From an optimization exercise on the open Yosys and OpenROAD flow, aimed at small area, a short achievable clock period and few clock cycles per item; shortcuts taken in it are not production practice. Where RTL was checked, it was by simulation tests only, not by an equivalence proof against the original. Not every run is shown, and edits may drop behaviour that the tests do not exercise. Only the layout flow was run in runs 11 and 12; the RTL was not checked for function there.

==> flow/design.v <==
`timescale 1ns / 1ps
module PolyMult(clk, rst, start, A3, A2, A1, A0, B3, B2, B1, B0, finish, C3, C2, C1, C0);
input clk, rst, start;
input [7:0] A3, A2, A1, A0, B3 , B2 , B1 , B0;
output reg finish ;
output reg [7:0] C3, C2, C1, C0;
wire [7:0] c0 = A0*B0 - (A1*B3 + A2*B2 + A3*B1);
wire [7:0] c1 = A0*B1 + A1*B0 - (A2*B3 + A3*B2);
wire [7:0] c2 = A0*B2 + A1*B1 + A2*B0 - A3*B3;
wire [7:0] c3 = A0*B3 + A1*B2 + A2*B1 + A3*B0;
always @(posedge clk or posedge rst)
	if (rst) finish <= 1'b0;
	else     finish <= start;
always @(posedge clk) begin
	C0 <= c0;
	C1 <= c1;
	C2 <= c2;
	C3 <= c3;
end
endmodule
==> flow/run.sh <==
#!/bin/bash
# synth_recipe.tcl (not shown) runs the flow's synth.tcl, then flattens the netlist and writes it again
# the make line also repeats each setting of config.mk as NAME=value (left out here)
make -C /OpenROAD-flow-scripts/flow DESIGN_CONFIG=/design/flow/config.mk WORK_HOME=/design/flow/orfs CLKGATE_MAP_FILE= SYNTH_SCRIPT=/design/flow/synth_recipe.tcl finish
==> flow/config.mk <==
export PLATFORM = sky130hd
export DESIGN_NAME = PolyMult
export DESIGN_NICKNAME = PolyMult
export VERILOG_FILES = /design/flow/design.v
export SDC_FILE = /design/flow/constraint.sdc
export NUM_CORES = 4
export LEC_CHECK = 0
export CAP_MARGIN = 20
export CORE_MARGIN = 2
export CORE_UTILIZATION = 40
export SLEW_MARGIN = 20
==> flow/constraint.sdc <==
create_clock -name core_clock -period 6.0 [get_ports {clk}]
set_input_delay 1.2000 -clock core_clock [delete_from_list [all_inputs] [get_ports {clk}]]
set_output_delay 1.2000 -clock core_clock [all_outputs]
set_load 0.01 [all_outputs]
Fig. 1: run 1, placed standard cells
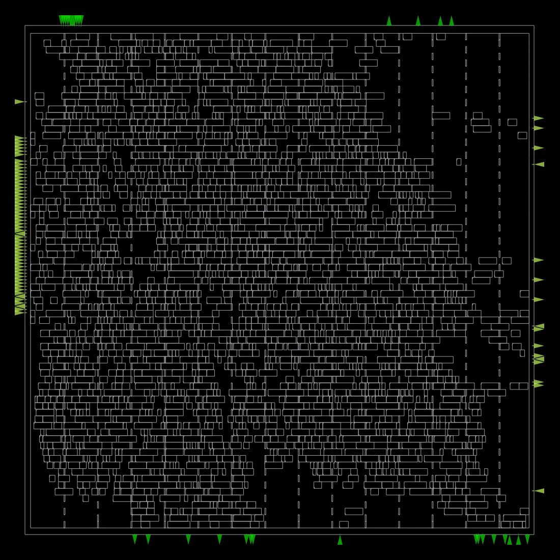
seq_cells: 33
Final Util: 53.86%
fin cells: 2798
tap cells: 539

Fig. 2: run 1, close-up of the layout
Window x 92 to 117, y 50 to 75 µm. Cells in grey, sequential cells in the stronger grey; small squares are vias.
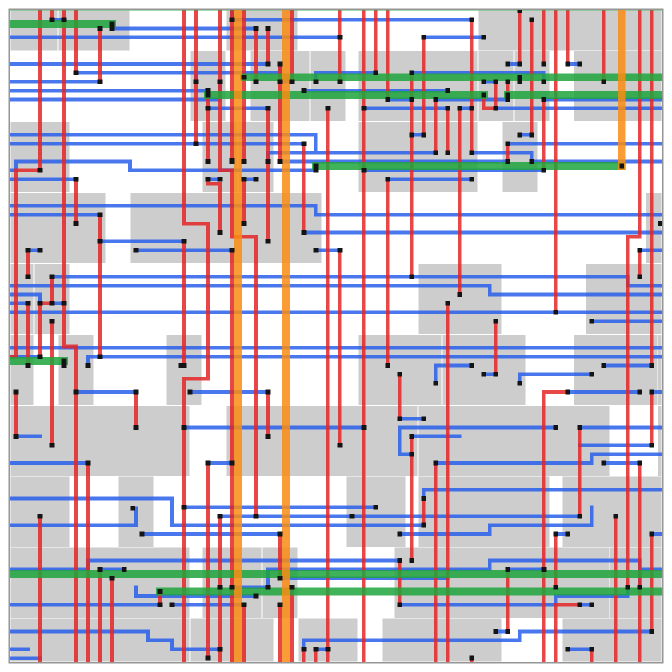
Key: metal 2 = red; metal 1 = blue; metal 3 = green; metal 4 = orange
42 logic cells have their middle in the window. Most frequent: nand2_1 (11), fa_1 (7). Sequential cells in the window: 0.

Fig. 3: run 1, wires at chosen ports, followed through buffers
Drawn at 2 px/µm.
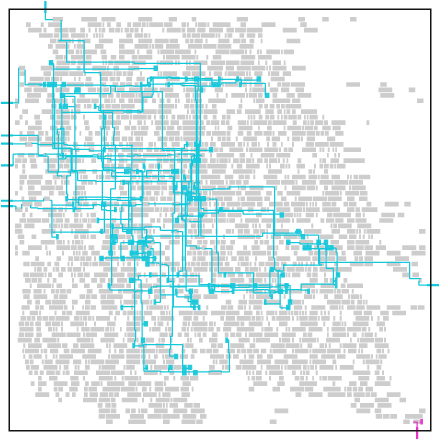
Key: rst = magenta [bits 1, direction input, end cells 1, buffers 1, wire 6.00 µm]; B0 = cyan [bits 8, direction input, end cells 144, buffers 40, wire 4220 µm]

Fig. 4: run 1, signal wires on met3
Drawn at 3 px/µm.
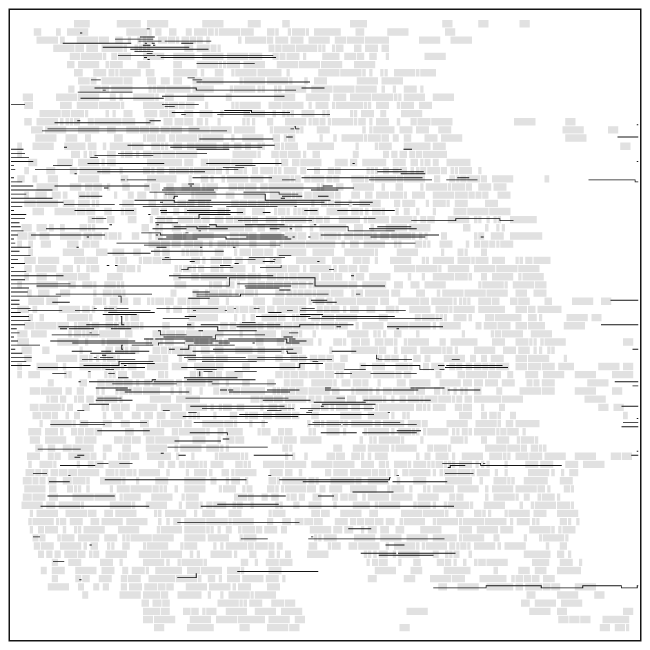
The layer carries 5970 µm of wire. The longest straight run is 99.4 µm. The layer holds 9.6% of the routed length. The wires run mostly horizontal. 283 nets have wire on it.
Total Wirelength: 62.36 mm
met3 usage in global routing: 5.483%
via count: 14200

==> results by group, run 1 <==
Setup path
  • Critical-path cell list: buf_12 > buf_12 > nand2_4 > fa_1 > inv_1 > fa_1 > inv_2 > fa_1 > fa_1 > fa_1 > inv_2 > fa_1 > fa_1 > fa_1 > fa_2 > a21o_1 > a21oi_4 > xnor2_2 > xnor2_1 > xnor3_1 > xnor3_1
  • Startpoint types: primary input
  • Max stage delay on crit path: roughly 0.57 ns
  • CP Data Required Time: approximately 6.2 ns
  • Slowest-stage cell, CP: fa_1
  • CP dominant cell by count: fa_1
  • CP Capture Type: flop
  • Crit-path max FO: 5
  • WS Path Type: in -> reg
  • Critical Path AT: just over 7 ns
  • Worst path bufs/invs: 5
  • Crit path max-delay family: adder cells

Clocking
  • Clock root buffer: clkbuf_16
  • Worst-case clock buffer depth: 2
  • Post-CTS setup buffer count: 83
  • Cells resized by post-CTS repair: 323
  • Clock-pin slew on the worst setup and hold paths: around 0.080 ns
  • H-tree levels: 2
  • Total CTS buffers: 5
  • Hold-fix buffer count after cts: 0
  • Clock sink total: 33
  • CTS tree: yes

Synthesis
  • Async SR Flop Fraction: under 10%
  • Top-area cell type share of the netlist area: 36.22%
  • Ys Warns: 1
  • Most frequent cells after synthesis: inv_1, fa_1, nand2_1, and2_1, ha_1
  • EDFF count, synth: 0
  • Register bit total from synthesis: 33
  • Sequential area share after synthesis: under 10%
  • Netlist Area Pre-Place: about 17000 µm²
  • Syn_area_per_cell: roughly 8.9 µm²
  • Top cells by area, synth: fa_1, ha_1, and2_1, xnor2_1, inv_1
  • Most frequent cell after synthesis: inv_1
  • Netlist cell types: 22
  • Leading area contributor after synthesis: fa_1
  • Top_reg_cell synth: dfxtp_1
  • Post-synthesis instance total: 1903

Placement
  • Area after DPL: slightly above 20000 µm²
  • IO buf count: 99
  • Gpl congestion: roughly 1
  • DP Worst Slack: -1.851 ns
  • Number of instances in the placed design: approximately 2700
  • Dpl hpwl: roughly 46 mm

Detailed routing
  • Initial DRT Pass Iterations: 5
  • Final antenna-violating net count: 0
  • Routed length per instance: ~22 µm
  • Initial DRC count: between 1000 and 1500
  • Via density per instance: between 5 and 6
  • DRC viols: 0

Floorplan
  • Io pins: 100
  • Core area: 41950 µm²
  • Core Rows: 75
  • Die Y: 210.0 µm
  • Starting Density: 40.45%
  • Full die area: roughly 44000 µm²
  • Overall die width: around 210 µm

Run status
  • Outcome: finished with violations
  • Layout Check Failures: negative setup slack

Finish
  • Final net count: around 2900
  • Synth-to-layout area growth: 33.15%
  • Share of cells above drive strength 1: a little under a quarter
  • Finished layout cell area: around 23000 µm²

STA
  • Final WS setup: -0.9344 ns
  • Final Cycle Share: 115.6%
  • Fin crit period: just under 7 ns
  • Final Hold Viols: 0
  • Slew at the pin closest to its max-slew limit: 0.4738 ns
  • Slew Viols, Final: 0
  • RSZ-0062 raised after global routing: true
  • Max_slew headroom: between 60% and 70%
  • Max Clk Rate: about 0.14 GHz
  • Final Setup Violations: 13

GRT
  • First-pass GRT wire length: roughly 94 mm
  • Largest net degree at the start of global routing: 19
  • Initial antenna violation count: 7
  • Vias in the first global route: about 15000
  • Gr usage total: approximately 29%
  • Gr ovfl total: 0

Hold path
  • Hold WC Path Type: in -> async

Flow run
  • MaxCap Viol Count: 0
Testbench counts for the RTL of run 1, summed over its fixed seeds: cycles 804, items 800.
## run 1: through the flow
stage	setup TNS (ns)	hold WS, ns
floorplan	-4.468	0.9287
global route	-8.382	1.016
CTS	-5.483	1.007
global placement	-19.19	1.343
finish	-6.592	1.020
detailed placement	-20.06	1.344
## run 1: placed cells by master, fill, tap and decap left out, drive strengths merged
cell type,count
a21o,8
a21oi,9
and2,273
and3,1
buf,366
bufbuf,7
bufinv,1
clkbuf,17
clkdlybuf4s15,3
clkdlybuf4s50,49
clkinvlp,1
dfrtp,1
dfxtp,32
diode,4
dlygate4sd2,6
fa,307
ha,237
inv,383
nand2,303
o21bai,1
xnor2,199
xnor3,8
xor2,43
## run 1: sequential cells by signal, summed over array words and instances, names as in the netlist
signal,cells
C3,8
C0,8
finish,1
C1,8
C2,8
## run 1: cells by family after synthesis
kind of cell    count (synthesis)  share of synthesized area (%)
xor+xnor                      250                          13.86
buf+inv                       481                          10.99
flops                          33                          3.923
simple gates                  577                          16.86
compound gates                 18                         0.6637
fa+ha+maj                     544                          53.70
## run 1: final cells by class
type                            instances  area (µm²)
Inverter                              383        1438
Tap cell                              539       674.4
Clock inverter                          2       37.54
Clock buffer                            6       138.9
Multi-Input combinational cell       1389       15010
Antenna cell                            4       10.01
Fill cell                            3761       19350
Timing Repair Buffer                  442        4619
Sequential cell                        33       665.6
## run 1: layer usage
layer	vias to the layer above	GRT usage, %	routed length, µm
met3	184	5.483	5973
li1	6241	-	-
met4	4	14.70	3780
met1	7054	38.88	25220
met2	712	45.57	27360
met5	-	0	25
## run 1: worst paths after layout
| kind | depth (start not counted) | slack [ns] | from | end |
|---|---|---|---|---|
| max | 21 | -0.93 | A0[1] | C0[7] |
| min | 2 | 1.02 | rst | finish |
| max in group asynchronous | 2 | 4.89 | rst | finish |
| min in group core_clock | 1 | 1.33 | start | finish |
Fig. 5: run 1, metal 1
Drawn at 2 px/µm.
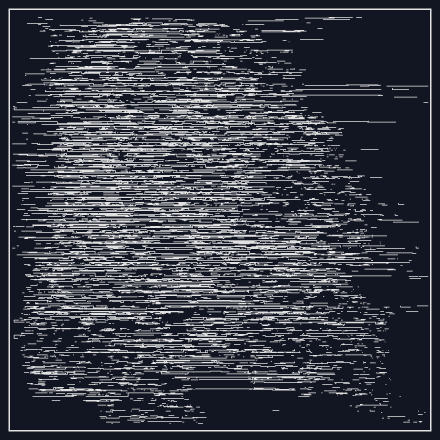

--- run 2: outline of the changes from run 1 ---
flow/design.v: 20 -> 1164 lines; modules unchanged: 0
  PolyMult: edited, 19 -> 1163 lines
==> flow/flow/run.sh (new file) <==
#!/bin/bash
# The standard layout, except that synthesis leaves full/half adders to ABC
# instead of mapping them to the library's fa/ha cells (ADDER_MAP_FILE empty).
set -euo pipefail
bash standard.sh ADDER_MAP_FILE= finish > standard_flow.log 2>&1
==> flow/standard.sh (new file) <==
#!/bin/bash
# synth_recipe.tcl (not shown) runs the flow's synth.tcl, then flattens the netlist and writes it again
# the make line also repeats each setting of config.mk as NAME=value (left out here)
make -C /OpenROAD-flow-scripts/flow DESIGN_CONFIG=/design/flow/config.mk WORK_HOME=/design/flow/orfs CLKGATE_MAP_FILE= SYNTH_SCRIPT=/design/flow/synth_recipe.tcl "${@:-finish}"
removed: flow/run.sh
Fig. 6: run 2, metal 1
Drawn at 2 px/µm.
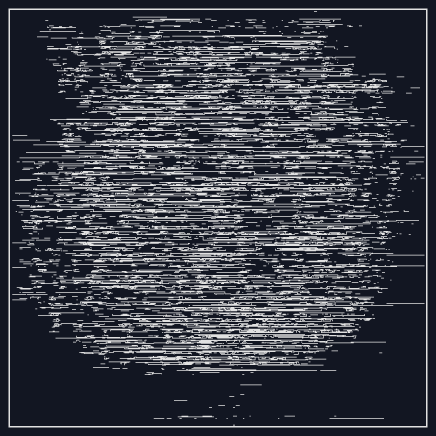
The wires run mostly horizontal. The longest straight run is 81.0 µm. 2103 nets have wire on it.
via count: 14940
Total Wirelength: 56.27 mm
met1 usage: 32.11%

==> run 2 against run 1 <==
  * The run now finishes clean
  * Routed wire length down 9.8%
  * Critical path depth down 7
  * Flip-flop and latch count unchanged
  * Via count up 5.2%
  * Worst setup slack better by 1.6 ns
  * Non-clock buffer count down 253
  * Final cell count down 3.2%
  * Global-route usage down 3.5 points
  * Synthesized area down 1.9%
  * Critical path type unchanged
  * Largest cell class unchanged
  * Highest routed layer is now met4
==> results by group, run 2 <==
Run status
  • Outcome: finished clean

Finish
  • Leading cell types in the layout, fill and taps excluded: nand2_1, xnor2_1, maj3_1
  • Final net count: about 2200
  • Antenna fix cells: 0
  • Share of cells above drive strength 1: a little over 6%
  • Synth-to-layout area growth: 11.80%
  • Commonest non-fill, non-tap cell in the layout: nand2_1

STA
  • Slew Viols, Final: 0
  • Slew at the pin closest to its max-slew limit: roughly 0.67 ns
  • Final Setup Violations: 0
  • Max_slew headroom: a little under three fifths
  • Final WS setup: around 0.62 ns
  • Final Hold Viols: 0
  • Final Cycle Share: between 80% and 90%
  • Fin crit period: 5.380 ns
  • Setup TNS: 0 ns
  • RSZ-0062 raised after global routing: false
  • Max Clk Rate: 0.1859 GHz

Detailed routing
  • Initial DRT Pass Iterations: 6
  • Via density per instance: 5.513
  • Routed length per instance: just over 20 µm
  • DRC viols: 0
  • Initial DRC count: 1389
  • Final antenna-violating net count: 0

Hold path
  • Hold WC Path Type: in -> async

Synthesis
  • Netlist cell types: between 60 and 70
  • Ys Warns: 1
  • Compound-Gate Fraction of Synth Area: just under 6%
  • Most frequent cell after synthesis: nand2_1
  • Top-area cell type share of the netlist area: a little under a quarter
  • Top cells by area, synth: xnor2_1, maj3_1, nand2_1, xnor3_1, xor2_1
  • Synth Area in Adders: between 10 and 15%
  • Post-synthesis mux area share: less than 1%
  • Sequential area share after synthesis: between 3 and 4%
  • Async SR Flop Fraction: about 3.0%
  • EDFF count, synth: 0
  • Leading area contributor after synthesis: xnor2_1
  • Synth Area in XOR/XNOR: slightly above 50%
  • Post-synthesis instance total: 2105
  • Netlist Area Pre-Place: ~17000 µm²
  • Most frequent cells after synthesis: nand2_1, xnor2_1, maj3_1, xor2_1, xnor3_1
  • Combinational family with the most area after synthesis: XOR/XNOR gates
  • Synth Area in Simple Gates: between 10% and 20%
  • Syn_area_per_cell: approximately 7.9 µm²
  • Top_reg_cell synth: dfxtp_1

Clocking
  • CTS tree: yes
  • H-tree levels: 2
  • Clock sink total: 33
  • Hold-fix buffer count after cts: 0
  • Post-CTS setup buffer count: 0
  • Clock root buffer: clkbuf_16
  • Total CTS buffers: 5
  • Cells resized by post-CTS repair: 0
  • Clock-pin slew on the worst setup and hold paths: about 0.060 ns
  • Worst-case clock buffer depth: 2

GRT
  • Gr ovfl total: 0
  • First-pass GRT wire length: ~86 mm
  • Vias in the first global route: between 10000 and 15000
  • Gr usage total: ~26%
  • Largest net degree at the start of global routing: 39
  • Initial antenna violation count: 2

Setup path
  • Critical Path AT: ~5.6 ns
  • CP dominant cell by count: xnor2_1
  • WS Path Type: in -> reg
  • Slowest-stage cell, CP: clkdlybuf4s50_1
  • CP Capture Type: flop
  • CP Data Required Time: 6.19 ns
  • Startpoint types: primary input
  • Max stage delay on crit path: roughly 0.85 ns
  • Crit-path max FO: 10
  • Critical-path cell list: clkdlybuf4s50_1 > nand2_1 > xor3_1 > maj3_1 > xor3_1 > xnor3_1 > xnor2_1 > xnor2_1 > xnor2_1 > xnor2_2 > nand2_4 > a21o_1 > a221o_1 > xnor2_1

Placement
  • Dpl hpwl: 41.41 mm
  • Gpl congestion: 0.8693
  • DP Worst Slack: 0.3199 ns
  • Number of instances in the placed design: roughly 2700
  • IO buf count: 99

Flow run
  • MaxCap Viol Count: 0

Floorplan
  • Io pins: 100
  • Overall die width: around 210 µm
  • Die Y: around 210 µm
  • Starting Density: 40.69%
  • Full die area: roughly 43000 µm²
  • Core Rows: 74
Testbench counts for the RTL of run 2, summed over its fixed seeds: cycles 804, items 800.
Fig. 7: run 2, placed standard cells
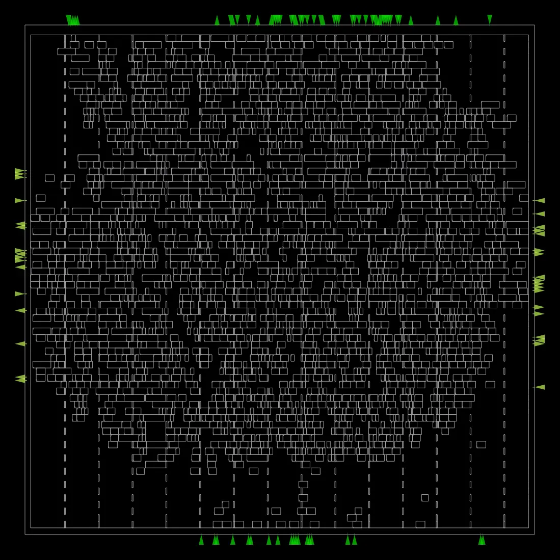
core area: 40920 µm²
fin cells: 2709
fillers: 4063

run 2: worst paths after layout:
kind	startpoint	to	slack, ns	cells after the start
setup / recovery	B0[2]	C2[7]	0.62	14
hold / removal	rst	finish	1.03	2
max in group asynchronous	rst	finish	4.89	2
min in group core_clock	start	finish	1.35	1
run 2: area by class of cell:
class / count / area (µm²)
clock buffers: 8 / 136.4
fillers: 4063 / 22310
flip-flops and latches: 33 / 665.6
multi-input cells: 1927 / 15280
repair buffers: 189 / 1797
well taps: 532 / 665.6
inverters: 20 / 75.07
run 2: logic make-up (layout without fill, tap and decap cells):
| logic type | after synthesis | after routing |
|---|---|---|
| AOI/OAI and AO/OA | 156 | 156 |
| adders and majority gates | 246 | 246 |
| muxes | 12 | 12 |
| xor gates and xnor gates | 759 | 759 |
| DFF | 33 | 33 |
| buffers and inverters | 145 | 217 |
| and+or+nand+nor | 754 | 754 |
run 2: critical path, delay by kind of cell:
family / cells / cell delay (ns)
buffers and inverters: 1 / 0.85
xor gates and xnor gates: 8 / 2.28
and+or+nand+nor: 2 / 0.31
AOI/OAI and AO/OA: 2 / 0.50
adders and majority gates: 1 / 0.42
run 2: through the flow:
| step | hold slack [ns] | instance area, µm² | util (%) |
|---|---|---|---|
| after detailed placement | 1.342 | 18480 | 45.16 |
| after floorplan | 0.9287 | 16650 | - |
| after CTS | 1.020 | 18620 | 45.49 |
| after global placement | 1.347 | 18480 | 45.16 |
| after global routing | 1.040 | 18620 | 45.49 |
| final | 1.026 | 18620 | 45.49 |
run 2: metal layers:
metal | wire length [µm] | vias to the layer above | track usage (%) | part of all wire (%)
li1 | - | 7037 | - | -
met1 | 23410 | 7110 | 32.11 | 42
met2 | 26360 | 631 | 43.99 | 47
met3 | 4190 | 158 | 4.151 | 7.4
met4 | 2314 | 0 | 9.929 | 4.1
met5 | 0 | - | 0 | 0
Fig. 8: run 2, signal wires on met3
Drawn at 3 px/µm.
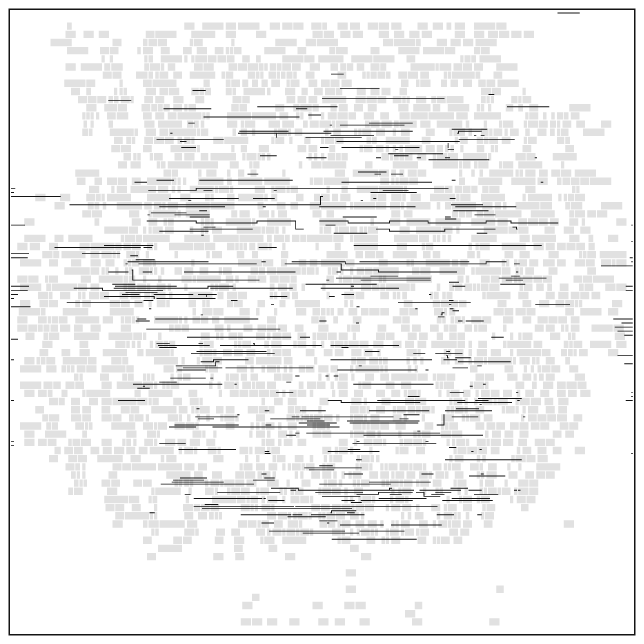

==> inputs of run 3 (changes only) <==
--- a/flow/config.mk
+++ b/flow/config.mk
@@ -9,3 +9,4 @@
 export CORE_MARGIN = 2
 export CORE_UTILIZATION = 40
+export SETUP_SLACK_MARGIN = 2.0
 export SLEW_MARGIN = 20
Fig. 9: run 3, signal wires on met3
Drawn at 3 px/µm.
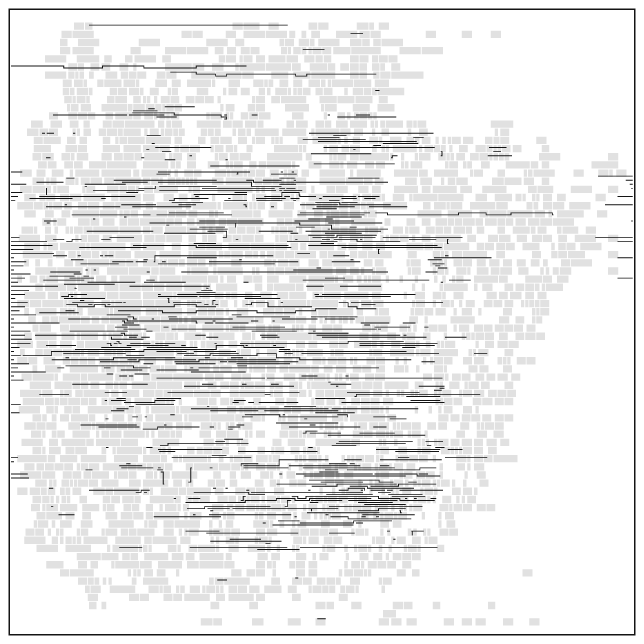
The wires run mostly horizontal. 322 nets have wire on it. The layer holds 11% of the routed length.
Total Wirelength: 64.84 mm
met3 usage in global routing: 5.857%
via count: 16650

Fig. 10: run 3, close-up of the layout
Window x 92 to 117, y 50 to 75 µm. Cells in grey, sequential cells in the stronger grey; small squares are vias.
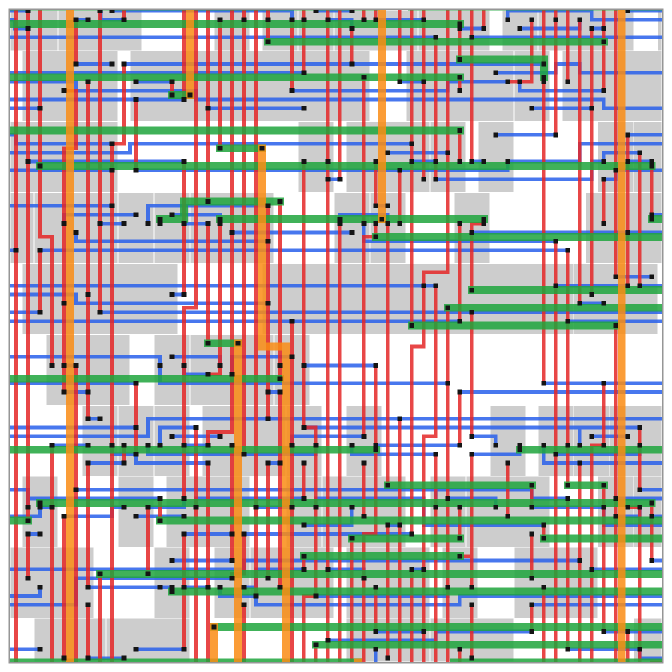
Key: metal 2 = red; metal 4 = orange; metal 1 = blue; metal 3 = green
65 logic cells have their middle in the window. Most frequent: nand2_1 (34), xnor2_1 (15), xor2_1 (4). Sequential cells in the window: 0.

==> run 3 against run 2 <==
  * Still clean on timing, DRC and antenna
  * Worst setup slack better by 0.92 ns
  * Utilization up 9.6 points
  * Synthesized area stayed put
  * Worst hold slack got worse by 0.0054 ns
  * Sequential share of layout area is 0.62 points lower
  * Via count rose by 11%
  * Die area stayed put
  * Fmax increased by 21%
==> results by group, run 3 <==
Run status
  • Outcome: finished clean

Detailed routing
  • DRC viols: 0
  • Routed length per instance: 22.05 µm
  • Initial DRC count: about 1800
  • Initial DRT Pass Iterations: 7
  • Via density per instance: 5.660

Setup path
  • Crit-path max FO: 5
  • Startpoint types: primary input
  • Slowest-stage cell, CP: xor3_1
  • CP dominant cell by count: xnor2_2
  • Max stage delay on crit path: about 0.43 ns
  • WS Path Type: in -> reg
  • CP Capture Type: flop
  • CP Data Required Time: approximately 6.2 ns
  • Crit path max-delay family: XOR/XNOR gates
  • Worst path bufs/invs: 3

Finish
  • Share of cells above drive strength 1: 27.23%
  • Synth-to-layout area growth: 35.43%
  • Leading cell types in the layout, fill and taps excluded: nand2_1, xnor2_1, buf_4
  • Fillers: 3601
  • Antenna fix cells: 0

Floorplan
  • Full die area: approximately 43000 µm²
  • Starting Density: roughly two fifths
  • Io pins: 100
  • Core area: a little over 40000 µm²
  • Overall die width: 208.0 µm
  • Core Rows: 74

Synthesis
  • Register bit total from synthesis: 33
  • Syn_area_per_cell: between 7 and 8 µm²
  • Netlist Area Pre-Place: approximately 17000 µm²
  • EDFF count, synth: 0
  • Top_reg_cell synth: dfxtp_1
  • Sequential area share after synthesis: 3.997%
  • Netlist cell types: between 60 and 70
  • Post-synthesis instance total: between 2000 and 2500
  • Most frequent cells after synthesis: nand2_1, xnor2_1, maj3_1, xor2_1, xnor3_1
  • Ys Warns: 1
  • Top cells by area, synth: xnor2_1, maj3_1, nand2_1, xnor3_1, xor2_1

STA
  • Final WS setup: around 1.5 ns
  • Max Clk Rate: 0.2242 GHz
  • Max_slew headroom: between 50% and 60%
  • Slew Viols, Final: 0
  • Setup TNS: 0 ns
  • Slew at the pin closest to its max-slew limit: approximately 0.66 ns
  • Final Setup Violations: 0

Clocking
  • Hold-fix buffer count after cts: 0
  • Total CTS buffers: 5
  • Clock-pin slew on the worst setup and hold paths: around 0.050 ns
  • H-tree levels: 2
  • Clock root buffer: clkbuf_16
  • Worst-case clock buffer depth: 2

GRT
  • Gr ovfl total: 0
  • First-pass GRT wire length: 95.08 mm
  • Largest net degree at the start of global routing: 23
  • Initial antenna violation count: 0
  • Vias in the first global route: around 16000

Placement
  • IO buf count: 99
  • Dpl hpwl: between 40 and 50 mm
-- run 3: layer usage --
metal	track usage [%]	routed length, µm
met3	5.857	6982
met4	14.70	3736
met1	35.16	24540
met2	47.02	29580
met5	0	0
-- run 3: layout make-up --
class	instances	area [µm²]	area share [%]
Clock buffer	7	142.6	0.6325
Clock inverter	1	30.03	0.1331
Tap cell	532	665.6	2.951
Sequential cell	33	665.6	2.951
Timing Repair Buffer	421	4692	20.80
Multi-Input combinational cell	1927	16280	72.19
Inverter	20	75.07	0.3329
-- run 3: timing repair --
action / CTS / global route
pin swaps: 134 / 103
endpoints found under the setup margin: 18 / 13
gates cloned: 15 / 1
gates resized for setup: 495 / 141
setup buffers: 149 / 59
-- run 3: worst paths after layout --
kind / cells after the start / end / slack [ns] / from
hold / removal: 2 / finish / 1.02 / rst
min in group core_clock: 3 / C1[0] / 1.30 / A3[0]
setup / recovery: 15 / C2[7] / 1.54 / B3[2]
max in group asynchronous: 2 / finish / 4.89 / rst
-- run 3: metrics by stage --
stage	util (%)	std cells	hold slack, ns	instance area (µm²)
floorplan	-	2105	0.9287	17010
global placement	45.61	2709	1.345	18670
detailed placement	45.61	2709	1.353	18670
CTS	52.59	2881	1.012	21520
global route	55.11	2941	1.019	22550
finish	55.11	2941	1.021	22550
-- run 3: kinds of logic (layout without fill, tap and decap cells) --
kind of cell	count (synthesis)	in the layout	share of synthesized area, %
XOR/XNOR	759	759	51.38
multiplexers	12	12	0.7439
AO/OA/AOI/OAI	156	156	5.801
AND/OR/NAND/NOR	754	754	18.94
flip-flops	33	33	3.997
buffers and inverters	145	449	4.260
adder cells (fa/ha/maj)	246	246	14.88
Fig. 11: run 3, placed standard cells
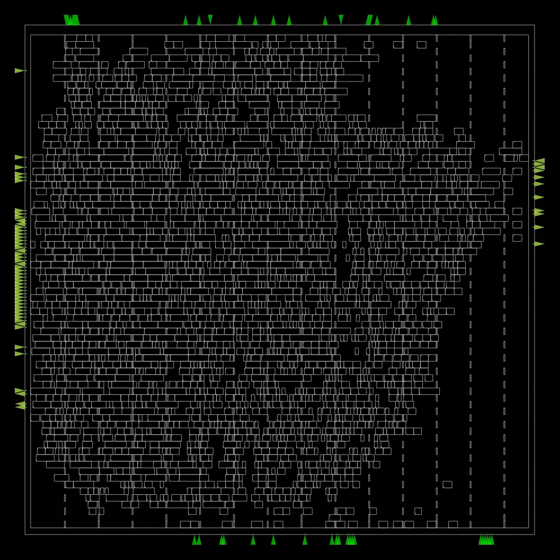

==> inputs of run 4 (changes only) <==
==> flow/run.sh (new file) <==
#!/bin/bash
# synth_recipe.tcl (not shown) runs the flow's synth.tcl, then flattens the netlist and writes it again
# the make line also repeats each setting of config.mk as NAME=value (left out here)
make -C /OpenROAD-flow-scripts/flow DESIGN_CONFIG=/design/flow/config.mk WORK_HOME=/design/flow/orfs CLKGATE_MAP_FILE= SYNTH_SCRIPT=/design/flow/synth_recipe.tcl finish
--- a/flow/config.mk
+++ b/flow/config.mk
@@ -9,4 +9,3 @@
 export CORE_MARGIN = 2
 export CORE_UTILIZATION = 40
-export SETUP_SLACK_MARGIN = 2.0
 export SLEW_MARGIN = 20
removed: flow/flow/run.sh
removed: flow/standard.sh
Fig. 12: run 4, placed standard cells
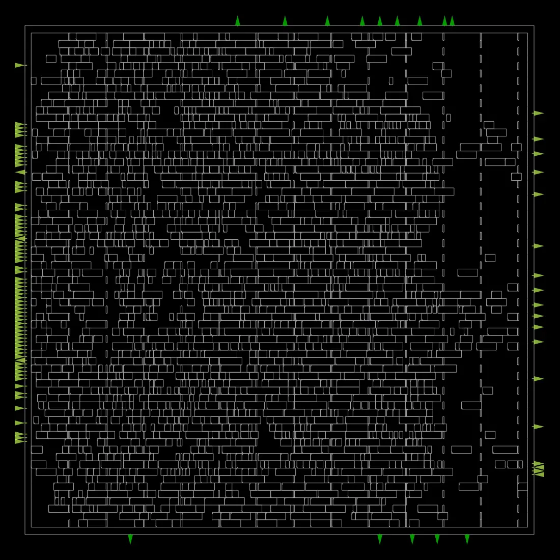
Final Util: 56.42%
tap cells: 448
fin cells: 2189

==> run 4 against run 3 <==
  * Now fails the layout checks on negative setup slack
  * Synthesized area is 19% lower
  * Fmax fell by 28%
  * Utilization is 1.3 points higher
  * Worst setup slack worse by 1.7 ns
  * Global-route usage up 5.4 points
  * Via count fell by 31%
==> results by group, run 4 <==
Synthesis
  • Leading area contributor after synthesis: fa_1
  • Syn_area_per_cell: 9.530 µm²
  • Register bit total from synthesis: 33
  • Async SR Flop Fraction: just over 3%
  • Netlist cell types: 18
  • Top_reg_cell synth: dfxtp_1
  • Post-synthesis instance total: roughly 1400
  • Most frequent cells after synthesis: and2_1, fa_1, nand2_1, xnor2_1, inv_1
  • Top-area cell type share of the netlist area: between 40% and 50%
  • Sequential area share after synthesis: around 5%
  • EDFF count, synth: 0
  • Most frequent cell after synthesis: and2_1
  • Netlist Area Pre-Place: 13500 µm²
  • Top cells by area, synth: fa_1, and2_1, xnor2_1, nand2_1, dfxtp_1
  • Ys Warns: 1

STA
  • RSZ-0062 raised after global routing: true
  • Final Setup Violations: 4
  • Final Hold Viols: 0
  • Slew at the pin closest to its max-slew limit: about 0.4 ns
  • Fin crit period: ~6.2 ns
  • Final Cycle Share: 103.4%
  • Slew Viols, Final: 0
  • Final WS setup: -0.2010 ns
  • Max_slew headroom: 73.21%
  • Max Clk Rate: between 0.15 and 0.2 GHz
  • Fin Hold WS: between 1 and 1.5 ns

Placement
  • Dpl hpwl: 38.76 mm
  • Gpl congestion: roughly 1

Finish
  • Synth-to-layout area growth: 39.39%
  • Fillers: 2875
  • Final net count: ~2200
  • Register area: approximately 670 µm²
  • Commonest non-fill, non-tap cell in the layout: and2_1
  • Multi-input logic area: between 10000 and 15000 µm²
  • Leading cell types in the layout, fill and taps excluded: and2_1, nand2_1, fa_1
  • Share of cells above drive strength 1: 30.46%

Clocking
  • H-tree levels: 2
  • Clock root buffer: clkbuf_16
  • Clock-pin slew on the worst setup and hold paths: 0.08 ns
  • Clock sink total: 33
  • Hold-fix buffer count after cts: 0
  • CTS tree: yes
  • Worst-case clock buffer depth: 2
  • Total CTS buffers: 5

Floorplan
  • Core area: between 30000 and 40000 µm²
  • Starting Density: between 40% and 50%
  • Die Y: 187.7 µm
  • Full die area: roughly 35000 µm²
  • Overall die width: ~190 µm
  • Core Rows: 67

GRT
  • Vias in the first global route: 12860
  • Gr usage total: around a third
  • Largest net degree at the start of global routing: 13
  • Initial antenna violation count: 1
  • Gr ovfl total: 0
  • First-pass GRT wire length: ~85 mm

Detailed routing
  • DRC viols: 0
  • Initial DRC count: about 1200
  • Initial DRT Pass Iterations: 5
  • Via count: between 10000 and 15000
  • Via density per instance: about 5.3
  • Total Wirelength: around 58 mm
  • Routed length per instance: around 26 µm
  • Final antenna-violating net count: 0

Setup path
  • CP dominant cell by count: fa_2
  • Slowest-stage cell, CP: fa_1
  • CP Capture Type: flop
  • Critical-path cell list: buf_2 > buf_12 > nand2_1 > fa_2 > fa_2 > fa_1 > fa_2 > fa_2 > fa_2 > fa_2 > fa_1 > inv_2 > ha_4 > xnor2_2 > xnor2_1 > xnor2_1 > xnor2_1 > xnor2_1 > xnor3_1
  • WS Path Type: in -> reg
  • Max stage delay on crit path: 0.56 ns
  • Critical Path AT: approximately 6.4 ns
  • Startpoint types: primary input
  • CP Data Required Time: just over 6 ns
  • Crit-path max FO: 9

Hold path
  • Hold WC Path Type: in -> async

Run status
  • Outcome: finished with violations
  • Layout Check Failures: negative setup slack

Flow run
  • MaxCap Viol Count: 0
Fig. 13: run 4, wires at chosen ports, followed through buffers
Drawn at 2 px/µm.
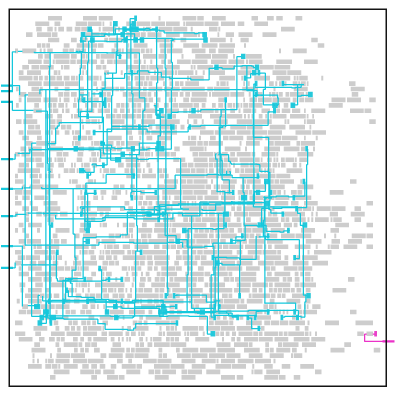
Key: rst = magenta [bits 1, direction input, end cells 1, buffers 1, wire 15.5 µm]; B0 = cyan [bits 8, direction input, end cells 144, buffers 53, wire 5370 µm]
IO buf count: 99
io pins: 100

-- run 4: logic make-up after synthesis --
family / Yosys count / share of synthesized area (%)
AND/OR/NAND/NOR: 576 / 22.24
adder cells (fa/ha/maj): 363 / 51.48
buffers and inverters: 226 / 6.690
XOR/XNOR: 219 / 14.67
flip-flops: 33 / 4.929
-- run 4: layer usage --
layer	track usage (%)	up-vias	wire length, µm
met5	0	-	0
li1	-	4747	-
met1	44.28	5758	21910
met3	8.254	217	6910
met4	20.23	0	4424
met2	51.24	805	24570
-- run 4: area by class of cell --
| type | count | area share, % |
|---|---|---|
| tap | 448 | 2.978 |
| clock inverter | 2 | 0.05318 |
| multi-input combinational | 1158 | 65.88 |
| timing repair buffer | 411 | 24.26 |
| clock buffer | 6 | 0.6847 |
| antenna | 1 | 0.01329 |
| sequential | 33 | 3.536 |
| inverter | 130 | 2.592 |
-- run 4: through the flow --
step	std cells	setup WS (ns)	TNS [ns]	area (µm²)
5_1_grt	2188	-0.3452	-1.155	18820
4_1_cts	2187	-0.2127	-0.7585	18720
3_3_place_gp	2062	-0.9310	-3.540	16920
6_report	2189	-0.2010	-0.5791	18820
2_1_floorplan	1417	-0.2020	-0.5191	14100
3_5_place_dp	2062	-1.018	-3.924	16920
-- run 4: path summary, 6_finish.rpt --
kind | from | endpoint | cells after the start
worst max-delay path | A0[0] | C0[7] | 19
min in group core_clock | start | finish | 1
max in group asynchronous | rst | finish | 2
worst min-delay path | rst | finish | 2
-- run 4: critical path, delay by kind of cell --
family                   cells  cell delay, ns
XOR/XNOR                     6            1.04
adder cells (fa/ha/maj)      9            3.61
buffers and inverters        3            0.43
AND/OR/NAND/NOR              1            0.10
-- run 4: timing repair --
item / 4_1_cts / 5_1_grt
buffers inserted: 100 / 3
pin swaps: 88 / 92
setup endpoints to repair: 4 / 4
gates resized for setup: 265 / 74
gates cloned: 20 / 0
Fig. 14: run 4, metal 1
Drawn at 2 px/µm.
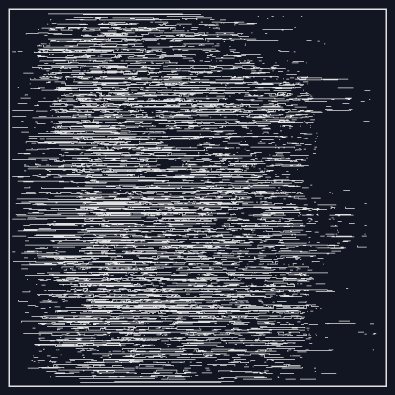

==> run 5: too many edits to list; what changed since run 4 <==
flow/design.v: 1164 -> 1138 lines; modules unchanged: 0
  PolyMult: edited, 1163 -> 1137 lines
==> flow/flow/run.sh (new file) <==
#!/bin/bash
# The standard layout (standard.sh) with these ORFS variables changed:
#   BUFFER_PORTS_ARGS='-buffer_cell sky130_fd_sc_hd__buf_2'
# The whole make output goes to standard_flow.log; ORFS keeps each step's log under orfs/logs/.
set -euo pipefail
bash standard.sh BUFFER_PORTS_ARGS='-buffer_cell sky130_fd_sc_hd__buf_2' finish > standard_flow.log 2>&1
==> flow/standard.sh (new file) <==
#!/bin/bash
# synth_recipe.tcl (not shown) runs the flow's synth.tcl, then flattens the netlist and writes it again
# the make line also repeats each setting of config.mk as NAME=value (left out here)
make -C /OpenROAD-flow-scripts/flow DESIGN_CONFIG=/design/flow/config.mk WORK_HOME=/design/flow/orfs CLKGATE_MAP_FILE= SYNTH_SCRIPT=/design/flow/synth_recipe.tcl "${@:-finish}"
removed: flow/run.sh
Fig. 15: run 5, metal 1
Drawn at 2 px/µm.
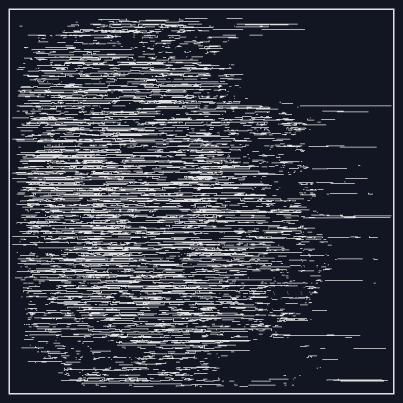
The layer holds 40% of the routed length. The longest straight run is 45.5 µm. 1797 nets have wire on it.
met1 usage: 37.50%
Total Wirelength: 46.93 mm
via count: 10820

==> run 5 against run 4 <==
  * Largest cell class unchanged
  * The run now finishes clean
  * Routed wire length down 19%
  * First-iteration DRC count down 19%
  * Global-route usage down 6.7 points
  * Worst setup slack better by 0.67 ns
  * Critical path type unchanged
  * Sequential share of layout area up 0.77 points
==> results by group, run 5 <==
Synthesis
  • Ys Warns: 1
  • EDFF count, synth: 0
  • Leading area contributor after synthesis: fa_1
  • Sequential area share after synthesis: around 4.7%
  • Netlist cell types: 21
  • Netlist Area Pre-Place: 14070 µm²
  • Top_reg_cell synth: dfxtp_1
  • Most frequent cell after synthesis: and2_1
  • Most frequent cells after synthesis: and2_1, fa_1, nand2_1, xnor2_1, inv_1
  • Register bit total from synthesis: 33
  • Syn_area_per_cell: 9.243 µm²
  • Top-area cell type share of the netlist area: 42.69%
  • Async SR Flop Fraction: under 10%
  • Top cells by area, synth: fa_1, and2_1, xnor2_1, ha_1, nand2_1
  • Post-synthesis instance total: 1522

Setup path
  • Startpoint types: primary input
  • Worst path bufs/invs: 5
  • WS Path Type: in -> reg
  • Max stage delay on crit path: 0.55 ns
  • Critical Path AT: 5.71 ns
  • CP Data Required Time: 6.18 ns
  • CP dominant cell by count: xnor2_1
  • Crit path max-delay family: adder cells
  • Crit-path max FO: 18
  • CP Capture Type: flop
  • Critical-path cell list: buf_2 > nand2_1 > fa_1 > fa_1 > fa_1 > inv_1 > ha_1 > inv_1 > fa_1 > inv_1 > ha_1 > inv_1 > fa_1 > xnor2_1 > xnor2_1 > xnor2_1 > xnor2_1 > xnor2_1 > xnor2_1 > xnor2_1
  • Slowest-stage cell, CP: fa_1

Run status
  • Outcome: finished clean

Detailed routing
  • Initial DRC count: around 950
  • Via density per instance: about 5.3
  • Final antenna-violating net count: 0
  • Initial DRT Pass Iterations: 5

Clocking
  • Worst-case clock buffer depth: 2
  • H-tree levels: 2
  • Clock root buffer: clkbuf_16
  • Clock sink total: 33
  • Clock-pin slew on the worst setup and hold paths: about 0.060 ns
  • Hold-fix buffer count after cts: 0
  • CTS tree: yes
  • Post-CTS setup buffer count: 0
  • Cells resized by post-CTS repair: 0

Finish
  • Fillers: about 3400
  • Final net count: ~2000
  • Leading cell types in the layout, fill and taps excluded: and2_1, fa_1, nand2_1
  • Synth-to-layout area growth: 10.01%
  • Antenna fix cells: 0
  • Commonest non-fill, non-tap cell in the layout: and2_1
  • Register area: 665.6 µm²
  • Multi-input logic area: approximately 12000 µm²
  • Final Util: between 40 and 50%

STA
  • Final Setup Violations: 0
  • Final Cycle Share: a little over 90%
  • Setup TNS: 0 ns
  • Max Clk Rate: between 0.15 and 0.2 GHz
  • RSZ-0062 raised after global routing: false
  • Slew at the pin closest to its max-slew limit: 0.6157 ns
  • Final WS setup: roughly 0.47 ns
  • Final Hold Viols: 0
  • Fin crit period: approximately 5.5 ns
  • Max_slew headroom: between 50% and 60%
  • Fin Hold WS: 0.7145 ns

GRT
  • Largest net degree at the start of global routing: 28
  • Gr ovfl total: 0
  • Gr usage total: 27.20%
  • Initial antenna violation count: 5

Placement
  • DP Worst Slack: roughly 0.14 ns
  • IO buf count: around 100
  • Dpl hpwl: ~36 mm
  • Gpl congestion: 0.9511

Floorplan
  • Core area: about 35000 µm²
  • Starting Density: between 40% and 50%
  • Core Rows: 68
  • Io pins: 100

Hold path
  • Hold WC Path Type: in -> async

Flow run
  • MaxCap Viol Count: 0
Testbench counts for the RTL of run 5, summed over its fixed seeds: cycles 804, items 800.
Fig. 16: run 5, close-up of the layout
Window x 83 to 108, y 45 to 70 µm. Cells in grey, sequential cells in the stronger grey; small squares are vias.
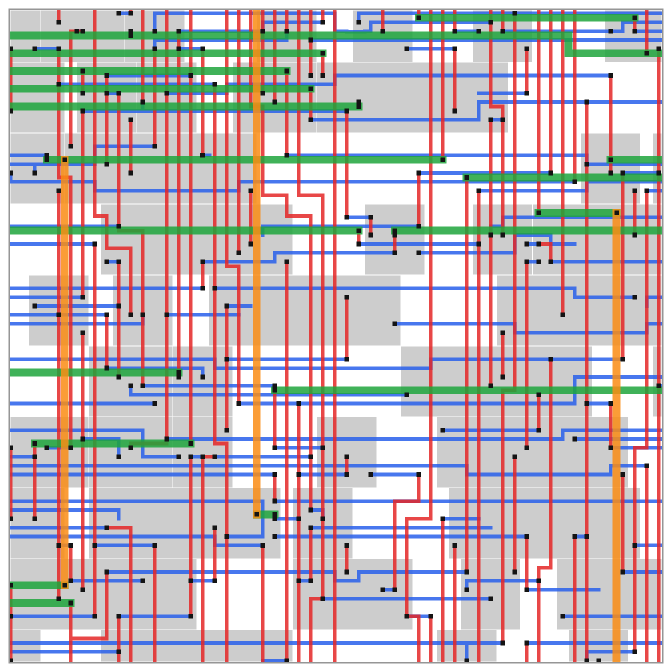
Key: metal 1 = blue; metal 2 = red; metal 3 = green; metal 4 = orange
Sequential cells in the window: 0. 37 logic cells have their middle in the window. Most frequent: and2_1 (19), fa_1 (12), xnor2_1 (5).

-- run 5: changes by cell type after synthesis, moves of 8 or more --
| cell | previous run | this run |
|---|---|---|
| o21bai_1 | 0 | 8 |
| inv_1 | 130 | 149 |
| nor2_1 | 0 | 8 |
| ha_1 | 42 | 75 |
| and2_1 | 326 | 364 |
| xnor2_1 | 175 | 196 |
| fa_1 | 321 | 300 |
| nand2_1 | 243 | 208 |
| a21oi_1 | 0 | 24 |
-- run 5: final timing paths --
path | start | endpoint | slack, ns | cells past startpoint
hold / removal | rst | finish | 0.71 | 2
max in group asynchronous | rst | finish | 5.20 | 2
setup / recovery | A0[0] | C0[7] | 0.47 | 20
min in group core_clock | start | finish | 1.00 | 1
-- run 5: routing by layer --
metal	vias to the layer above	routed length, µm	track usage [%]
li1	4615	-	-
met1	5418	18970	37.50
met2	636	20540	41.54
met3	153	4918	4.883
met4	0	2493	12.63
met5	-	0	0
-- run 5: area by class of cell --
class,instances,share of cell area [%]
clock buffers,7,0.9864
clock inverters,1,0.03234
flip-flops and latches,33,4.301
well taps,455,3.679
inverters,149,3.614
repair buffers,170,6.889
multi-input cells,1244,80.50
-- run 5: logic make-up (layout without fill, tap and decap cells) --
group,count (synthesis),after routing,share of synthesized area [%]
flops,33,33,4.732
simple gates,584,584,22.15
xor+xnor,243,243,15.23
buf+inv,245,327,6.715
compound gates,42,42,1.814
fa+ha+maj,375,375,49.36
-- run 5: through the flow --
stage | std cells | instance area (µm²)
after floorplan | 1522 | 14070
after global placement | 2051 | 15320
after detailed placement | 2051 | 15320
after CTS | 2059 | 15470
after global routing | 2059 | 15470
final | 2059 | 15470
Fig. 17: run 5, placed standard cells
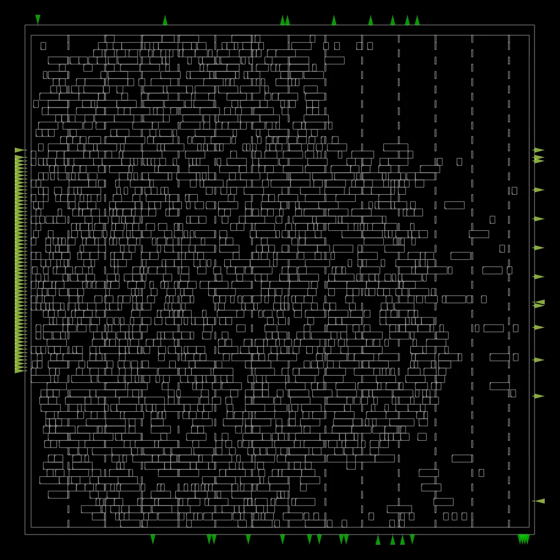

==> inputs of run 6 (changes only) <==
--- a/flow/config.mk
+++ b/flow/config.mk
@@ -8,4 +8,4 @@
 export CAP_MARGIN = 20
 export CORE_MARGIN = 2
-export CORE_UTILIZATION = 40
+export CORE_UTILIZATION = 65
 export SLEW_MARGIN = 20
Fig. 18: run 6, placed standard cells
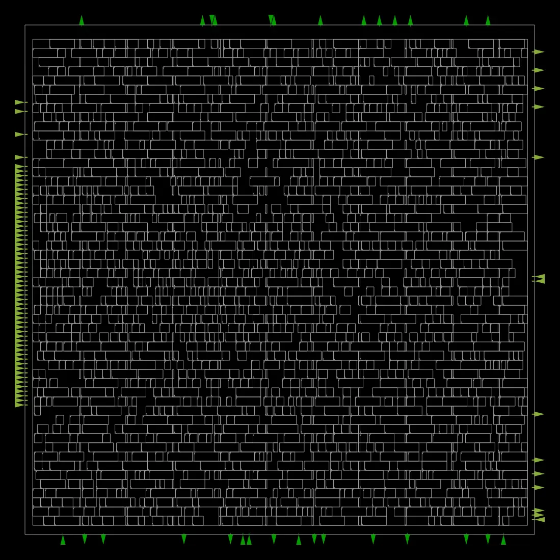
core area: 21150 µm²
sequential cell area share: 4.367%
tap cells: 275

Fig. 19: run 6, wires at chosen ports, followed through buffers
Drawn at 3 px/µm.
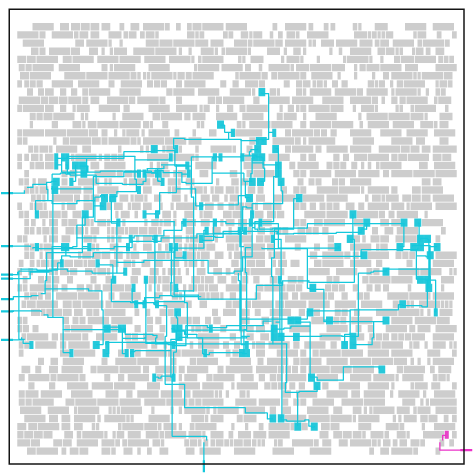
Key: rst = magenta [bits 1, direction input, end cells 1, buffers 1, wire 12.5 µm]; B0 = cyan [bits 8, direction input, end cells 144, buffers 18, wire 3040 µm]

==> run 6 against run 5 <==
  * Routed wire length fell by 5.3%
  * Worst hold slack improved by 0.0047 ns
  * Critical path depth fell by 3
  * Highest routed layer is now met5
  * Critical path type unchanged
  * Critical endpoint is now C3[7]
  * Final cell count fell by 8.9%
  * Utilization rose by 27 points
  * Count of clock-buffer cells in the layout fell by 1
  * Die area fell by 38%
  * Largest cell class unchanged
==> results by group, run 6 <==
STA
  • Max Clk Rate: 0.1809 GHz
  • Slew at the pin closest to its max-slew limit: approximately 0.66 ns
  • Final Hold Viols: 0
  • Final Cycle Share: 92.13%
  • RSZ-0062 raised after global routing: false
  • Fin crit period: 5.528 ns
  • Max_slew headroom: between 50% and 60%
  • Slew Viols, Final: 0
  • Final Setup Violations: 0
  • Final WS setup: about 0.47 ns
  • Setup TNS: 0 ns

Synthesis
  • Leading area contributor after synthesis: fa_1
  • Ys Warns: 1
  • Register bit total from synthesis: 33
  • Most frequent cells after synthesis: and2_1, fa_1, nand2_1, xnor2_1, inv_1
  • Top_reg_cell synth: dfxtp_1
  • Async SR Flop Fraction: a little over 3%
  • Netlist Area Pre-Place: between 10000 and 15000 µm²
  • Netlist cell types: 21
  • Post-synthesis instance total: between 1500 and 2000
  • Most frequent cell after synthesis: and2_1
  • Sequential area share after synthesis: approximately 4.7%
  • EDFF count, synth: 0
  • Top-area cell type share of the netlist area: around 43%

Detailed routing
  • Via density per instance: approximately 5.8
  • Total Wirelength: 44.42 mm
  • Final antenna-violating net count: 0
  • Initial DRC count: 1091
  • Initial DRT Pass Iterations: 5
  • DRC viols: 0
  • Via count: 10960
  • Routed length per instance: 23.68 µm

Setup path
  • Critical Path AT: between 5 and 6 ns
  • CP Data Required Time: slightly above 6 ns
  • Crit-path max FO: 18
  • WS Path Type: in -> reg
  • Startpoint types: primary input
  • CP Launch Point: B2[1]
  • CP Capture Type: flop

Clocking
  • Post-CTS setup buffer count: 0
  • Worst-case clock buffer depth: 2
  • Clock root buffer: clkbuf_16
  • Clock sink total: 33
  • Hold-fix buffer count after cts: 0
  • H-tree levels: 2
  • Total CTS buffers: 5
  • CTS tree: yes
  • Cells resized by post-CTS repair: 0

Placement
  • Gpl congestion: between 1 and 1.5
  • IO buf count: between 90 and 100
  • Dpl hpwl: approximately 34 mm
  • DP Worst Slack: about 0.2 ns

Floorplan
  • Io pins: 100
  • Starting Density: roughly 66%
  • Die Y: ~150 µm
  • Overall die width: ~150 µm
  • Core Rows: 53
  • Full die area: between 20000 and 25000 µm²

Finish
  • Register area: approximately 670 µm²
  • Final net count: around 2000
  • Leading cell types in the layout, fill and taps excluded: and2_1, fa_1, nand2_1
  • Synth-to-layout area growth: 8.343%
  • Share of cells above drive strength 1: about 11%
  • Multi-input logic area: 12460 µm²
  • Commonest non-fill, non-tap cell in the layout: and2_1

GRT
  • Vias in the first global route: 11800
  • Initial antenna violation count: 3
  • Gr usage total: a little over two fifths
  • Largest net degree at the start of global routing: 32
  • Gr ovfl total: 0
  • First-pass GRT wire length: a little under 70 mm

Hold path
  • Hold WC Path Type: in -> async

Run status
  • Outcome: finished clean

Flow run
  • MaxCap Viol Count: 0
run 6: cell counts after synthesis:
Identical to the previous run, type by type.
run 6: routing by layer:
metal | track usage (%) | share of wire, % | up-vias
li1 | - | - | 4608
met1 | 56.88 | 38 | 5412
met2 | 63.91 | 44 | 753
met3 | 12.89 | 14 | 180
met4 | 14.30 | 4.6 | 4
met5 | 0.9091 | 0.054 | -
run 6: area by class of cell:
class / instances / share of cell area [%]
multi-input cells: 1244 / 81.73
repair buffers: 166 / 7.044
flip-flops and latches: 33 / 4.367
inverters: 149 / 3.670
well taps: 275 / 2.258
clock buffers: 6 / 0.8456
clock inverters: 2 / 0.06568
diodes: 1 / 0.01642
run 6: path summary, 6_finish.rpt:
| path | slack (ns) | cells past startpoint | end |
|---|---|---|---|
| max in group asynchronous | 5.19 | 2 | finish |
| hold / removal | 0.72 | 2 | finish |
| setup / recovery | 0.47 | 17 | C3[7] |
| min in group core_clock | 1.01 | 1 | finish |
run 6: through the flow:
stage / instance area, µm² / util [%] / instances / hold slack (ns)
after detailed placement: 15100 / 71.38 / 1867 / 1.040
after global routing: 15240 / 72.04 / 1875 / 0.7332
after floorplan: 14070 / - / 1522 / 0.9287
final: 15240 / 72.05 / 1876 / 0.7193
after CTS: 15240 / 72.04 / 1875 / 0.7207
after global placement: 15100 / 71.38 / 1867 / 1.031
run 6: kinds of logic after synthesis:
kind of cell    share of synthesized area (%)
fa+ha+maj                               49.36
xor+xnor                                15.23
buf+inv                                 6.715
flops                                   4.732
compound gates                          1.814
simple gates                            22.15
run 6: critical path, stage by stage:
cell and delay, ns:
buf_2 0.44, buf_4 0.25, and2_1 0.16, fa_1 0.45, fa_1 0.59, fa_1 0.47, fa_1 0.50, fa_1 0.39
inv_1 0.06, ha_1 0.16, xnor2_1 0.14, xnor2_1 0.16, xnor2_1 0.16, xnor2_1 0.15, xnor2_1 0.15, xnor2_1 0.17
xnor2_1 0.15
Fig. 20: run 6, metal 1
Drawn at 3 px/µm.
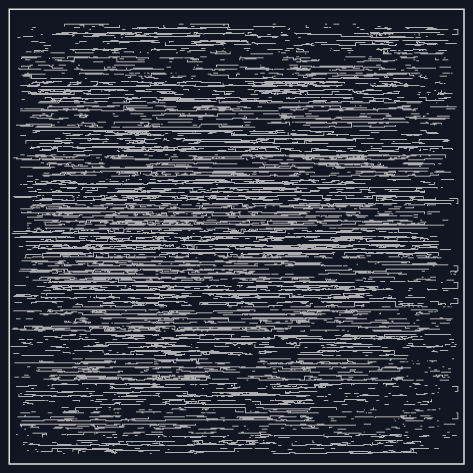

==> inputs of run 7 (changes only) <==
--- a/flow/config.mk
+++ b/flow/config.mk
@@ -9,3 +9,4 @@
 export CORE_MARGIN = 2
 export CORE_UTILIZATION = 65
+export SETUP_SLACK_MARGIN = 0.6
 export SLEW_MARGIN = 20
Fig. 21: run 7, metal 1
Drawn at 3 px/µm.
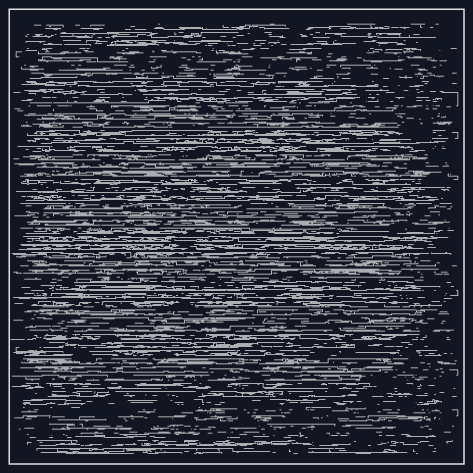
1755 nets have wire on it. The layer carries 15500 µm of wire. The wires run mostly horizontal.
via count: 11020
Total Wirelength: 44.16 mm
met1 usage: 53.30%

Fig. 22: run 7, close-up of the layout
Window x 63 to 88, y 33 to 58 µm. Cells in grey, sequential cells in the stronger grey; small squares are vias.
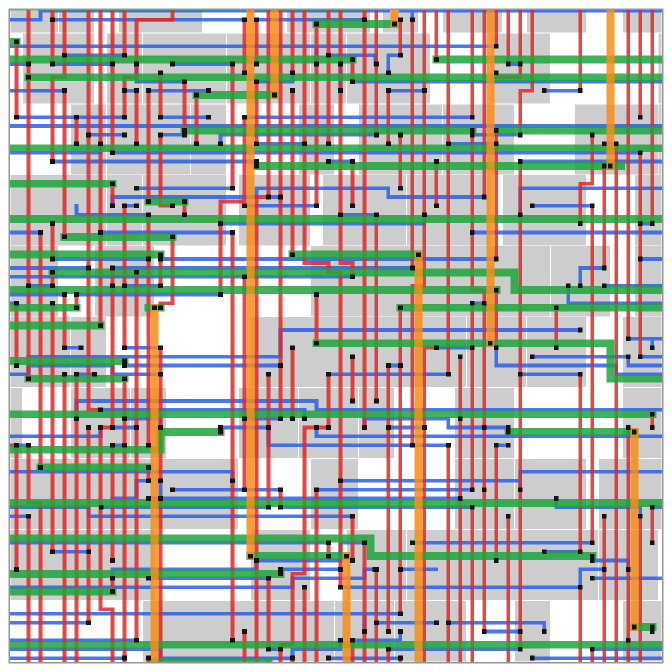
Key: metal 2 = red; metal 4 = orange; metal 3 = green; metal 1 = blue
52 logic cells have their middle in the window. Sequential cells in the window: 0. Most frequent: and2_1 (18), nand2_1 (9), xnor2_1 (8).

==> run 7 against run 6 <==
  * Worst hold slack better by 0.0056 ns
  * Non-clock buffer count down 9
  * Routed wire length down 0.59%
  * Count of clock-buffer cells in the layout unchanged
  * Worst setup slack better by 0.27 ns
  * Critical path depth up 3
  * Highest routed layer is now met4
==> results by group, run 7 <==
Run status
  • Outcome: finished clean

Synthesis
  • Most frequent cells after synthesis: and2_1, fa_1, nand2_1, xnor2_1, inv_1
  • Netlist Area Pre-Place: roughly 14000 µm²
  • EDFF count, synth: 0
  • Sequential area share after synthesis: about 4.7%
  • Compound-Gate Fraction of Synth Area: under 10%
  • Synth Area in XOR/XNOR: between 10% and 20%
  • Post-synthesis mux area share: 0%
  • Synth Area in Adders: roughly half
  • Most frequent cell after synthesis: and2_1
  • Synth Area in Simple Gates: 22.15%
  • Async SR Flop Fraction: roughly 3%
  • Register bit total from synthesis: 33
  • Netlist cell types: 21
  • Combinational family with the most area after synthesis: adder cells
  • Top cells by area, synth: fa_1, and2_1, xnor2_1, ha_1, nand2_1
  • Post-synthesis instance total: ~1500
  • Top_reg_cell synth: dfxtp_1
  • Leading area contributor after synthesis: fa_1

Clocking
  • Clock root buffer: clkbuf_16
  • Worst-case clock buffer depth: 2
  • CTS tree: yes
  • H-tree levels: 2
  • Hold-fix buffer count after cts: 0
  • Clock sink total: 33
  • Total CTS buffers: 5

STA
  • Fin Hold WS: a little over 0.7 ns
  • Fin crit period: 5.253 ns
  • Final Hold Viols: 0
  • Final Setup Violations: 0
  • RSZ-0062 raised after global routing: true
  • Max Clk Rate: 0.1904 GHz
  • Slew at the pin closest to its max-slew limit: roughly 0.48 ns
  • Setup TNS: 0 ns
  • Slew Viols, Final: 0

GRT
  • Gr usage total: 41.23%
  • Largest net degree at the start of global routing: 30
  • First-pass GRT wire length: 68.05 mm
  • Gr ovfl total: 0
  • Vias in the first global route: 11940
  • Initial antenna violation count: 1

Placement
  • Dpl hpwl: approximately 32 mm
  • IO buf count: between 90 and 100
  • Gpl congestion: about 1.0
  • DP Worst Slack: 0.1891 ns
  • Area after DPL: 14960 µm²

Finish
  • Leading cell types in the layout, fill and taps excluded: and2_1, fa_1, nand2_1
  • Antenna fix cells: 0
  • Synth-to-layout area growth: 10.19%
  • Final Util: roughly 73%
  • Share of cells above drive strength 1: 13.39%
  • Fin cells: approximately 1900
  • Finished layout cell area: ~16000 µm²
  • Final net count: about 2000

Detailed routing
  • Routed length per instance: approximately 24 µm
  • Initial DRT Pass Iterations: 5
  • Final antenna-violating net count: 0
  • Via density per instance: between 5 and 6
  • DRC viols: 0

Floorplan
  • Core area: 21150 µm²
  • Starting Density: between 60% and 70%
  • Die Y: between 150 and 200 µm
  • Io pins: 100
  • Overall die width: roughly 150 µm
  • Full die area: around 23000 µm²

Setup path
  • CP Data Required Time: 6.19 ns
  • Crit-path max FO: 24
  • Critical Path AT: 5.44 ns
  • Startpoint types: primary input
  • CP Capture Type: flop

Hold path
  • Hold WC Path Type: in -> async
[run 7: logic make-up (layout without fill, tap and decap cells)]
kind of cell             count (synthesis)  count (layout)
XOR/XNOR                               243             243
flip-flops                              33              33
buffers and inverters                  245             314
AND/OR/NAND/NOR                        584             584
AO/OA/AOI/OAI                           42              42
adder cells (fa/ha/maj)                375             375
[run 7: worst max-delay path, cell delays in order]
cell,delay (ns)
buf_6,0.17
and2_4,0.19
fa_2,0.39
fa_1,0.53
inv_1,0.05
fa_1,0.50
ha_2,0.16
inv_1,0.05
fa_2,0.36
inv_1,0.06
ha_2,0.17
inv_2,0.04
fa_2,0.37
xnor2_2,0.15
xnor2_1,0.19
xnor2_1,0.16
xnor2_1,0.15
xnor2_1,0.14
xnor3_1,0.24
xnor2_1,0.13
[run 7: area by class of cell]
class / instances / area (µm²)
multi-input cells: 1244 / 12600
fillers: 1695 / 5653
repair buffers: 157 / 1189
flip-flops and latches: 33 / 665.6
inverters: 149 / 559.3
well taps: 275 / 344.1
clock buffers: 6 / 128.9
clock inverters: 2 / 10.01
[run 7: repair_timing]
action / 4_1_cts / 5_1_grt
gates cloned: 0 / 0
buffers inserted: 0 / 5
pin swaps: 0 / 29
gates resized for setup: 23 / 108
setup endpoints to repair: 4 / 4
[run 7: worst max-delay path by stage]
stage                     startpoint     to  slack, ns  cells after the start
after floorplan                B1[1]  C2[7]       0.59                     17
after global placement         A1[0]  C0[7]       0.25                     20
after detailed placement       A1[0]  C0[7]       0.19                     20
after CTS                      A0[4]  C2[7]       0.60                     16
after global routing           A0[0]  C0[7]       0.59                     20
final                          B1[0]  C2[7]       0.75                     20
[run 7: per-layer routing]
metal  GRT usage [%]  part of all wire [%]
met1           53.30                    35
met2           66.16                    46
met3           11.63                    14
met4           16.26                   4.9
met5               0                     0
Fig. 23: run 7, wires at chosen ports, followed through buffers
Drawn at 3 px/µm.
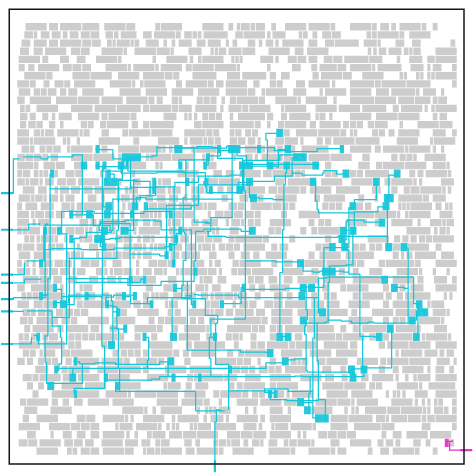

==> inputs of run 8 (changes only) <==
==> flow/flow/run.sh (replaced) <==
#!/bin/bash
# The standard layout (standard.sh) with these ORFS variables changed:
#   BUFFER_PORTS_ARGS='-buffer_cell sky130_fd_sc_hd__buf_4'
# The whole make output goes to standard_flow.log; ORFS keeps each step's log under orfs/logs/.
set -euo pipefail
bash standard.sh BUFFER_PORTS_ARGS='-buffer_cell sky130_fd_sc_hd__buf_4' finish > standard_flow.log 2>&1
--- a/flow/config.mk
+++ b/flow/config.mk
@@ -9,4 +9,3 @@
 export CORE_MARGIN = 2
 export CORE_UTILIZATION = 65
-export SETUP_SLACK_MARGIN = 0.6
 export SLEW_MARGIN = 20
Fig. 24: run 8, wires at chosen ports, followed through buffers
Drawn at 3 px/µm.
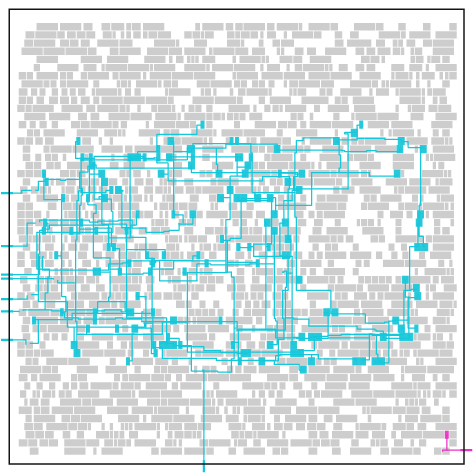
Key: B0 = cyan [bits 8, direction input, end cells 144, buffers 13, wire 3040 µm]; rst = magenta [bits 1, direction input, end cells 1, buffers 1, wire 11.9 µm]

Fig. 25: run 8, metal 1
Drawn at 3 px/µm.
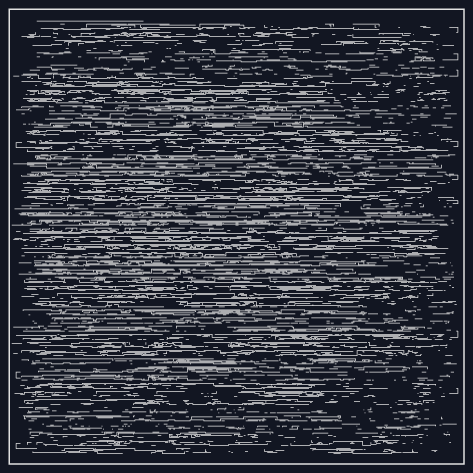
The layer holds 36% of the routed length. The longest straight run is 39.1 µm. The wires run mostly horizontal.
met1 usage: 53.45%
Total Wirelength: 43.65 mm

==> run 8 against run 7 <==
  * Still clean on timing, DRC and antenna
  * Design area fell by 2.0%
  * Utilization fell by 1.5 points
  * First-iteration DRC count fell by 16%
  * Synthesized cell count did not move
  * Critical path type unchanged
  * Largest cell class unchanged
==> results by group, run 8 <==
Run status
  • Outcome: finished clean

Finish
  • Finished layout cell area: 15190 µm²
  • Fillers: 1728
  • Leading cell types in the layout, fill and taps excluded: and2_1, fa_1, nand2_1
  • Commonest non-fill, non-tap cell in the layout: and2_1
  • Antenna fix cells: 0
  • Final net count: about 2000
  • Share of cells above drive strength 1: a little under a tenth
  • Synth-to-layout area growth: 7.969%

Synthesis
  • Top cells by area, synth: fa_1, and2_1, xnor2_1, ha_1, nand2_1
  • Netlist Area Pre-Place: around 14000 µm²
  • Most frequent cells after synthesis: and2_1, fa_1, nand2_1, xnor2_1, inv_1
  • Leading area contributor after synthesis: fa_1
  • Ys Warns: 1
  • Register bit total from synthesis: 33
  • Top_reg_cell synth: dfxtp_1
  • Post-synthesis instance total: 1522
  • Sequential area share after synthesis: 4.732%
  • EDFF count, synth: 0
  • Async SR Flop Fraction: 3.030%
  • Most frequent cell after synthesis: and2_1
  • Top-area cell type share of the netlist area: roughly 43%
  • Netlist cell types: 21
  • Syn_area_per_cell: 9.243 µm²

Detailed routing
  • Initial DRC count: 910
  • Metal3 WL: 5.866 mm
  • DRC viols: 0
  • Final antenna-violating net count: 0
  • Initial DRT Pass Iterations: 7
  • WL met2: roughly 20 mm
  • M1 WL: about 16 mm
  • Via density per instance: 5.889
  • Via count: ~11000
  • Highest Signal Layer: met4
  • Routed length per instance: between 20 and 25 µm

Clocking
  • Clock-pin slew on the worst setup and hold paths: 0.06 ns
  • CTS tree: yes
  • Post-CTS setup buffer count: 0
  • H-tree levels: 2
  • Cells resized by post-CTS repair: 0
  • Total CTS buffers: 5
  • Hold-fix buffer count after cts: 0
  • Clock root buffer: clkbuf_16
  • Clock sink total: 33
  • Worst-case clock buffer depth: 2

Placement
  • IO buf count: 99
  • Area after DPL: about 15000 µm²
  • Gpl congestion: 0.9570
  • Dpl hpwl: approximately 32 mm

STA
  • RSZ-0062 raised after global routing: false
  • Slew at the pin closest to its max-slew limit: around 0.50 ns
  • Final Hold Viols: 0
  • Max_slew headroom: approximately two thirds
  • Fin crit period: roughly 5.5 ns
  • Final Setup Violations: 0
  • Max Clk Rate: roughly 0.18 GHz
  • Setup TNS: 0 ns
  • Slew Viols, Final: 0
  • Final Cycle Share: between 90% and 100%

Setup path
  • Startpoint types: primary input
  • CP endpoint: C0[7]
  • Critical Path AT: about 5.7 ns
  • CP Capture Type: flop
  • CP Data Required Time: slightly above 6 ns
  • WS Path Type: in -> reg
  • Crit-path max FO: 17
  • CP Launch Point: A2[1]

GRT
  • Vias in the first global route: about 12000
  • Largest net degree at the start of global routing: 33
  • First-pass GRT wire length: approximately 68 mm
  • Gr ovfl total: 0
  • Initial antenna violation count: 0
  • Gr usage total: 41.29%

Floorplan
  • Io pins: 100
  • Die Y: 151.1 µm
  • Starting Density: between 60% and 70%
  • Core area: ~21000 µm²
  • Overall die width: 151.1 µm
  • Full die area: between 20000 and 25000 µm²
  • Core Rows: 53

Hold path
  • Hold WC Path Type: in -> async

Flow run
  • MaxCap Viol Count: 0
[run 8: cell counts after synthesis]
No cell type changed its count.
[run 8: cells by family after synthesis]
kind of cell | count (synthesis) | synth area share (%)
buffers and inverters | 245 | 6.715
AND/OR/NAND/NOR | 584 | 22.15
XOR/XNOR | 243 | 15.23
flip-flops | 33 | 4.732
adder cells (fa/ha/maj) | 375 | 49.36
AO/OA/AOI/OAI | 42 | 1.814
[run 8: metal layers]
layer	global-route usage, %	up-vias
met2	65.61	758
met5	0	-
li1	-	4536
met1	53.45	5360
met4	17.94	0
met3	11.30	194
[run 8: area by class of cell]
class                   instances  area, µm²  area share, %
clock inverters                 2      10.01        0.06590
well taps                     275      344.1          2.265
inverters                     149      559.3          3.682
repair buffers                133       1023          6.739
flip-flops and latches         33      665.6          4.383
clock buffers                   6      128.9         0.8485
multi-input cells            1244      12460          82.02
[run 8: worst min-delay path by stage]
stage,endpoint,slack (ns)
global placement,finish,1.04
global route,finish,0.75
detailed placement,finish,1.06
finish,finish,0.74
floorplan,finish,0.93
CTS,finish,0.74
[run 8: through the flow]
stage,setup slack [ns],util [%],cells,hold WS (ns)
final,0.4833,71.80,1842,0.7427
after floorplan,0.3902,-,1522,0.9287
after global routing,0.1949,71.80,1842,0.7461
after detailed placement,0.1668,71.14,1834,1.059
after global placement,0.2610,71.14,1834,1.043
after CTS,0.4661,71.80,1842,0.7446
[run 8: worst max-delay path, stage by stage]
cell	delay, ns
buf_4	0.21
buf_4	0.23
and2_1	0.17
fa_1	0.41
fa_1	0.55
fa_1	0.42
inv_1	0.07
ha_1	0.13
inv_1	0.05
fa_1	0.41
inv_1	0.08
ha_1	0.18
inv_1	0.07
fa_1	0.42
xnor2_1	0.18
xnor2_1	0.15
xnor2_1	0.17
xnor2_1	0.17
xnor2_1	0.16
xnor2_1	0.15
xnor2_1	0.13
Fig. 26: run 8, close-up of the layout
Window x 63 to 88, y 33 to 58 µm. Cells in grey, sequential cells in the stronger grey; small squares are vias.
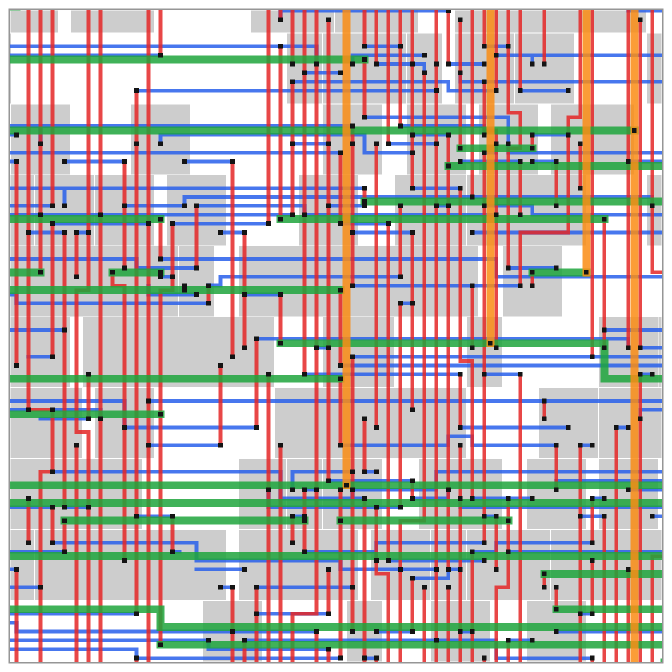

==> inputs of run 9 (changes only) <==
==> flow/flow/run.sh (replaced) <==
#!/bin/bash
# The standard layout (standard.sh) with these ORFS variables changed:
#   ADDER_MAP_FILE= BUFFER_PORTS_ARGS='-buffer_cell sky130_fd_sc_hd__buf_2'
# The whole make output goes to standard_flow.log; ORFS keeps each step's log under orfs/logs/.
set -euo pipefail
bash standard.sh ADDER_MAP_FILE= BUFFER_PORTS_ARGS='-buffer_cell sky130_fd_sc_hd__buf_2' finish > standard_flow.log 2>&1
--- a/flow/config.mk
+++ b/flow/config.mk
@@ -8,4 +8,4 @@
 export CAP_MARGIN = 20
 export CORE_MARGIN = 2
-export CORE_UTILIZATION = 65
+export CORE_UTILIZATION = 40
 export SLEW_MARGIN = 20
Fig. 27: run 9, close-up of the layout
Window x 92 to 117, y 50 to 75 µm. Cells in grey, sequential cells in the stronger grey; small squares are vias.
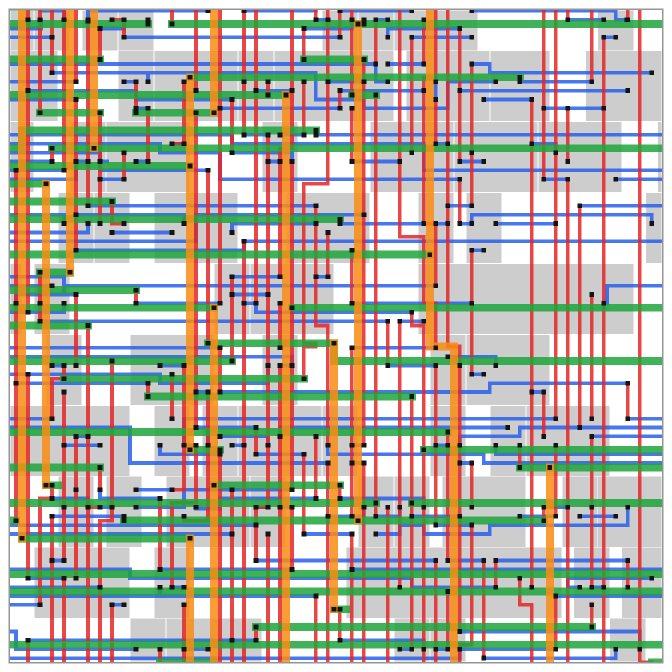
Key: metal 1 = blue; metal 4 = orange; metal 3 = green; metal 2 = red
Sequential cells in the window: 0. 65 logic cells have their middle in the window. Most frequent: nand2_1 (38), xnor2_1 (13), xor2_1 (5).

Fig. 28: run 9, signal wires on met3
Drawn at 3 px/µm.
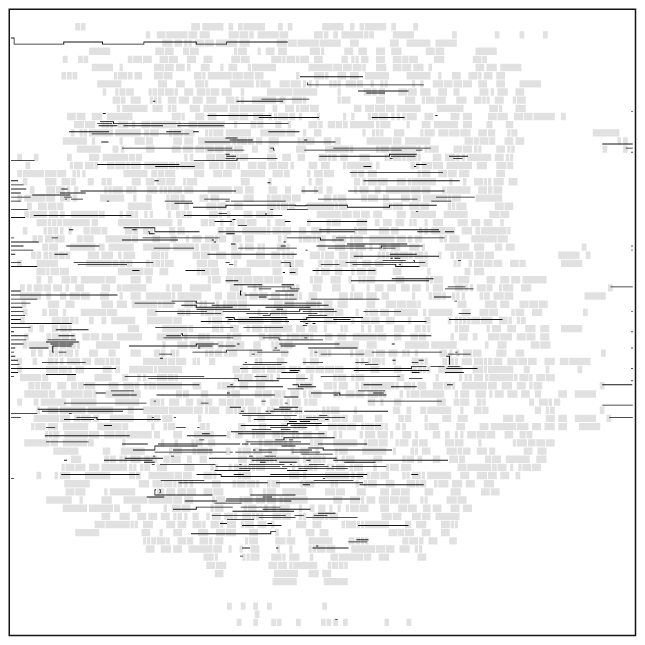
The longest straight run is 82.8 µm. 192 nets have wire on it. The wires run mostly horizontal.

==> run 9 against run 8 <==
  * Synthesized cell count rose by 36%
  * Non-clock buffer count is 26 higher
  * Worst hold slack got worse by 0.026 ns
  * Critical path depth shrank 7
  * Final cell count is 43% higher
  * Critical path type unchanged
  * Routed wire length up 32%
  * Critical endpoint unchanged
  * Via count grew 38%
==> results by group, run 9 <==
Placement
  • Number of instances in the placed design: about 2600
  • Gpl congestion: between 0.9 and 1
  • IO buf count: a little under 100
  • Dpl hpwl: 41.50 mm

Floorplan
  • Overall die width: approximately 210 µm
  • Core Rows: 74
  • Starting Density: between 40% and 50%
  • Full die area: about 43000 µm²
  • Die Y: ~210 µm
  • Core area: just over 40000 µm²
  • Io pins: 100

Clocking
  • Total CTS buffers: 5
  • Clock root buffer: clkbuf_16
  • Clock sink total: 33
  • Post-CTS setup buffer count: 0
  • Hold-fix buffer count after cts: 0
  • Clock-pin slew on the worst setup and hold paths: around 0.060 ns
  • Worst-case clock buffer depth: 2
  • H-tree levels: 2
  • Cells resized by post-CTS repair: 0
  • CTS tree: yes

Finish
  • Synth-to-layout area growth: 7.049%
  • Commonest non-fill, non-tap cell in the layout: nand2_1
  • Final net count: approximately 2200
  • Fillers: between 4000 and 5000
  • Share of cells above drive strength 1: 9.091%
  • Leading cell types in the layout, fill and taps excluded: nand2_1, xnor2_1, maj3_1
  • Fin cells: 2635

STA
  • Setup TNS: 0 ns
  • Slew Viols, Final: 0
  • Max_slew headroom: 39.03%
  • Fin crit period: around 5.0 ns
  • Final Cycle Share: between 80% and 90%
  • Final Setup Violations: 0
  • Final Hold Viols: 0
  • Slew at the pin closest to its max-slew limit: roughly 0.91 ns
  • Max Clk Rate: a little over 0.2 GHz
  • RSZ-0062 raised after global routing: false

Synthesis
  • Leading area contributor after synthesis: xnor2_1
  • Ys Warns: 1
  • Async SR Flop Fraction: between 3 and 4%
  • Register bit total from synthesis: 33
  • Top cells by area, synth: xnor2_1, maj3_1, xnor3_1, nand2_1, xor2_1
  • Netlist Area Pre-Place: roughly 17000 µm²
  • Syn_area_per_cell: 8.052 µm²
  • EDFF count, synth: 0
  • Most frequent cells after synthesis: nand2_1, xnor2_1, maj3_1, xor2_1, xnor3_1
  • Netlist cell types: roughly 60
  • Most frequent cell after synthesis: nand2_1
  • Post-synthesis instance total: between 2000 and 2500
  • Top_reg_cell synth: dfxtp_1
  • Sequential area share after synthesis: 3.990%
  • Top-area cell type share of the netlist area: roughly a quarter

GRT
  • Initial antenna violation count: 2
  • Gr ovfl total: 0
  • Largest net degree at the start of global routing: 35
  • Gr usage total: between 20% and 30%
  • First-pass GRT wire length: just under 90 mm
  • Vias in the first global route: around 15000

Hold path
  • Hold WC Path Type: in -> async

Detailed routing
  • Total Wirelength: between 50 and 60 mm
  • Via count: approximately 15000
  • DRC viols: 0
  • Routed length per instance: around 22 µm
  • Final antenna-violating net count: 0
  • Initial DRC count: roughly 1400
  • Initial DRT Pass Iterations: 6
  • Via density per instance: 5.695

Setup path
  • WS Path Type: in -> reg
  • Slowest-stage cell, CP: buf_2
  • Max stage delay on crit path: between 0.6 and 0.7 ns
  • CP dominant cell by count: xnor2_1
  • Crit-path max FO: 29
  • Crit path max-delay family: XOR/XNOR gates
  • Critical-path cell list: buf_2 > and2_1 > xor3_1 > xnor3_1 > maj3_2 > xor3_1 > xnor2_1 > xnor2_1 > buf_4 > a2111oi_0 > a211oi_1 > a31oi_1 > a211oi_2 > xnor2_1
  • CP Data Required Time: slightly above 6 ns
  • Critical Path AT: ~5.1 ns
  • Startpoint types: primary input
  • CP Capture Type: flop
  • Worst path bufs/invs: 2

Run status
  • Outcome: finished clean

Flow run
  • MaxCap Viol Count: 0
-- run 9: changes by cell type after synthesis, moves of 123 or more --
cell	before	now
and2_1	364	78
fa_1	300	0
inv_1	149	26
maj3_1	0	238
nand2_1	208	537
xnor2_1	196	451
-- run 9: cells by family (layout without fill, tap and decap cells) --
family | Yosys count | count (layout) | share of synthesized area (%)
buf+inv | 164 | 193 | 4.665
other cells | 0 | 2 | 0
xor+xnor | 749 | 749 | 51.87
flops | 33 | 33 | 3.990
fa+ha+maj | 254 | 254 | 15.36
compound gates | 138 | 138 | 5.287
mux | 3 | 3 | 0.1875
simple gates | 731 | 731 | 18.64
-- run 9: worst max-delay path by stage --
stage | from | to | slack, ns | cells after the start
after CTS | B0[1] | C0[7] | 1.13 | 13
after global routing | B0[0] | C0[7] | 0.91 | 13
final | B0[1] | C0[7] | 1.05 | 14
after floorplan | A1[0] | C1[7] | 1.47 | 13
after detailed placement | B0[1] | C0[7] | 0.81 | 13
after global placement | B0[1] | C0[7] | 0.81 | 14
-- run 9: metrics by stage --
step	cell area, µm²	hold WS, ns	worst slack, ns	util [%]
after CTS	17850	0.7039	1.126	43.53
after global placement	17660	1.032	0.8123	43.07
after global routing	17850	0.7090	0.9059	43.53
after detailed placement	17660	1.037	0.8079	43.07
after floorplan	16680	0.9287	1.470	-
final	17860	0.7170	1.049	43.54
-- run 9: layout make-up --
type / count / area [µm²] / area share [%]
clock buffers: 5 / 125.1 / 0.7006
well taps: 532 / 665.6 / 3.727
flip-flops and latches: 33 / 665.6 / 3.727
multi-input cells: 1875 / 15240 / 85.33
clock inverters: 3 / 65.06 / 0.3643
diodes: 2 / 5.005 / 0.02802
repair buffers: 159 / 996.0 / 5.577
inverters: 26 / 97.59 / 0.5464
-- run 9: routing by layer --
layer	vias up	global-route usage [%]	wire length, µm
li1	6863	-	-
met1	7187	33.61	23550
met2	765	44.64	26580
met3	191	4.106	5117
met4	0	10.37	2426
met5	-	0	0
Fig. 29: run 9, wires at chosen ports, followed through buffers
Drawn at 2 px/µm.
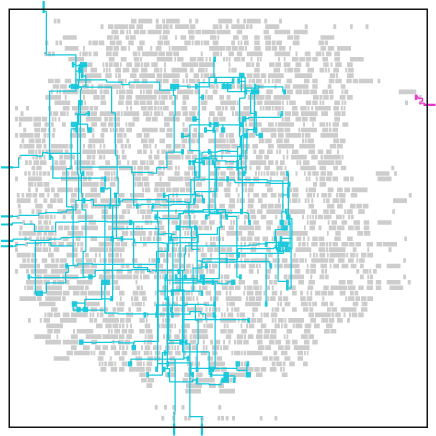

==> inputs of run 10 (changes only) <==
==> flow/run.sh (new file) <==
#!/bin/bash
# synth_recipe.tcl (not shown) runs the flow's synth.tcl, then flattens the netlist and writes it again
# the make line also repeats each setting of config.mk as NAME=value (left out here)
make -C /OpenROAD-flow-scripts/flow DESIGN_CONFIG=/design/flow/config.mk WORK_HOME=/design/flow/orfs CLKGATE_MAP_FILE= SYNTH_SCRIPT=/design/flow/synth_recipe.tcl finish
removed: flow/flow/run.sh
removed: flow/standard.sh
Fig. 30: run 10, wires at chosen ports, followed through buffers
Drawn at 2 px/µm.
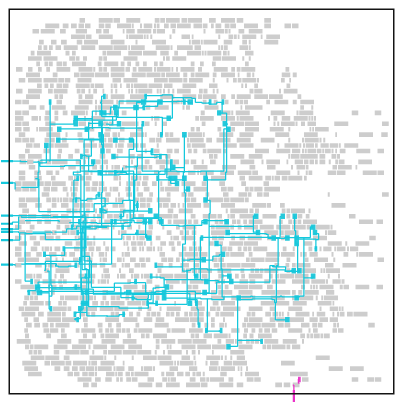
Key: rst = magenta [bits 1, direction input, end cells 1, buffers 1, wire 6.70 µm]; B0 = cyan [bits 8, direction input, end cells 144, buffers 26, wire 3510 µm]

Fig. 31: run 10, placed standard cells
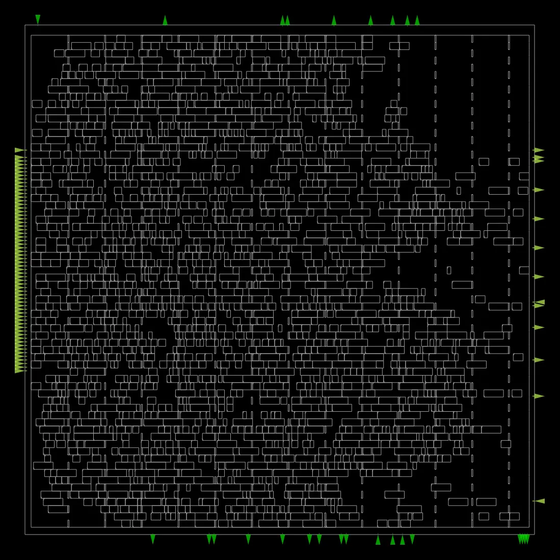
fillers: 3303
Final Util: 49.00%
fin cells: 2154
tap cells: 455

==> run 10 against run 9 <==
  * Still clean
  * Design area down 5.0%
  * Synthesized area shrank 16%
  * Sequential share of layout area increased by 0.20 points
  * Utilization rose by 5.5 points
  * Critical path type unchanged
  * Critical endpoint is now C2[7]
==> results by group, run 10 <==
Setup path
  • CP Capture Type: flop
  • Worst path bufs/invs: 3
  • CP Launch Point: A2[1]
  • Slowest-stage cell, CP: clkdlybuf4s50_1
  • Startpoint types: primary input
  • Crit path max-delay family: adder cells
  • Crit-path max FO: 9
  • Critical-path cell list: clkdlybuf4s50_1 > buf_4 > and2_1 > fa_1 > fa_1 > fa_1 > fa_1 > fa_1 > inv_1 > ha_1 > xor2_1 > xnor2_1 > xnor2_1 > xnor2_1 > xnor2_1 > xnor3_1 > xnor2_1
  • Max stage delay on crit path: 0.52 ns
  • CP Data Required Time: roughly 6 ns
  • WS Path Type: in -> reg
  • Critical Path AT: roughly 6.0 ns

Finish
  • Final net count: 2138
  • Share of cells above drive strength 1: around a tenth
  • Leading cell types in the layout, fill and taps excluded: and2_1, fa_1, nand2_1
  • Synth-to-layout area growth: 20.63%
  • Commonest non-fill, non-tap cell in the layout: and2_1

Synthesis
  • Async SR Flop Fraction: 3.030%
  • Register bit total from synthesis: 33
  • EDFF count, synth: 0
  • Top cells by area, synth: fa_1, and2_1, xnor2_1, ha_1, nand2_1
  • Top_reg_cell synth: dfxtp_1
  • Netlist Area Pre-Place: ~14000 µm²
  • Most frequent cells after synthesis: and2_1, fa_1, nand2_1, xnor2_1, inv_1
  • Ys Warns: 1
  • Sequential area share after synthesis: under 10%
  • Top-area cell type share of the netlist area: 42.69%
  • Most frequent cell after synthesis: and2_1
  • Netlist cell types: 21
  • Post-synthesis instance total: 1522
  • Leading area contributor after synthesis: fa_1
  • Syn_area_per_cell: 9.243 µm²

Detailed routing
  • Initial DRC count: between 1000 and 1500
  • Final antenna-violating net count: 0
  • Initial DRT Pass Iterations: 5
  • Via count: between 10000 and 15000
  • Total Wirelength: just over 50 mm
  • Via density per instance: between 5 and 6
  • Routed length per instance: between 20 and 25 µm
  • DRC viols: 0

GRT
  • Vias in the first global route: between 10000 and 15000
  • Initial antenna violation count: 2
  • First-pass GRT wire length: between 70 and 80 mm
  • Largest net degree at the start of global routing: 23
  • Gr ovfl total: 0
  • Gr usage total: 29.13%

STA
  • Final Hold Viols: 0
  • Max_slew headroom: around 55%
  • Setup TNS: 0 ns
  • Fin crit period: 5.818 ns
  • Final Cycle Share: 96.97%
  • RSZ-0062 raised after global routing: false
  • Max Clk Rate: 0.1719 GHz
  • Slew at the pin closest to its max-slew limit: just under 0.7 ns
  • Final Setup Violations: 0
  • Slew Viols, Final: 0

Clocking
  • Cells resized by post-CTS repair: 0
  • Total CTS buffers: 5
  • CTS tree: yes
  • Hold-fix buffer count after cts: 0
  • Clock-pin slew on the worst setup and hold paths: around 0.060 ns
  • Clock root buffer: clkbuf_16
  • Worst-case clock buffer depth: 2
  • Post-CTS setup buffer count: 0
  • Clock sink total: 33
  • H-tree levels: 2

Flow run
  • MaxCap Viol Count: 0

Run status
  • Outcome: finished clean

Hold path
  • Hold WC Path Type: in -> async

Floorplan
  • Starting Density: 40.62%
  • Core area: approximately 35000 µm²
  • Io pins: 100
  • Full die area: approximately 37000 µm²
  • Die Y: between 150 and 200 µm
  • Core Rows: 68
  • Overall die width: approximately 190 µm

Placement
  • IO buf count: slightly below 100
  • Dpl hpwl: about 41 mm
  • Gpl congestion: ~1.0
==> run 10: changes by cell type after synthesis, moves of 41 or more <==
cell	previous run	this run
and2_1	78	364
buf_2	61	7
clkbuf_1	37	78
fa_1	0	300
ha_1	0	75
inv_1	26	149
maj3_1	238	0
nand2_1	537	208
o21ai_0	50	0
xnor2_1	451	196
xnor3_1	92	1
xor2_1	150	46
xor3_1	52	0
==> run 10: path summary, 6_finish.rpt <==
| path | slack [ns] | to | cells past startpoint |
|---|---|---|---|
| max in group asynchronous | 4.88 | finish | 2 |
| min | 1.04 | finish | 2 |
| min in group core_clock | 1.34 | finish | 1 |
| max | 0.18 | C2[7] | 17 |
==> run 10: cell families after synthesis <==
group	Yosys count	synth area share, %
xor+xnor	243	15.23
compound gates	42	1.814
simple gates	584	22.15
fa+ha+maj	375	49.36
buf+inv	245	6.715
flops	33	4.732
==> run 10: final cells by class <==
type | count | area (µm²)
Fill cell | 3303 | 17660
Sequential cell | 33 | 665.6
Antenna cell | 2 | 5.005
Timing Repair Buffer | 263 | 2564
Tap cell | 455 | 569.3
Clock buffer | 8 | 136.4
Inverter | 149 | 559.3
Multi-Input combinational cell | 1244 | 12470
==> run 10: metal layers <==
metal  up-vias  track usage (%)  part of all wire [%]
met2       666            44.53                    44
li1       4807                -                     -
met4         2            11.98                   4.4
met1      5560            38.81                    40
met5         -                0                 0.026
met3       143            8.188                    12
==> run 10: per-stage QoR <==
stage / instance area (µm²) / std cells / setup slack [ns] / hold WS [ns]
floorplan: 14070 / 1522 / 0.3902 / 0.9287
global placement: 16740 / 2144 / -0.1303 / 1.338
detailed placement: 16740 / 2144 / -0.1848 / 1.347
CTS: 16870 / 2152 / 0.1173 / 1.021
global route: 16960 / 2152 / 0.002541 / 1.057
finish: 16970 / 2154 / 0.1816 / 1.035
Fig. 32: run 10, metal 1
Drawn at 2 px/µm.
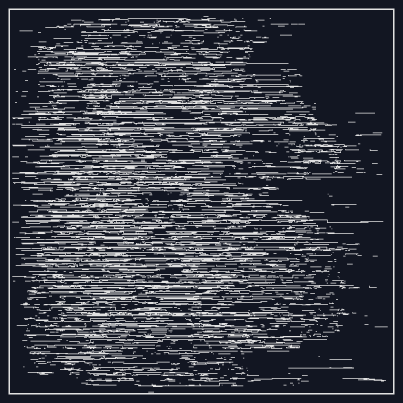

==> run 11: too many edits to list; what changed since run 10 <==
flow/design.v: 1138 -> 1144 lines; modules unchanged: 0
  PolyMult: edited, 1137 -> 1137 lines
  PolyMult_fa: new, 3 lines
  PolyMult_ha: new, 3 lines
==> module PolyMult_fa as of run 11 <==
module PolyMult_fa(input a, input b, input c, output s, output co);
assign {co, s} = a + b + c;
endmodule
==> module PolyMult_ha as of run 11 <==
module PolyMult_ha(input a, input b, output s, output co);
assign {co, s} = a + b;
endmodule
==> flow/flow/run.sh (new file) <==
#!/bin/bash
# The standard layout (standard.sh) with these ORFS variables changed:
#   BUFFER_PORTS_ARGS='-buffer_cell sky130_fd_sc_hd__buf_4'
# The whole make output goes to standard_flow.log; ORFS keeps each step's log under orfs/logs/.
set -euo pipefail
bash standard.sh BUFFER_PORTS_ARGS='-buffer_cell sky130_fd_sc_hd__buf_4' finish > standard_flow.log 2>&1
==> flow/standard.sh (new file) <==
#!/bin/bash
# synth_recipe.tcl (not shown) runs the flow's synth.tcl, then flattens the netlist and writes it again
# the make line also repeats each setting of config.mk as NAME=value (left out here)
make -C /OpenROAD-flow-scripts/flow DESIGN_CONFIG=/design/flow/config.mk WORK_HOME=/design/flow/orfs CLKGATE_MAP_FILE= SYNTH_SCRIPT=/design/flow/synth_recipe.tcl "${@:-finish}"
--- a/flow/config.mk
+++ b/flow/config.mk
@@ -8,4 +8,6 @@
 export CAP_MARGIN = 20
 export CORE_MARGIN = 2
-export CORE_UTILIZATION = 40
+export CORE_UTILIZATION = 65
 export SLEW_MARGIN = 20
+export SYNTH_HIERARCHICAL = 1
+export SYNTH_MINIMUM_KEEP_SIZE = 0
removed: flow/run.sh
Fig. 33: run 11, metal 1
Drawn at 3 px/µm.
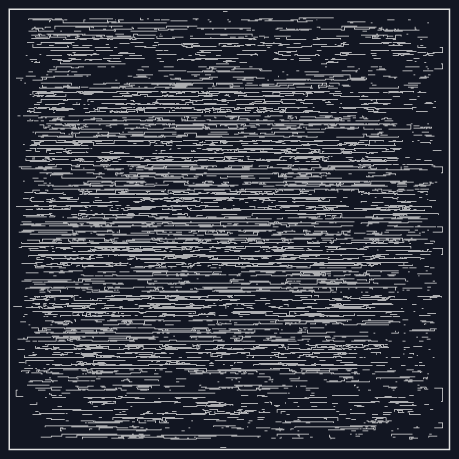
1681 nets have wire on it. The layer holds 34% of the routed length. The longest straight run is 47.4 µm.

Fig. 34: run 11, signal wires on met3
Drawn at 4 px/µm.
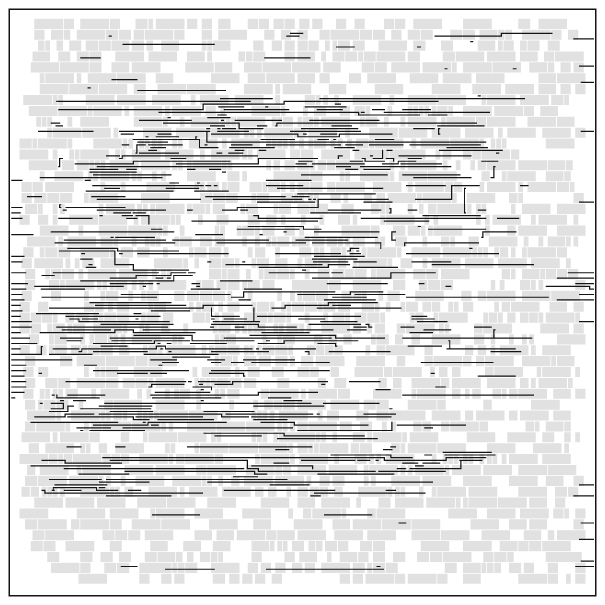
The layer holds 14% of the routed length. The layer carries 5950 µm of wire. The longest straight run is 70.4 µm.
met3 usage in global routing: 12.34%
Total Wirelength: 43.17 mm
via count: 10660

==> run 11 against run 10 <==
  * Highest routed layer is now met4
  * Count of clock-buffer cells in the layout down 2
  * Synthesized area down 6.5%
  * Worst hold slack worse by 0.31 ns
  * Routed wire length down 15%
  * Critical path type unchanged
==> results by group, run 11 <==
Clocking
  • Clock root buffer: clkbuf_16
  • Cells resized by post-CTS repair: 0
  • Clock sink total: 33
  • H-tree levels: 2
  • Worst-case clock buffer depth: 2
  • CTS tree: yes
  • Hold-fix buffer count after cts: 0
  • Clock-pin slew on the worst setup and hold paths: about 0.07 ns

STA
  • Final Cycle Share: between 80 and 90%
  • Final Setup Violations: 0
  • Fin crit period: between 5 and 6 ns
  • Final Hold Viols: 0
  • Slew at the pin closest to its max-slew limit: 0.5024 ns
  • RSZ-0062 raised after global routing: false
  • Max_slew headroom: roughly two thirds

Setup path
  • WS Path Type: in -> reg
  • Crit path max-delay family: adder cells
  • Startpoint types: primary input
  • CP dominant cell by count: xnor2_1
  • CP Capture Type: flop
  • Worst path bufs/invs: 2
  • Critical-path cell list: buf_4 > buf_4 > nand2_1 > fa_1 > fa_1 > fa_1 > ha_1 > fa_1 > ha_1 > fa_1 > xor2_1 > xnor2_1 > xnor2_1 > xnor2_1 > xnor2_1 > xnor2_1 > xnor2_1
  • Crit-path max FO: 21
  • CP Data Required Time: 6.23 ns
  • Critical Path AT: roughly 5.6 ns
  • Max stage delay on crit path: approximately 0.5 ns
  • Slowest-stage cell, CP: fa_1

GRT
  • Met2 Use GR: between 60% and 70%
  • Gr ovfl total: 0
  • Vias in the first global route: between 10000 and 15000
  • Most used routing layer: met2
  • Met1 usage: 53.03%
  • First-pass GRT wire length: 67.03 mm
  • Largest net degree at the start of global routing: 33
  • Gr usage total: roughly 42%

Finish
  • Final net count: 1908
  • Commonest non-fill, non-tap cell in the layout: nand2_1
  • Antenna fix cells: 0
  • Fin cells: around 1700

Synthesis
  • Netlist cell types: 22
  • Post-synthesis instance total: 1400
  • Top cells by area, synth: fa_1, nand2_1, xnor2_1, and2_1, ha_1
  • Register bit total from synthesis: 33
  • Top-area cell type share of the netlist area: 49.15%
  • Top_reg_cell synth: dfxtp_1
  • EDFF count, synth: 0
  • Ys Warns: 7
  • Async SR Flop Fraction: under 10%
  • Most frequent cells after synthesis: nand2_1, fa_1, xnor2_1, and2_1, clkbuf_1

Hold path
  • Hold WC Path Type: in -> async

Floorplan
  • Core area: between 20000 and 25000 µm²
  • Die Y: around 150 µm
  • Starting Density: 65.65%
  • Overall die width: between 100 and 150 µm

Detailed routing
  • DRC viols: 0
  • Routed length per instance: between 20 and 25 µm

Placement
  • Gpl congestion: about 0.97
  • Number of instances in the placed design: around 1700

Run status
  • Outcome: finished clean
[run 11: cell families (layout without fill, tap and decap cells)]
kind of cell | after synthesis | count (layout) | share of synthesized area [%]
simple gates | 584 | 584 | 18.84
fa+ha+maj | 375 | 375 | 54.09
xor+xnor | 243 | 243 | 16.28
buf+inv | 122 | 167 | 3.757
compound gates | 42 | 42 | 1.940
flops | 33 | 33 | 5.059
other cells | 1 | 23 | 0.02850
[run 11: worst max-delay path by stage]
stage | start | endpoint | slack (ns)
after global placement | A1[0] | C1[7] | 0.37
after global routing | A3[0] | C0[7] | 0.36
final | A1[0] | C0[7] | 0.60
after CTS | A1[0] | C0[7] | 0.59
after detailed placement | A1[0] | C0[7] | 0.31
after floorplan | B2[0] | C2[7] | 0.37
[run 11: Yosys stat by module (local to each module, per instance)]
module       flops+latches  area (µm²)
PolyMult                33        6470
PolyMult_fa              0       20.02
PolyMult_ha              0       12.51
[run 11: stage by stage]
stage	hold WS (ns)	setup slack (ns)	instance area, µm²	utilization [%]
6_report	0.7263	0.6029	14350	71.60
3_5_place_dp	1.047	0.3064	14210	70.91
4_1_cts	0.7243	0.5901	14350	71.60
2_1_floorplan	0.9287	0.3737	13240	-
5_1_grt	0.7366	0.3590	14350	71.60
3_3_place_gp	1.043	0.3712	14210	70.91
[run 11: layout make-up]
cell class	count	area (µm²)
clock buffers	6	128.9
clock inverters	2	10.01
fillers	1663	5690
inverters	21	78.83
multi-input cells	1267	12080
flip-flops and latches	33	665.6
well taps	270	337.8
repair buffers	138	1049
[run 11: per-layer routing]
layer	wire length (µm)	up-vias
met5	0	-
met1	14770	5249
met2	19380	879
li1	-	4287
met4	3071	0
met3	5950	244
Fig. 35: run 11, close-up of the layout
Window x 61 to 86, y 31 to 56 µm. Cells in grey, sequential cells in the stronger grey; small squares are vias.
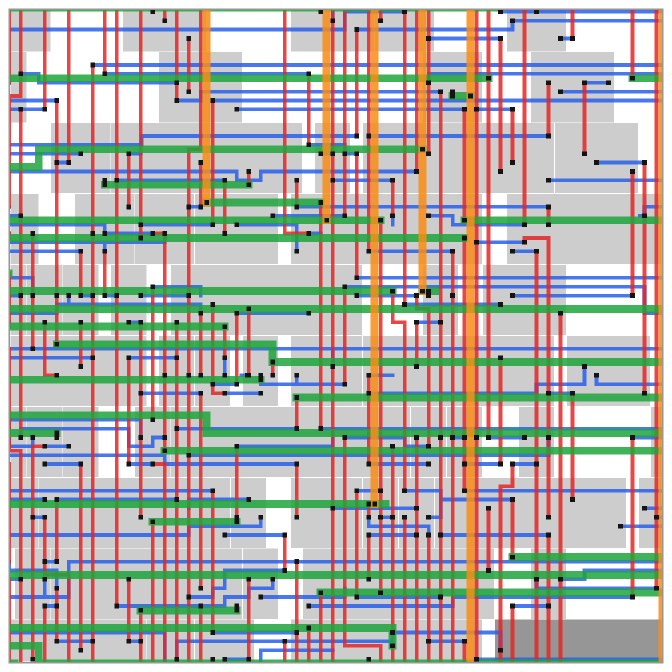

==> inputs of run 12 (changes only) <==
==> flow/flow/run.sh (replaced) <==
#!/bin/bash
# The standard layout (standard.sh) with these ORFS variables changed:
#   BUFFER_PORTS_ARGS='-buffer_cell sky130_fd_sc_hd__buf_2'
# The whole make output goes to standard_flow.log; ORFS keeps each step's log under orfs/logs/.
set -euo pipefail
bash standard.sh BUFFER_PORTS_ARGS='-buffer_cell sky130_fd_sc_hd__buf_2' finish > standard_flow.log 2>&1
--- a/flow/config.mk
+++ b/flow/config.mk
@@ -9,4 +9,5 @@
 export CORE_MARGIN = 2
 export CORE_UTILIZATION = 65
+export SETUP_SLACK_MARGIN = 1.0
 export SLEW_MARGIN = 20
 export SYNTH_HIERARCHICAL = 1
Fig. 36: run 12, close-up of the layout
Window x 61 to 86, y 31 to 56 µm. Cells in grey, sequential cells in the stronger grey; small squares are vias.
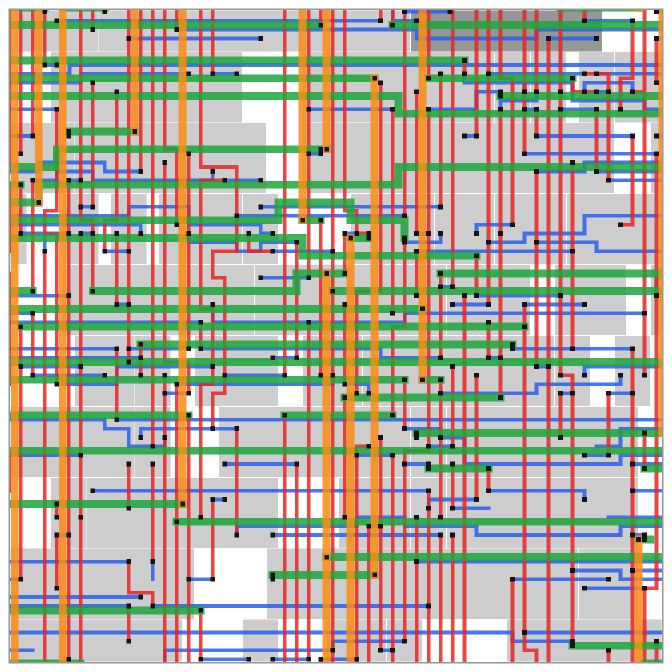
Key: metal 3 = green; metal 1 = blue; metal 4 = orange; metal 2 = red
Sequential cells in the window: 1. Netlist names of flops here include C0 (1). 47 logic cells have their middle in the window. Most frequent: nand2_1 (14), fa_1 (12), and2_1 (4).

Fig. 37: run 12, wires at chosen ports, followed through buffers
Drawn at 3 px/µm.
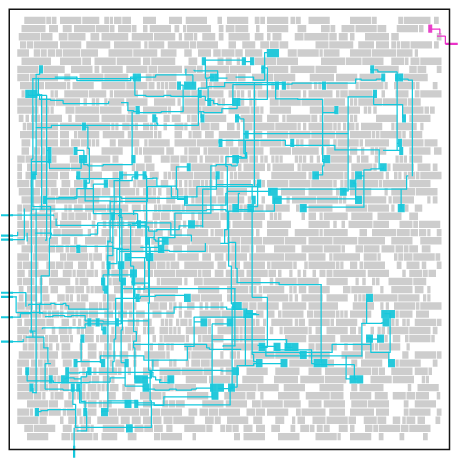
Key: B0 = cyan [bits 8, direction input, end cells 144, buffers 28, wire 3940 µm]; rst = magenta [bits 1, direction input, end cells 1, buffers 1, wire 11.1 µm]

==> run 12 against run 11 <==
  * Fmax up 2.6%
  * Synthesized cell count did not move
  * Still clean on timing, DRC and antenna
  * Critical path type unchanged
  * Design area is 13% higher
  * Via count up 8.1%
  * Critical path depth decreased by 1
  * Die area unchanged
  * Utilization is 9.3 points higher
==> results by group, run 12 <==
Setup path
  • Crit-path max FO: 9
  • WS Path Type: in -> reg
  • Slowest-stage cell, CP: fa_1
  • Critical Path AT: ~5.5 ns
  • Critical-path cell list: buf_12 > buf_12 > nand2_2 > fa_1 > fa_1 > fa_1 > fa_1 > fa_2 > ha_4 > xor2_2 > xnor2_2 > xnor2_2 > xnor2_1 > xnor2_1 > xnor3_1 > xnor2_1
  • CP Capture Type: flop
  • CP Data Required Time: ~6.2 ns
  • CP dominant cell by count: fa_1
  • Max stage delay on crit path: around 0.59 ns

Synthesis
  • Netlist cell types: 22
  • Async SR Flop Fraction: 3.030%
  • Top cells by area, synth: fa_1, nand2_1, xnor2_1, and2_1, ha_1
  • Netlist Area Pre-Place: 13160 µm²
  • Ys Warns: 7
  • Sequential area share after synthesis: ~5%
  • Most frequent cells after synthesis: nand2_1, fa_1, xnor2_1, and2_1, clkbuf_1
  • Top-area cell type share of the netlist area: between 40% and 50%
  • Leading area contributor after synthesis: fa_1
  • Top_reg_cell synth: dfxtp_1
  • Register bit total from synthesis: 33
  • Most frequent cell after synthesis: nand2_1
  • Post-synthesis instance total: 1400
  • EDFF count, synth: 0

Clocking
  • H-tree levels: 2
  • Clock sink total: 33
  • Total CTS buffers: 5
  • Hold-fix buffer count after cts: 0
  • Clock-pin slew on the worst setup and hold paths: approximately 0.07 ns
  • Worst-case clock buffer depth: 2
  • CTS tree: yes
  • Clock root buffer: clkbuf_16

GRT
  • Largest net degree at the start of global routing: 32
  • First-pass GRT wire length: 74.25 mm
  • Gr usage total: a little under half
  • Vias in the first global route: 12610
  • Gr ovfl total: 0
  • Initial antenna violation count: 2

STA
  • Final Hold Viols: 0
  • Slew Viols, Final: 0
  • Fin crit period: 5.259 ns
  • Final Cycle Share: roughly 90%
  • Final Setup Violations: 0
  • Max_slew headroom: about half
  • RSZ-0062 raised after global routing: true

Detailed routing
  • DRC viols: 0
  • Initial DRT Pass Iterations: 6
  • Routed length per instance: around 27 µm
  • Via count: 11530
  • Total Wirelength: roughly 50 mm
  • Final antenna-violating net count: 0
  • Via density per instance: around 6.3
  • Initial DRC count: approximately 1600

Finish
  • Synth-to-layout area growth: 23.22%
  • Commonest non-fill, non-tap cell in the layout: nand2_1
  • Final Util: 80.90%
  • Finished layout cell area: ~16000 µm²
  • Leading cell types in the layout, fill and taps excluded: nand2_1, fa_1, xnor2_1
  • Share of cells above drive strength 1: a little under a quarter

Placement
  • Gpl congestion: approximately 0.96
  • Dpl hpwl: 31.20 mm
  • Area after DPL: between 10000 and 15000 µm²
  • IO buf count: 99

Hold path
  • Hold WC Path Type: in -> async

Run status
  • Outcome: finished clean

Floorplan
  • Core area: between 20000 and 25000 µm²
  • Full die area: between 20000 and 25000 µm²
  • Die Y: 146.3 µm
  • Core Rows: 52
  • Overall die width: ~150 µm
  • Starting Density: 65.65%

Flow run
  • MaxCap Viol Count: 0
## run 12: cell counts after synthesis
Identical to the previous run, type by type.
## run 12: cell families after synthesis
group / synth area share, %
fa+ha+maj: 54.09
other cells: 0.02850
simple gates: 18.84
compound gates: 1.940
flops: 5.059
buf+inv: 3.757
xor+xnor: 16.28
## run 12: final timing paths
path | startpoint | to | slack, ns | cells past startpoint
worst max-delay path | B1[1] | C2[7] | 0.74 | 16
min in group core_clock | start | finish | 1.00 | 1
worst min-delay path | rst | finish | 0.72 | 2
max in group asynchronous | rst | finish | 5.19 | 2
## run 12: Yosys stat by module, one instance, submodules excluded
module | cells | times used
PolyMult_fa | 1 | 319
PolyMult_ha | 1 | 24
PolyMult | 1057 | 1
## run 12: cell type report
cell class	count	area, µm²
diodes	3	7.507
clock buffers	7	142.6
clock inverters	1	30.03
fillers	1316	3827
inverters	21	78.83
multi-input cells	1267	12490
flip-flops and latches	33	665.6
well taps	270	337.8
repair buffers	227	2455
## run 12: what timing repair did
action	CTS	global route
setup endpoints to repair	4	4
resized for setup	122	57
buffers inserted	40	5
pin swaps	74	48
hold endpoints to repair	0	0
gates cloned	10	0
## run 12: worst max-delay path: cells and delay by family
| kind | cells | cell delay (ns) |
|---|---|---|
| xor gates and xnor gates | 7 | 1.26 |
| and+or+nand+nor | 1 | 0.08 |
| buffers and inverters | 2 | 0.26 |
| adders and majority gates | 6 | 2.62 |
## run 12: through the flow
stage               setup slack, ns  instances  hold WS (ns)
floorplan                    0.7895       1422        0.9287
detailed placement           0.1123       1763         1.038
finish                       0.7412       1829        0.7216
CTS                          0.8275       1821        0.7160
global route                 0.6292       1826        0.7325
global placement             0.2332       1763         1.032
## run 12: layer usage
metal / GRT usage (%) / routed length (µm) / vias to the layer above
met3: 18.78 / 7929 / 346
met1: 60.11 / 16260 / 5567
met2: 69.13 / 21040 / 1108
met4: 31.36 / 4276 / 0
met5: 0 / 0 / -
li1: - / - / 4504

==> gallery <==
Wires at chosen ports, followed through buffers.
Plate I
Drawn at 2 px/µm.
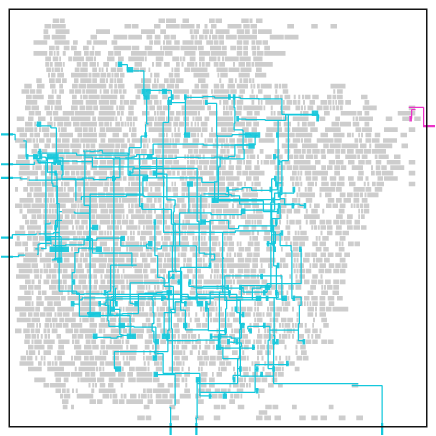
Plate II
Drawn at 2 px/µm.
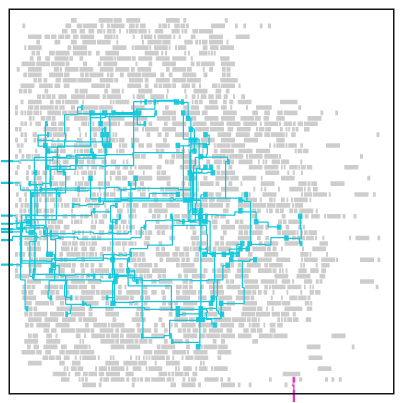
Plate III
Drawn at 3 px/µm.
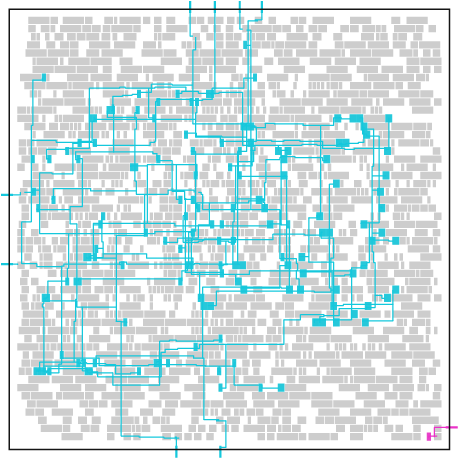
Plate IV
Drawn at 2 px/µm.
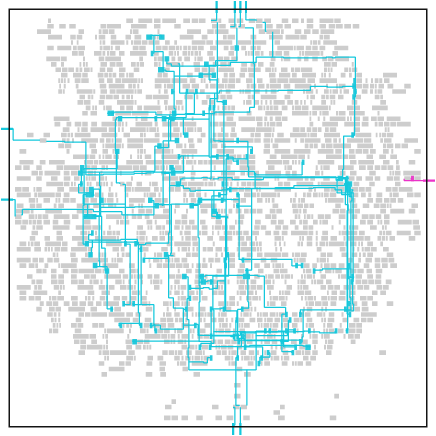
Plate III is run 11.
Plate IV is run 2.
Plate II is run 5.
Plate I is run 3.
Of these, smallest die: Plate III
Of these, fewest cells: Plate III

Key to Plate III:
Key: rst = magenta [bits 1, direction input, end cells 1, buffers 1, wire 10.8 µm]; B0 = cyan [bits 8, direction input, end cells 144, buffers 11, wire 3380 µm]


==> screenshots <==
Signal wires on met3.
picture 1
Drawn at 4 px/µm.
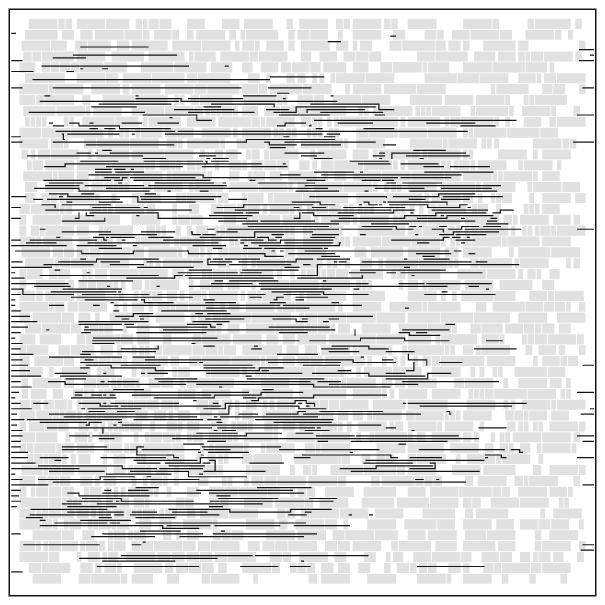
picture 2
Drawn at 3 px/µm.
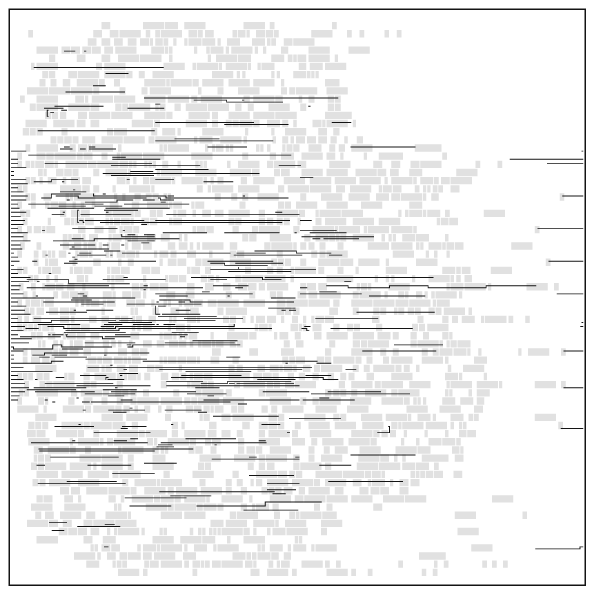
picture 3
Drawn at 3 px/µm.
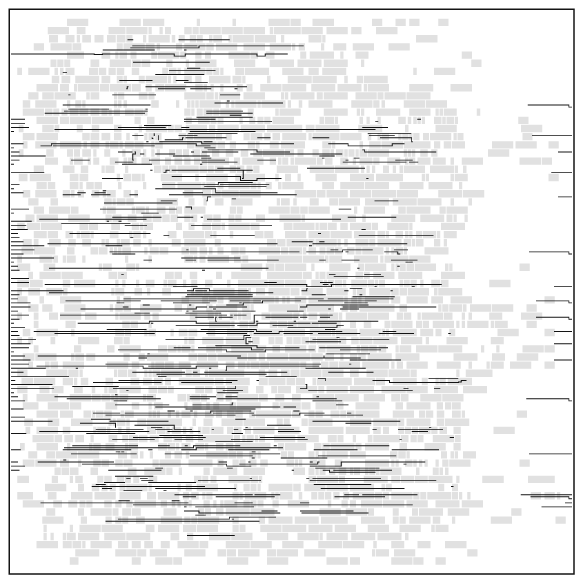
picture 4
Drawn at 4 px/µm.
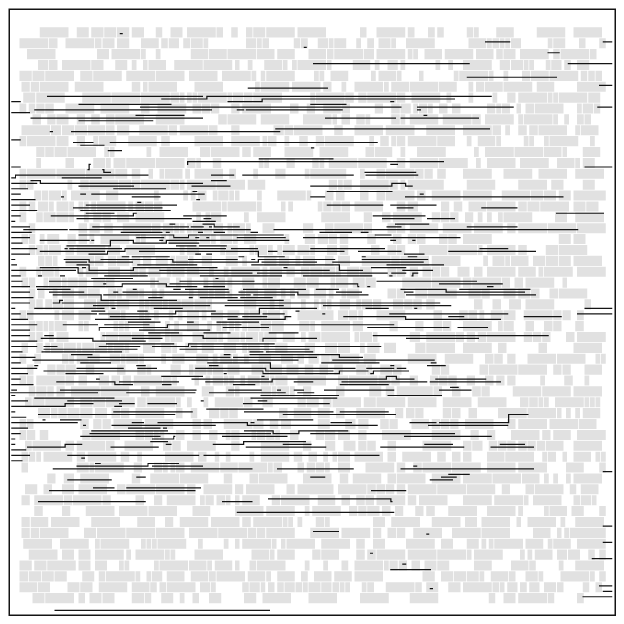
Picture 1 comes from run 12.
Picture 3 comes from run 4.
Picture 2 comes from run 5.
Picture 4 comes from run 6.

Key to picture 2:
The wires run mostly horizontal. 204 nets have wire on it.

-- static timing again, ports no longer ideal --
In the flow no input, the clock included, has a driving cell. The finished layouts below were timed again as built, in two steps.
Step 1: set_driving_cell puts a clkbuf_16 on clk and a buf_2 on each other input, an assumption about the parent block.
Step 2 moves the port delays by t, midway between the first and last clock arrival at a register: inputs arrive t later, outputs are due t later. That takes back most of the time a late clock gives input paths.
Three values: no drivers, after step 1, after step 2; two values: the first two.
run | t (ns) | slack for setup (ns) | slew at the worst register clock pin (ns) | pins driven straight from the clock port
run 1 | 0.361 | -0.934 / -0.946 / -1.307 | 0.08 / 0.08 | 1
run 2 | 0.353 | 0.620 / 0.646 / 0.293 | 0.06 / 0.06 | 1
run 3 | 0.377 | 1.540 / 1.466 / 1.089 | 0.06 / 0.06 | 1
run 4 | 0.363 | -0.201 / -0.176 / -0.539 | 0.08 / 0.08 | 1
run 5 | 0.349 | 0.469 / 0.496 / 0.147 | 0.06 / 0.06 | 1
run 6 | 0.339 | 0.472 / 0.472 / 0.133 | 0.07 / 0.07 | 1
run 7 | 0.343 | 0.747 / 0.763 / 0.420 | 0.07 / 0.07 | 1
run 8 | 0.340 | 0.483 / 0.483 / 0.143 | 0.06 / 0.06 | 1
run 9 | 0.351 | 1.049 / 1.056 / 0.705 | 0.06 / 0.06 | 1
run 10 | 0.343 | 0.182 / 0.208 / -0.135 | 0.06 / 0.06 | 1
run 11 | 0.346 | 0.603 / 0.617 / 0.272 | 0.07 / 0.07 | 1
run 12 | 0.348 | 0.741 / 0.728 / 0.380 | 0.07 / 0.07 | 1
With both steps, setup timing fails in run 10, where it was met with ideal ports. The setup slack of run 3, which loses most, moves by -0.074 ns with the drivers and by -0.451 ns with both steps.
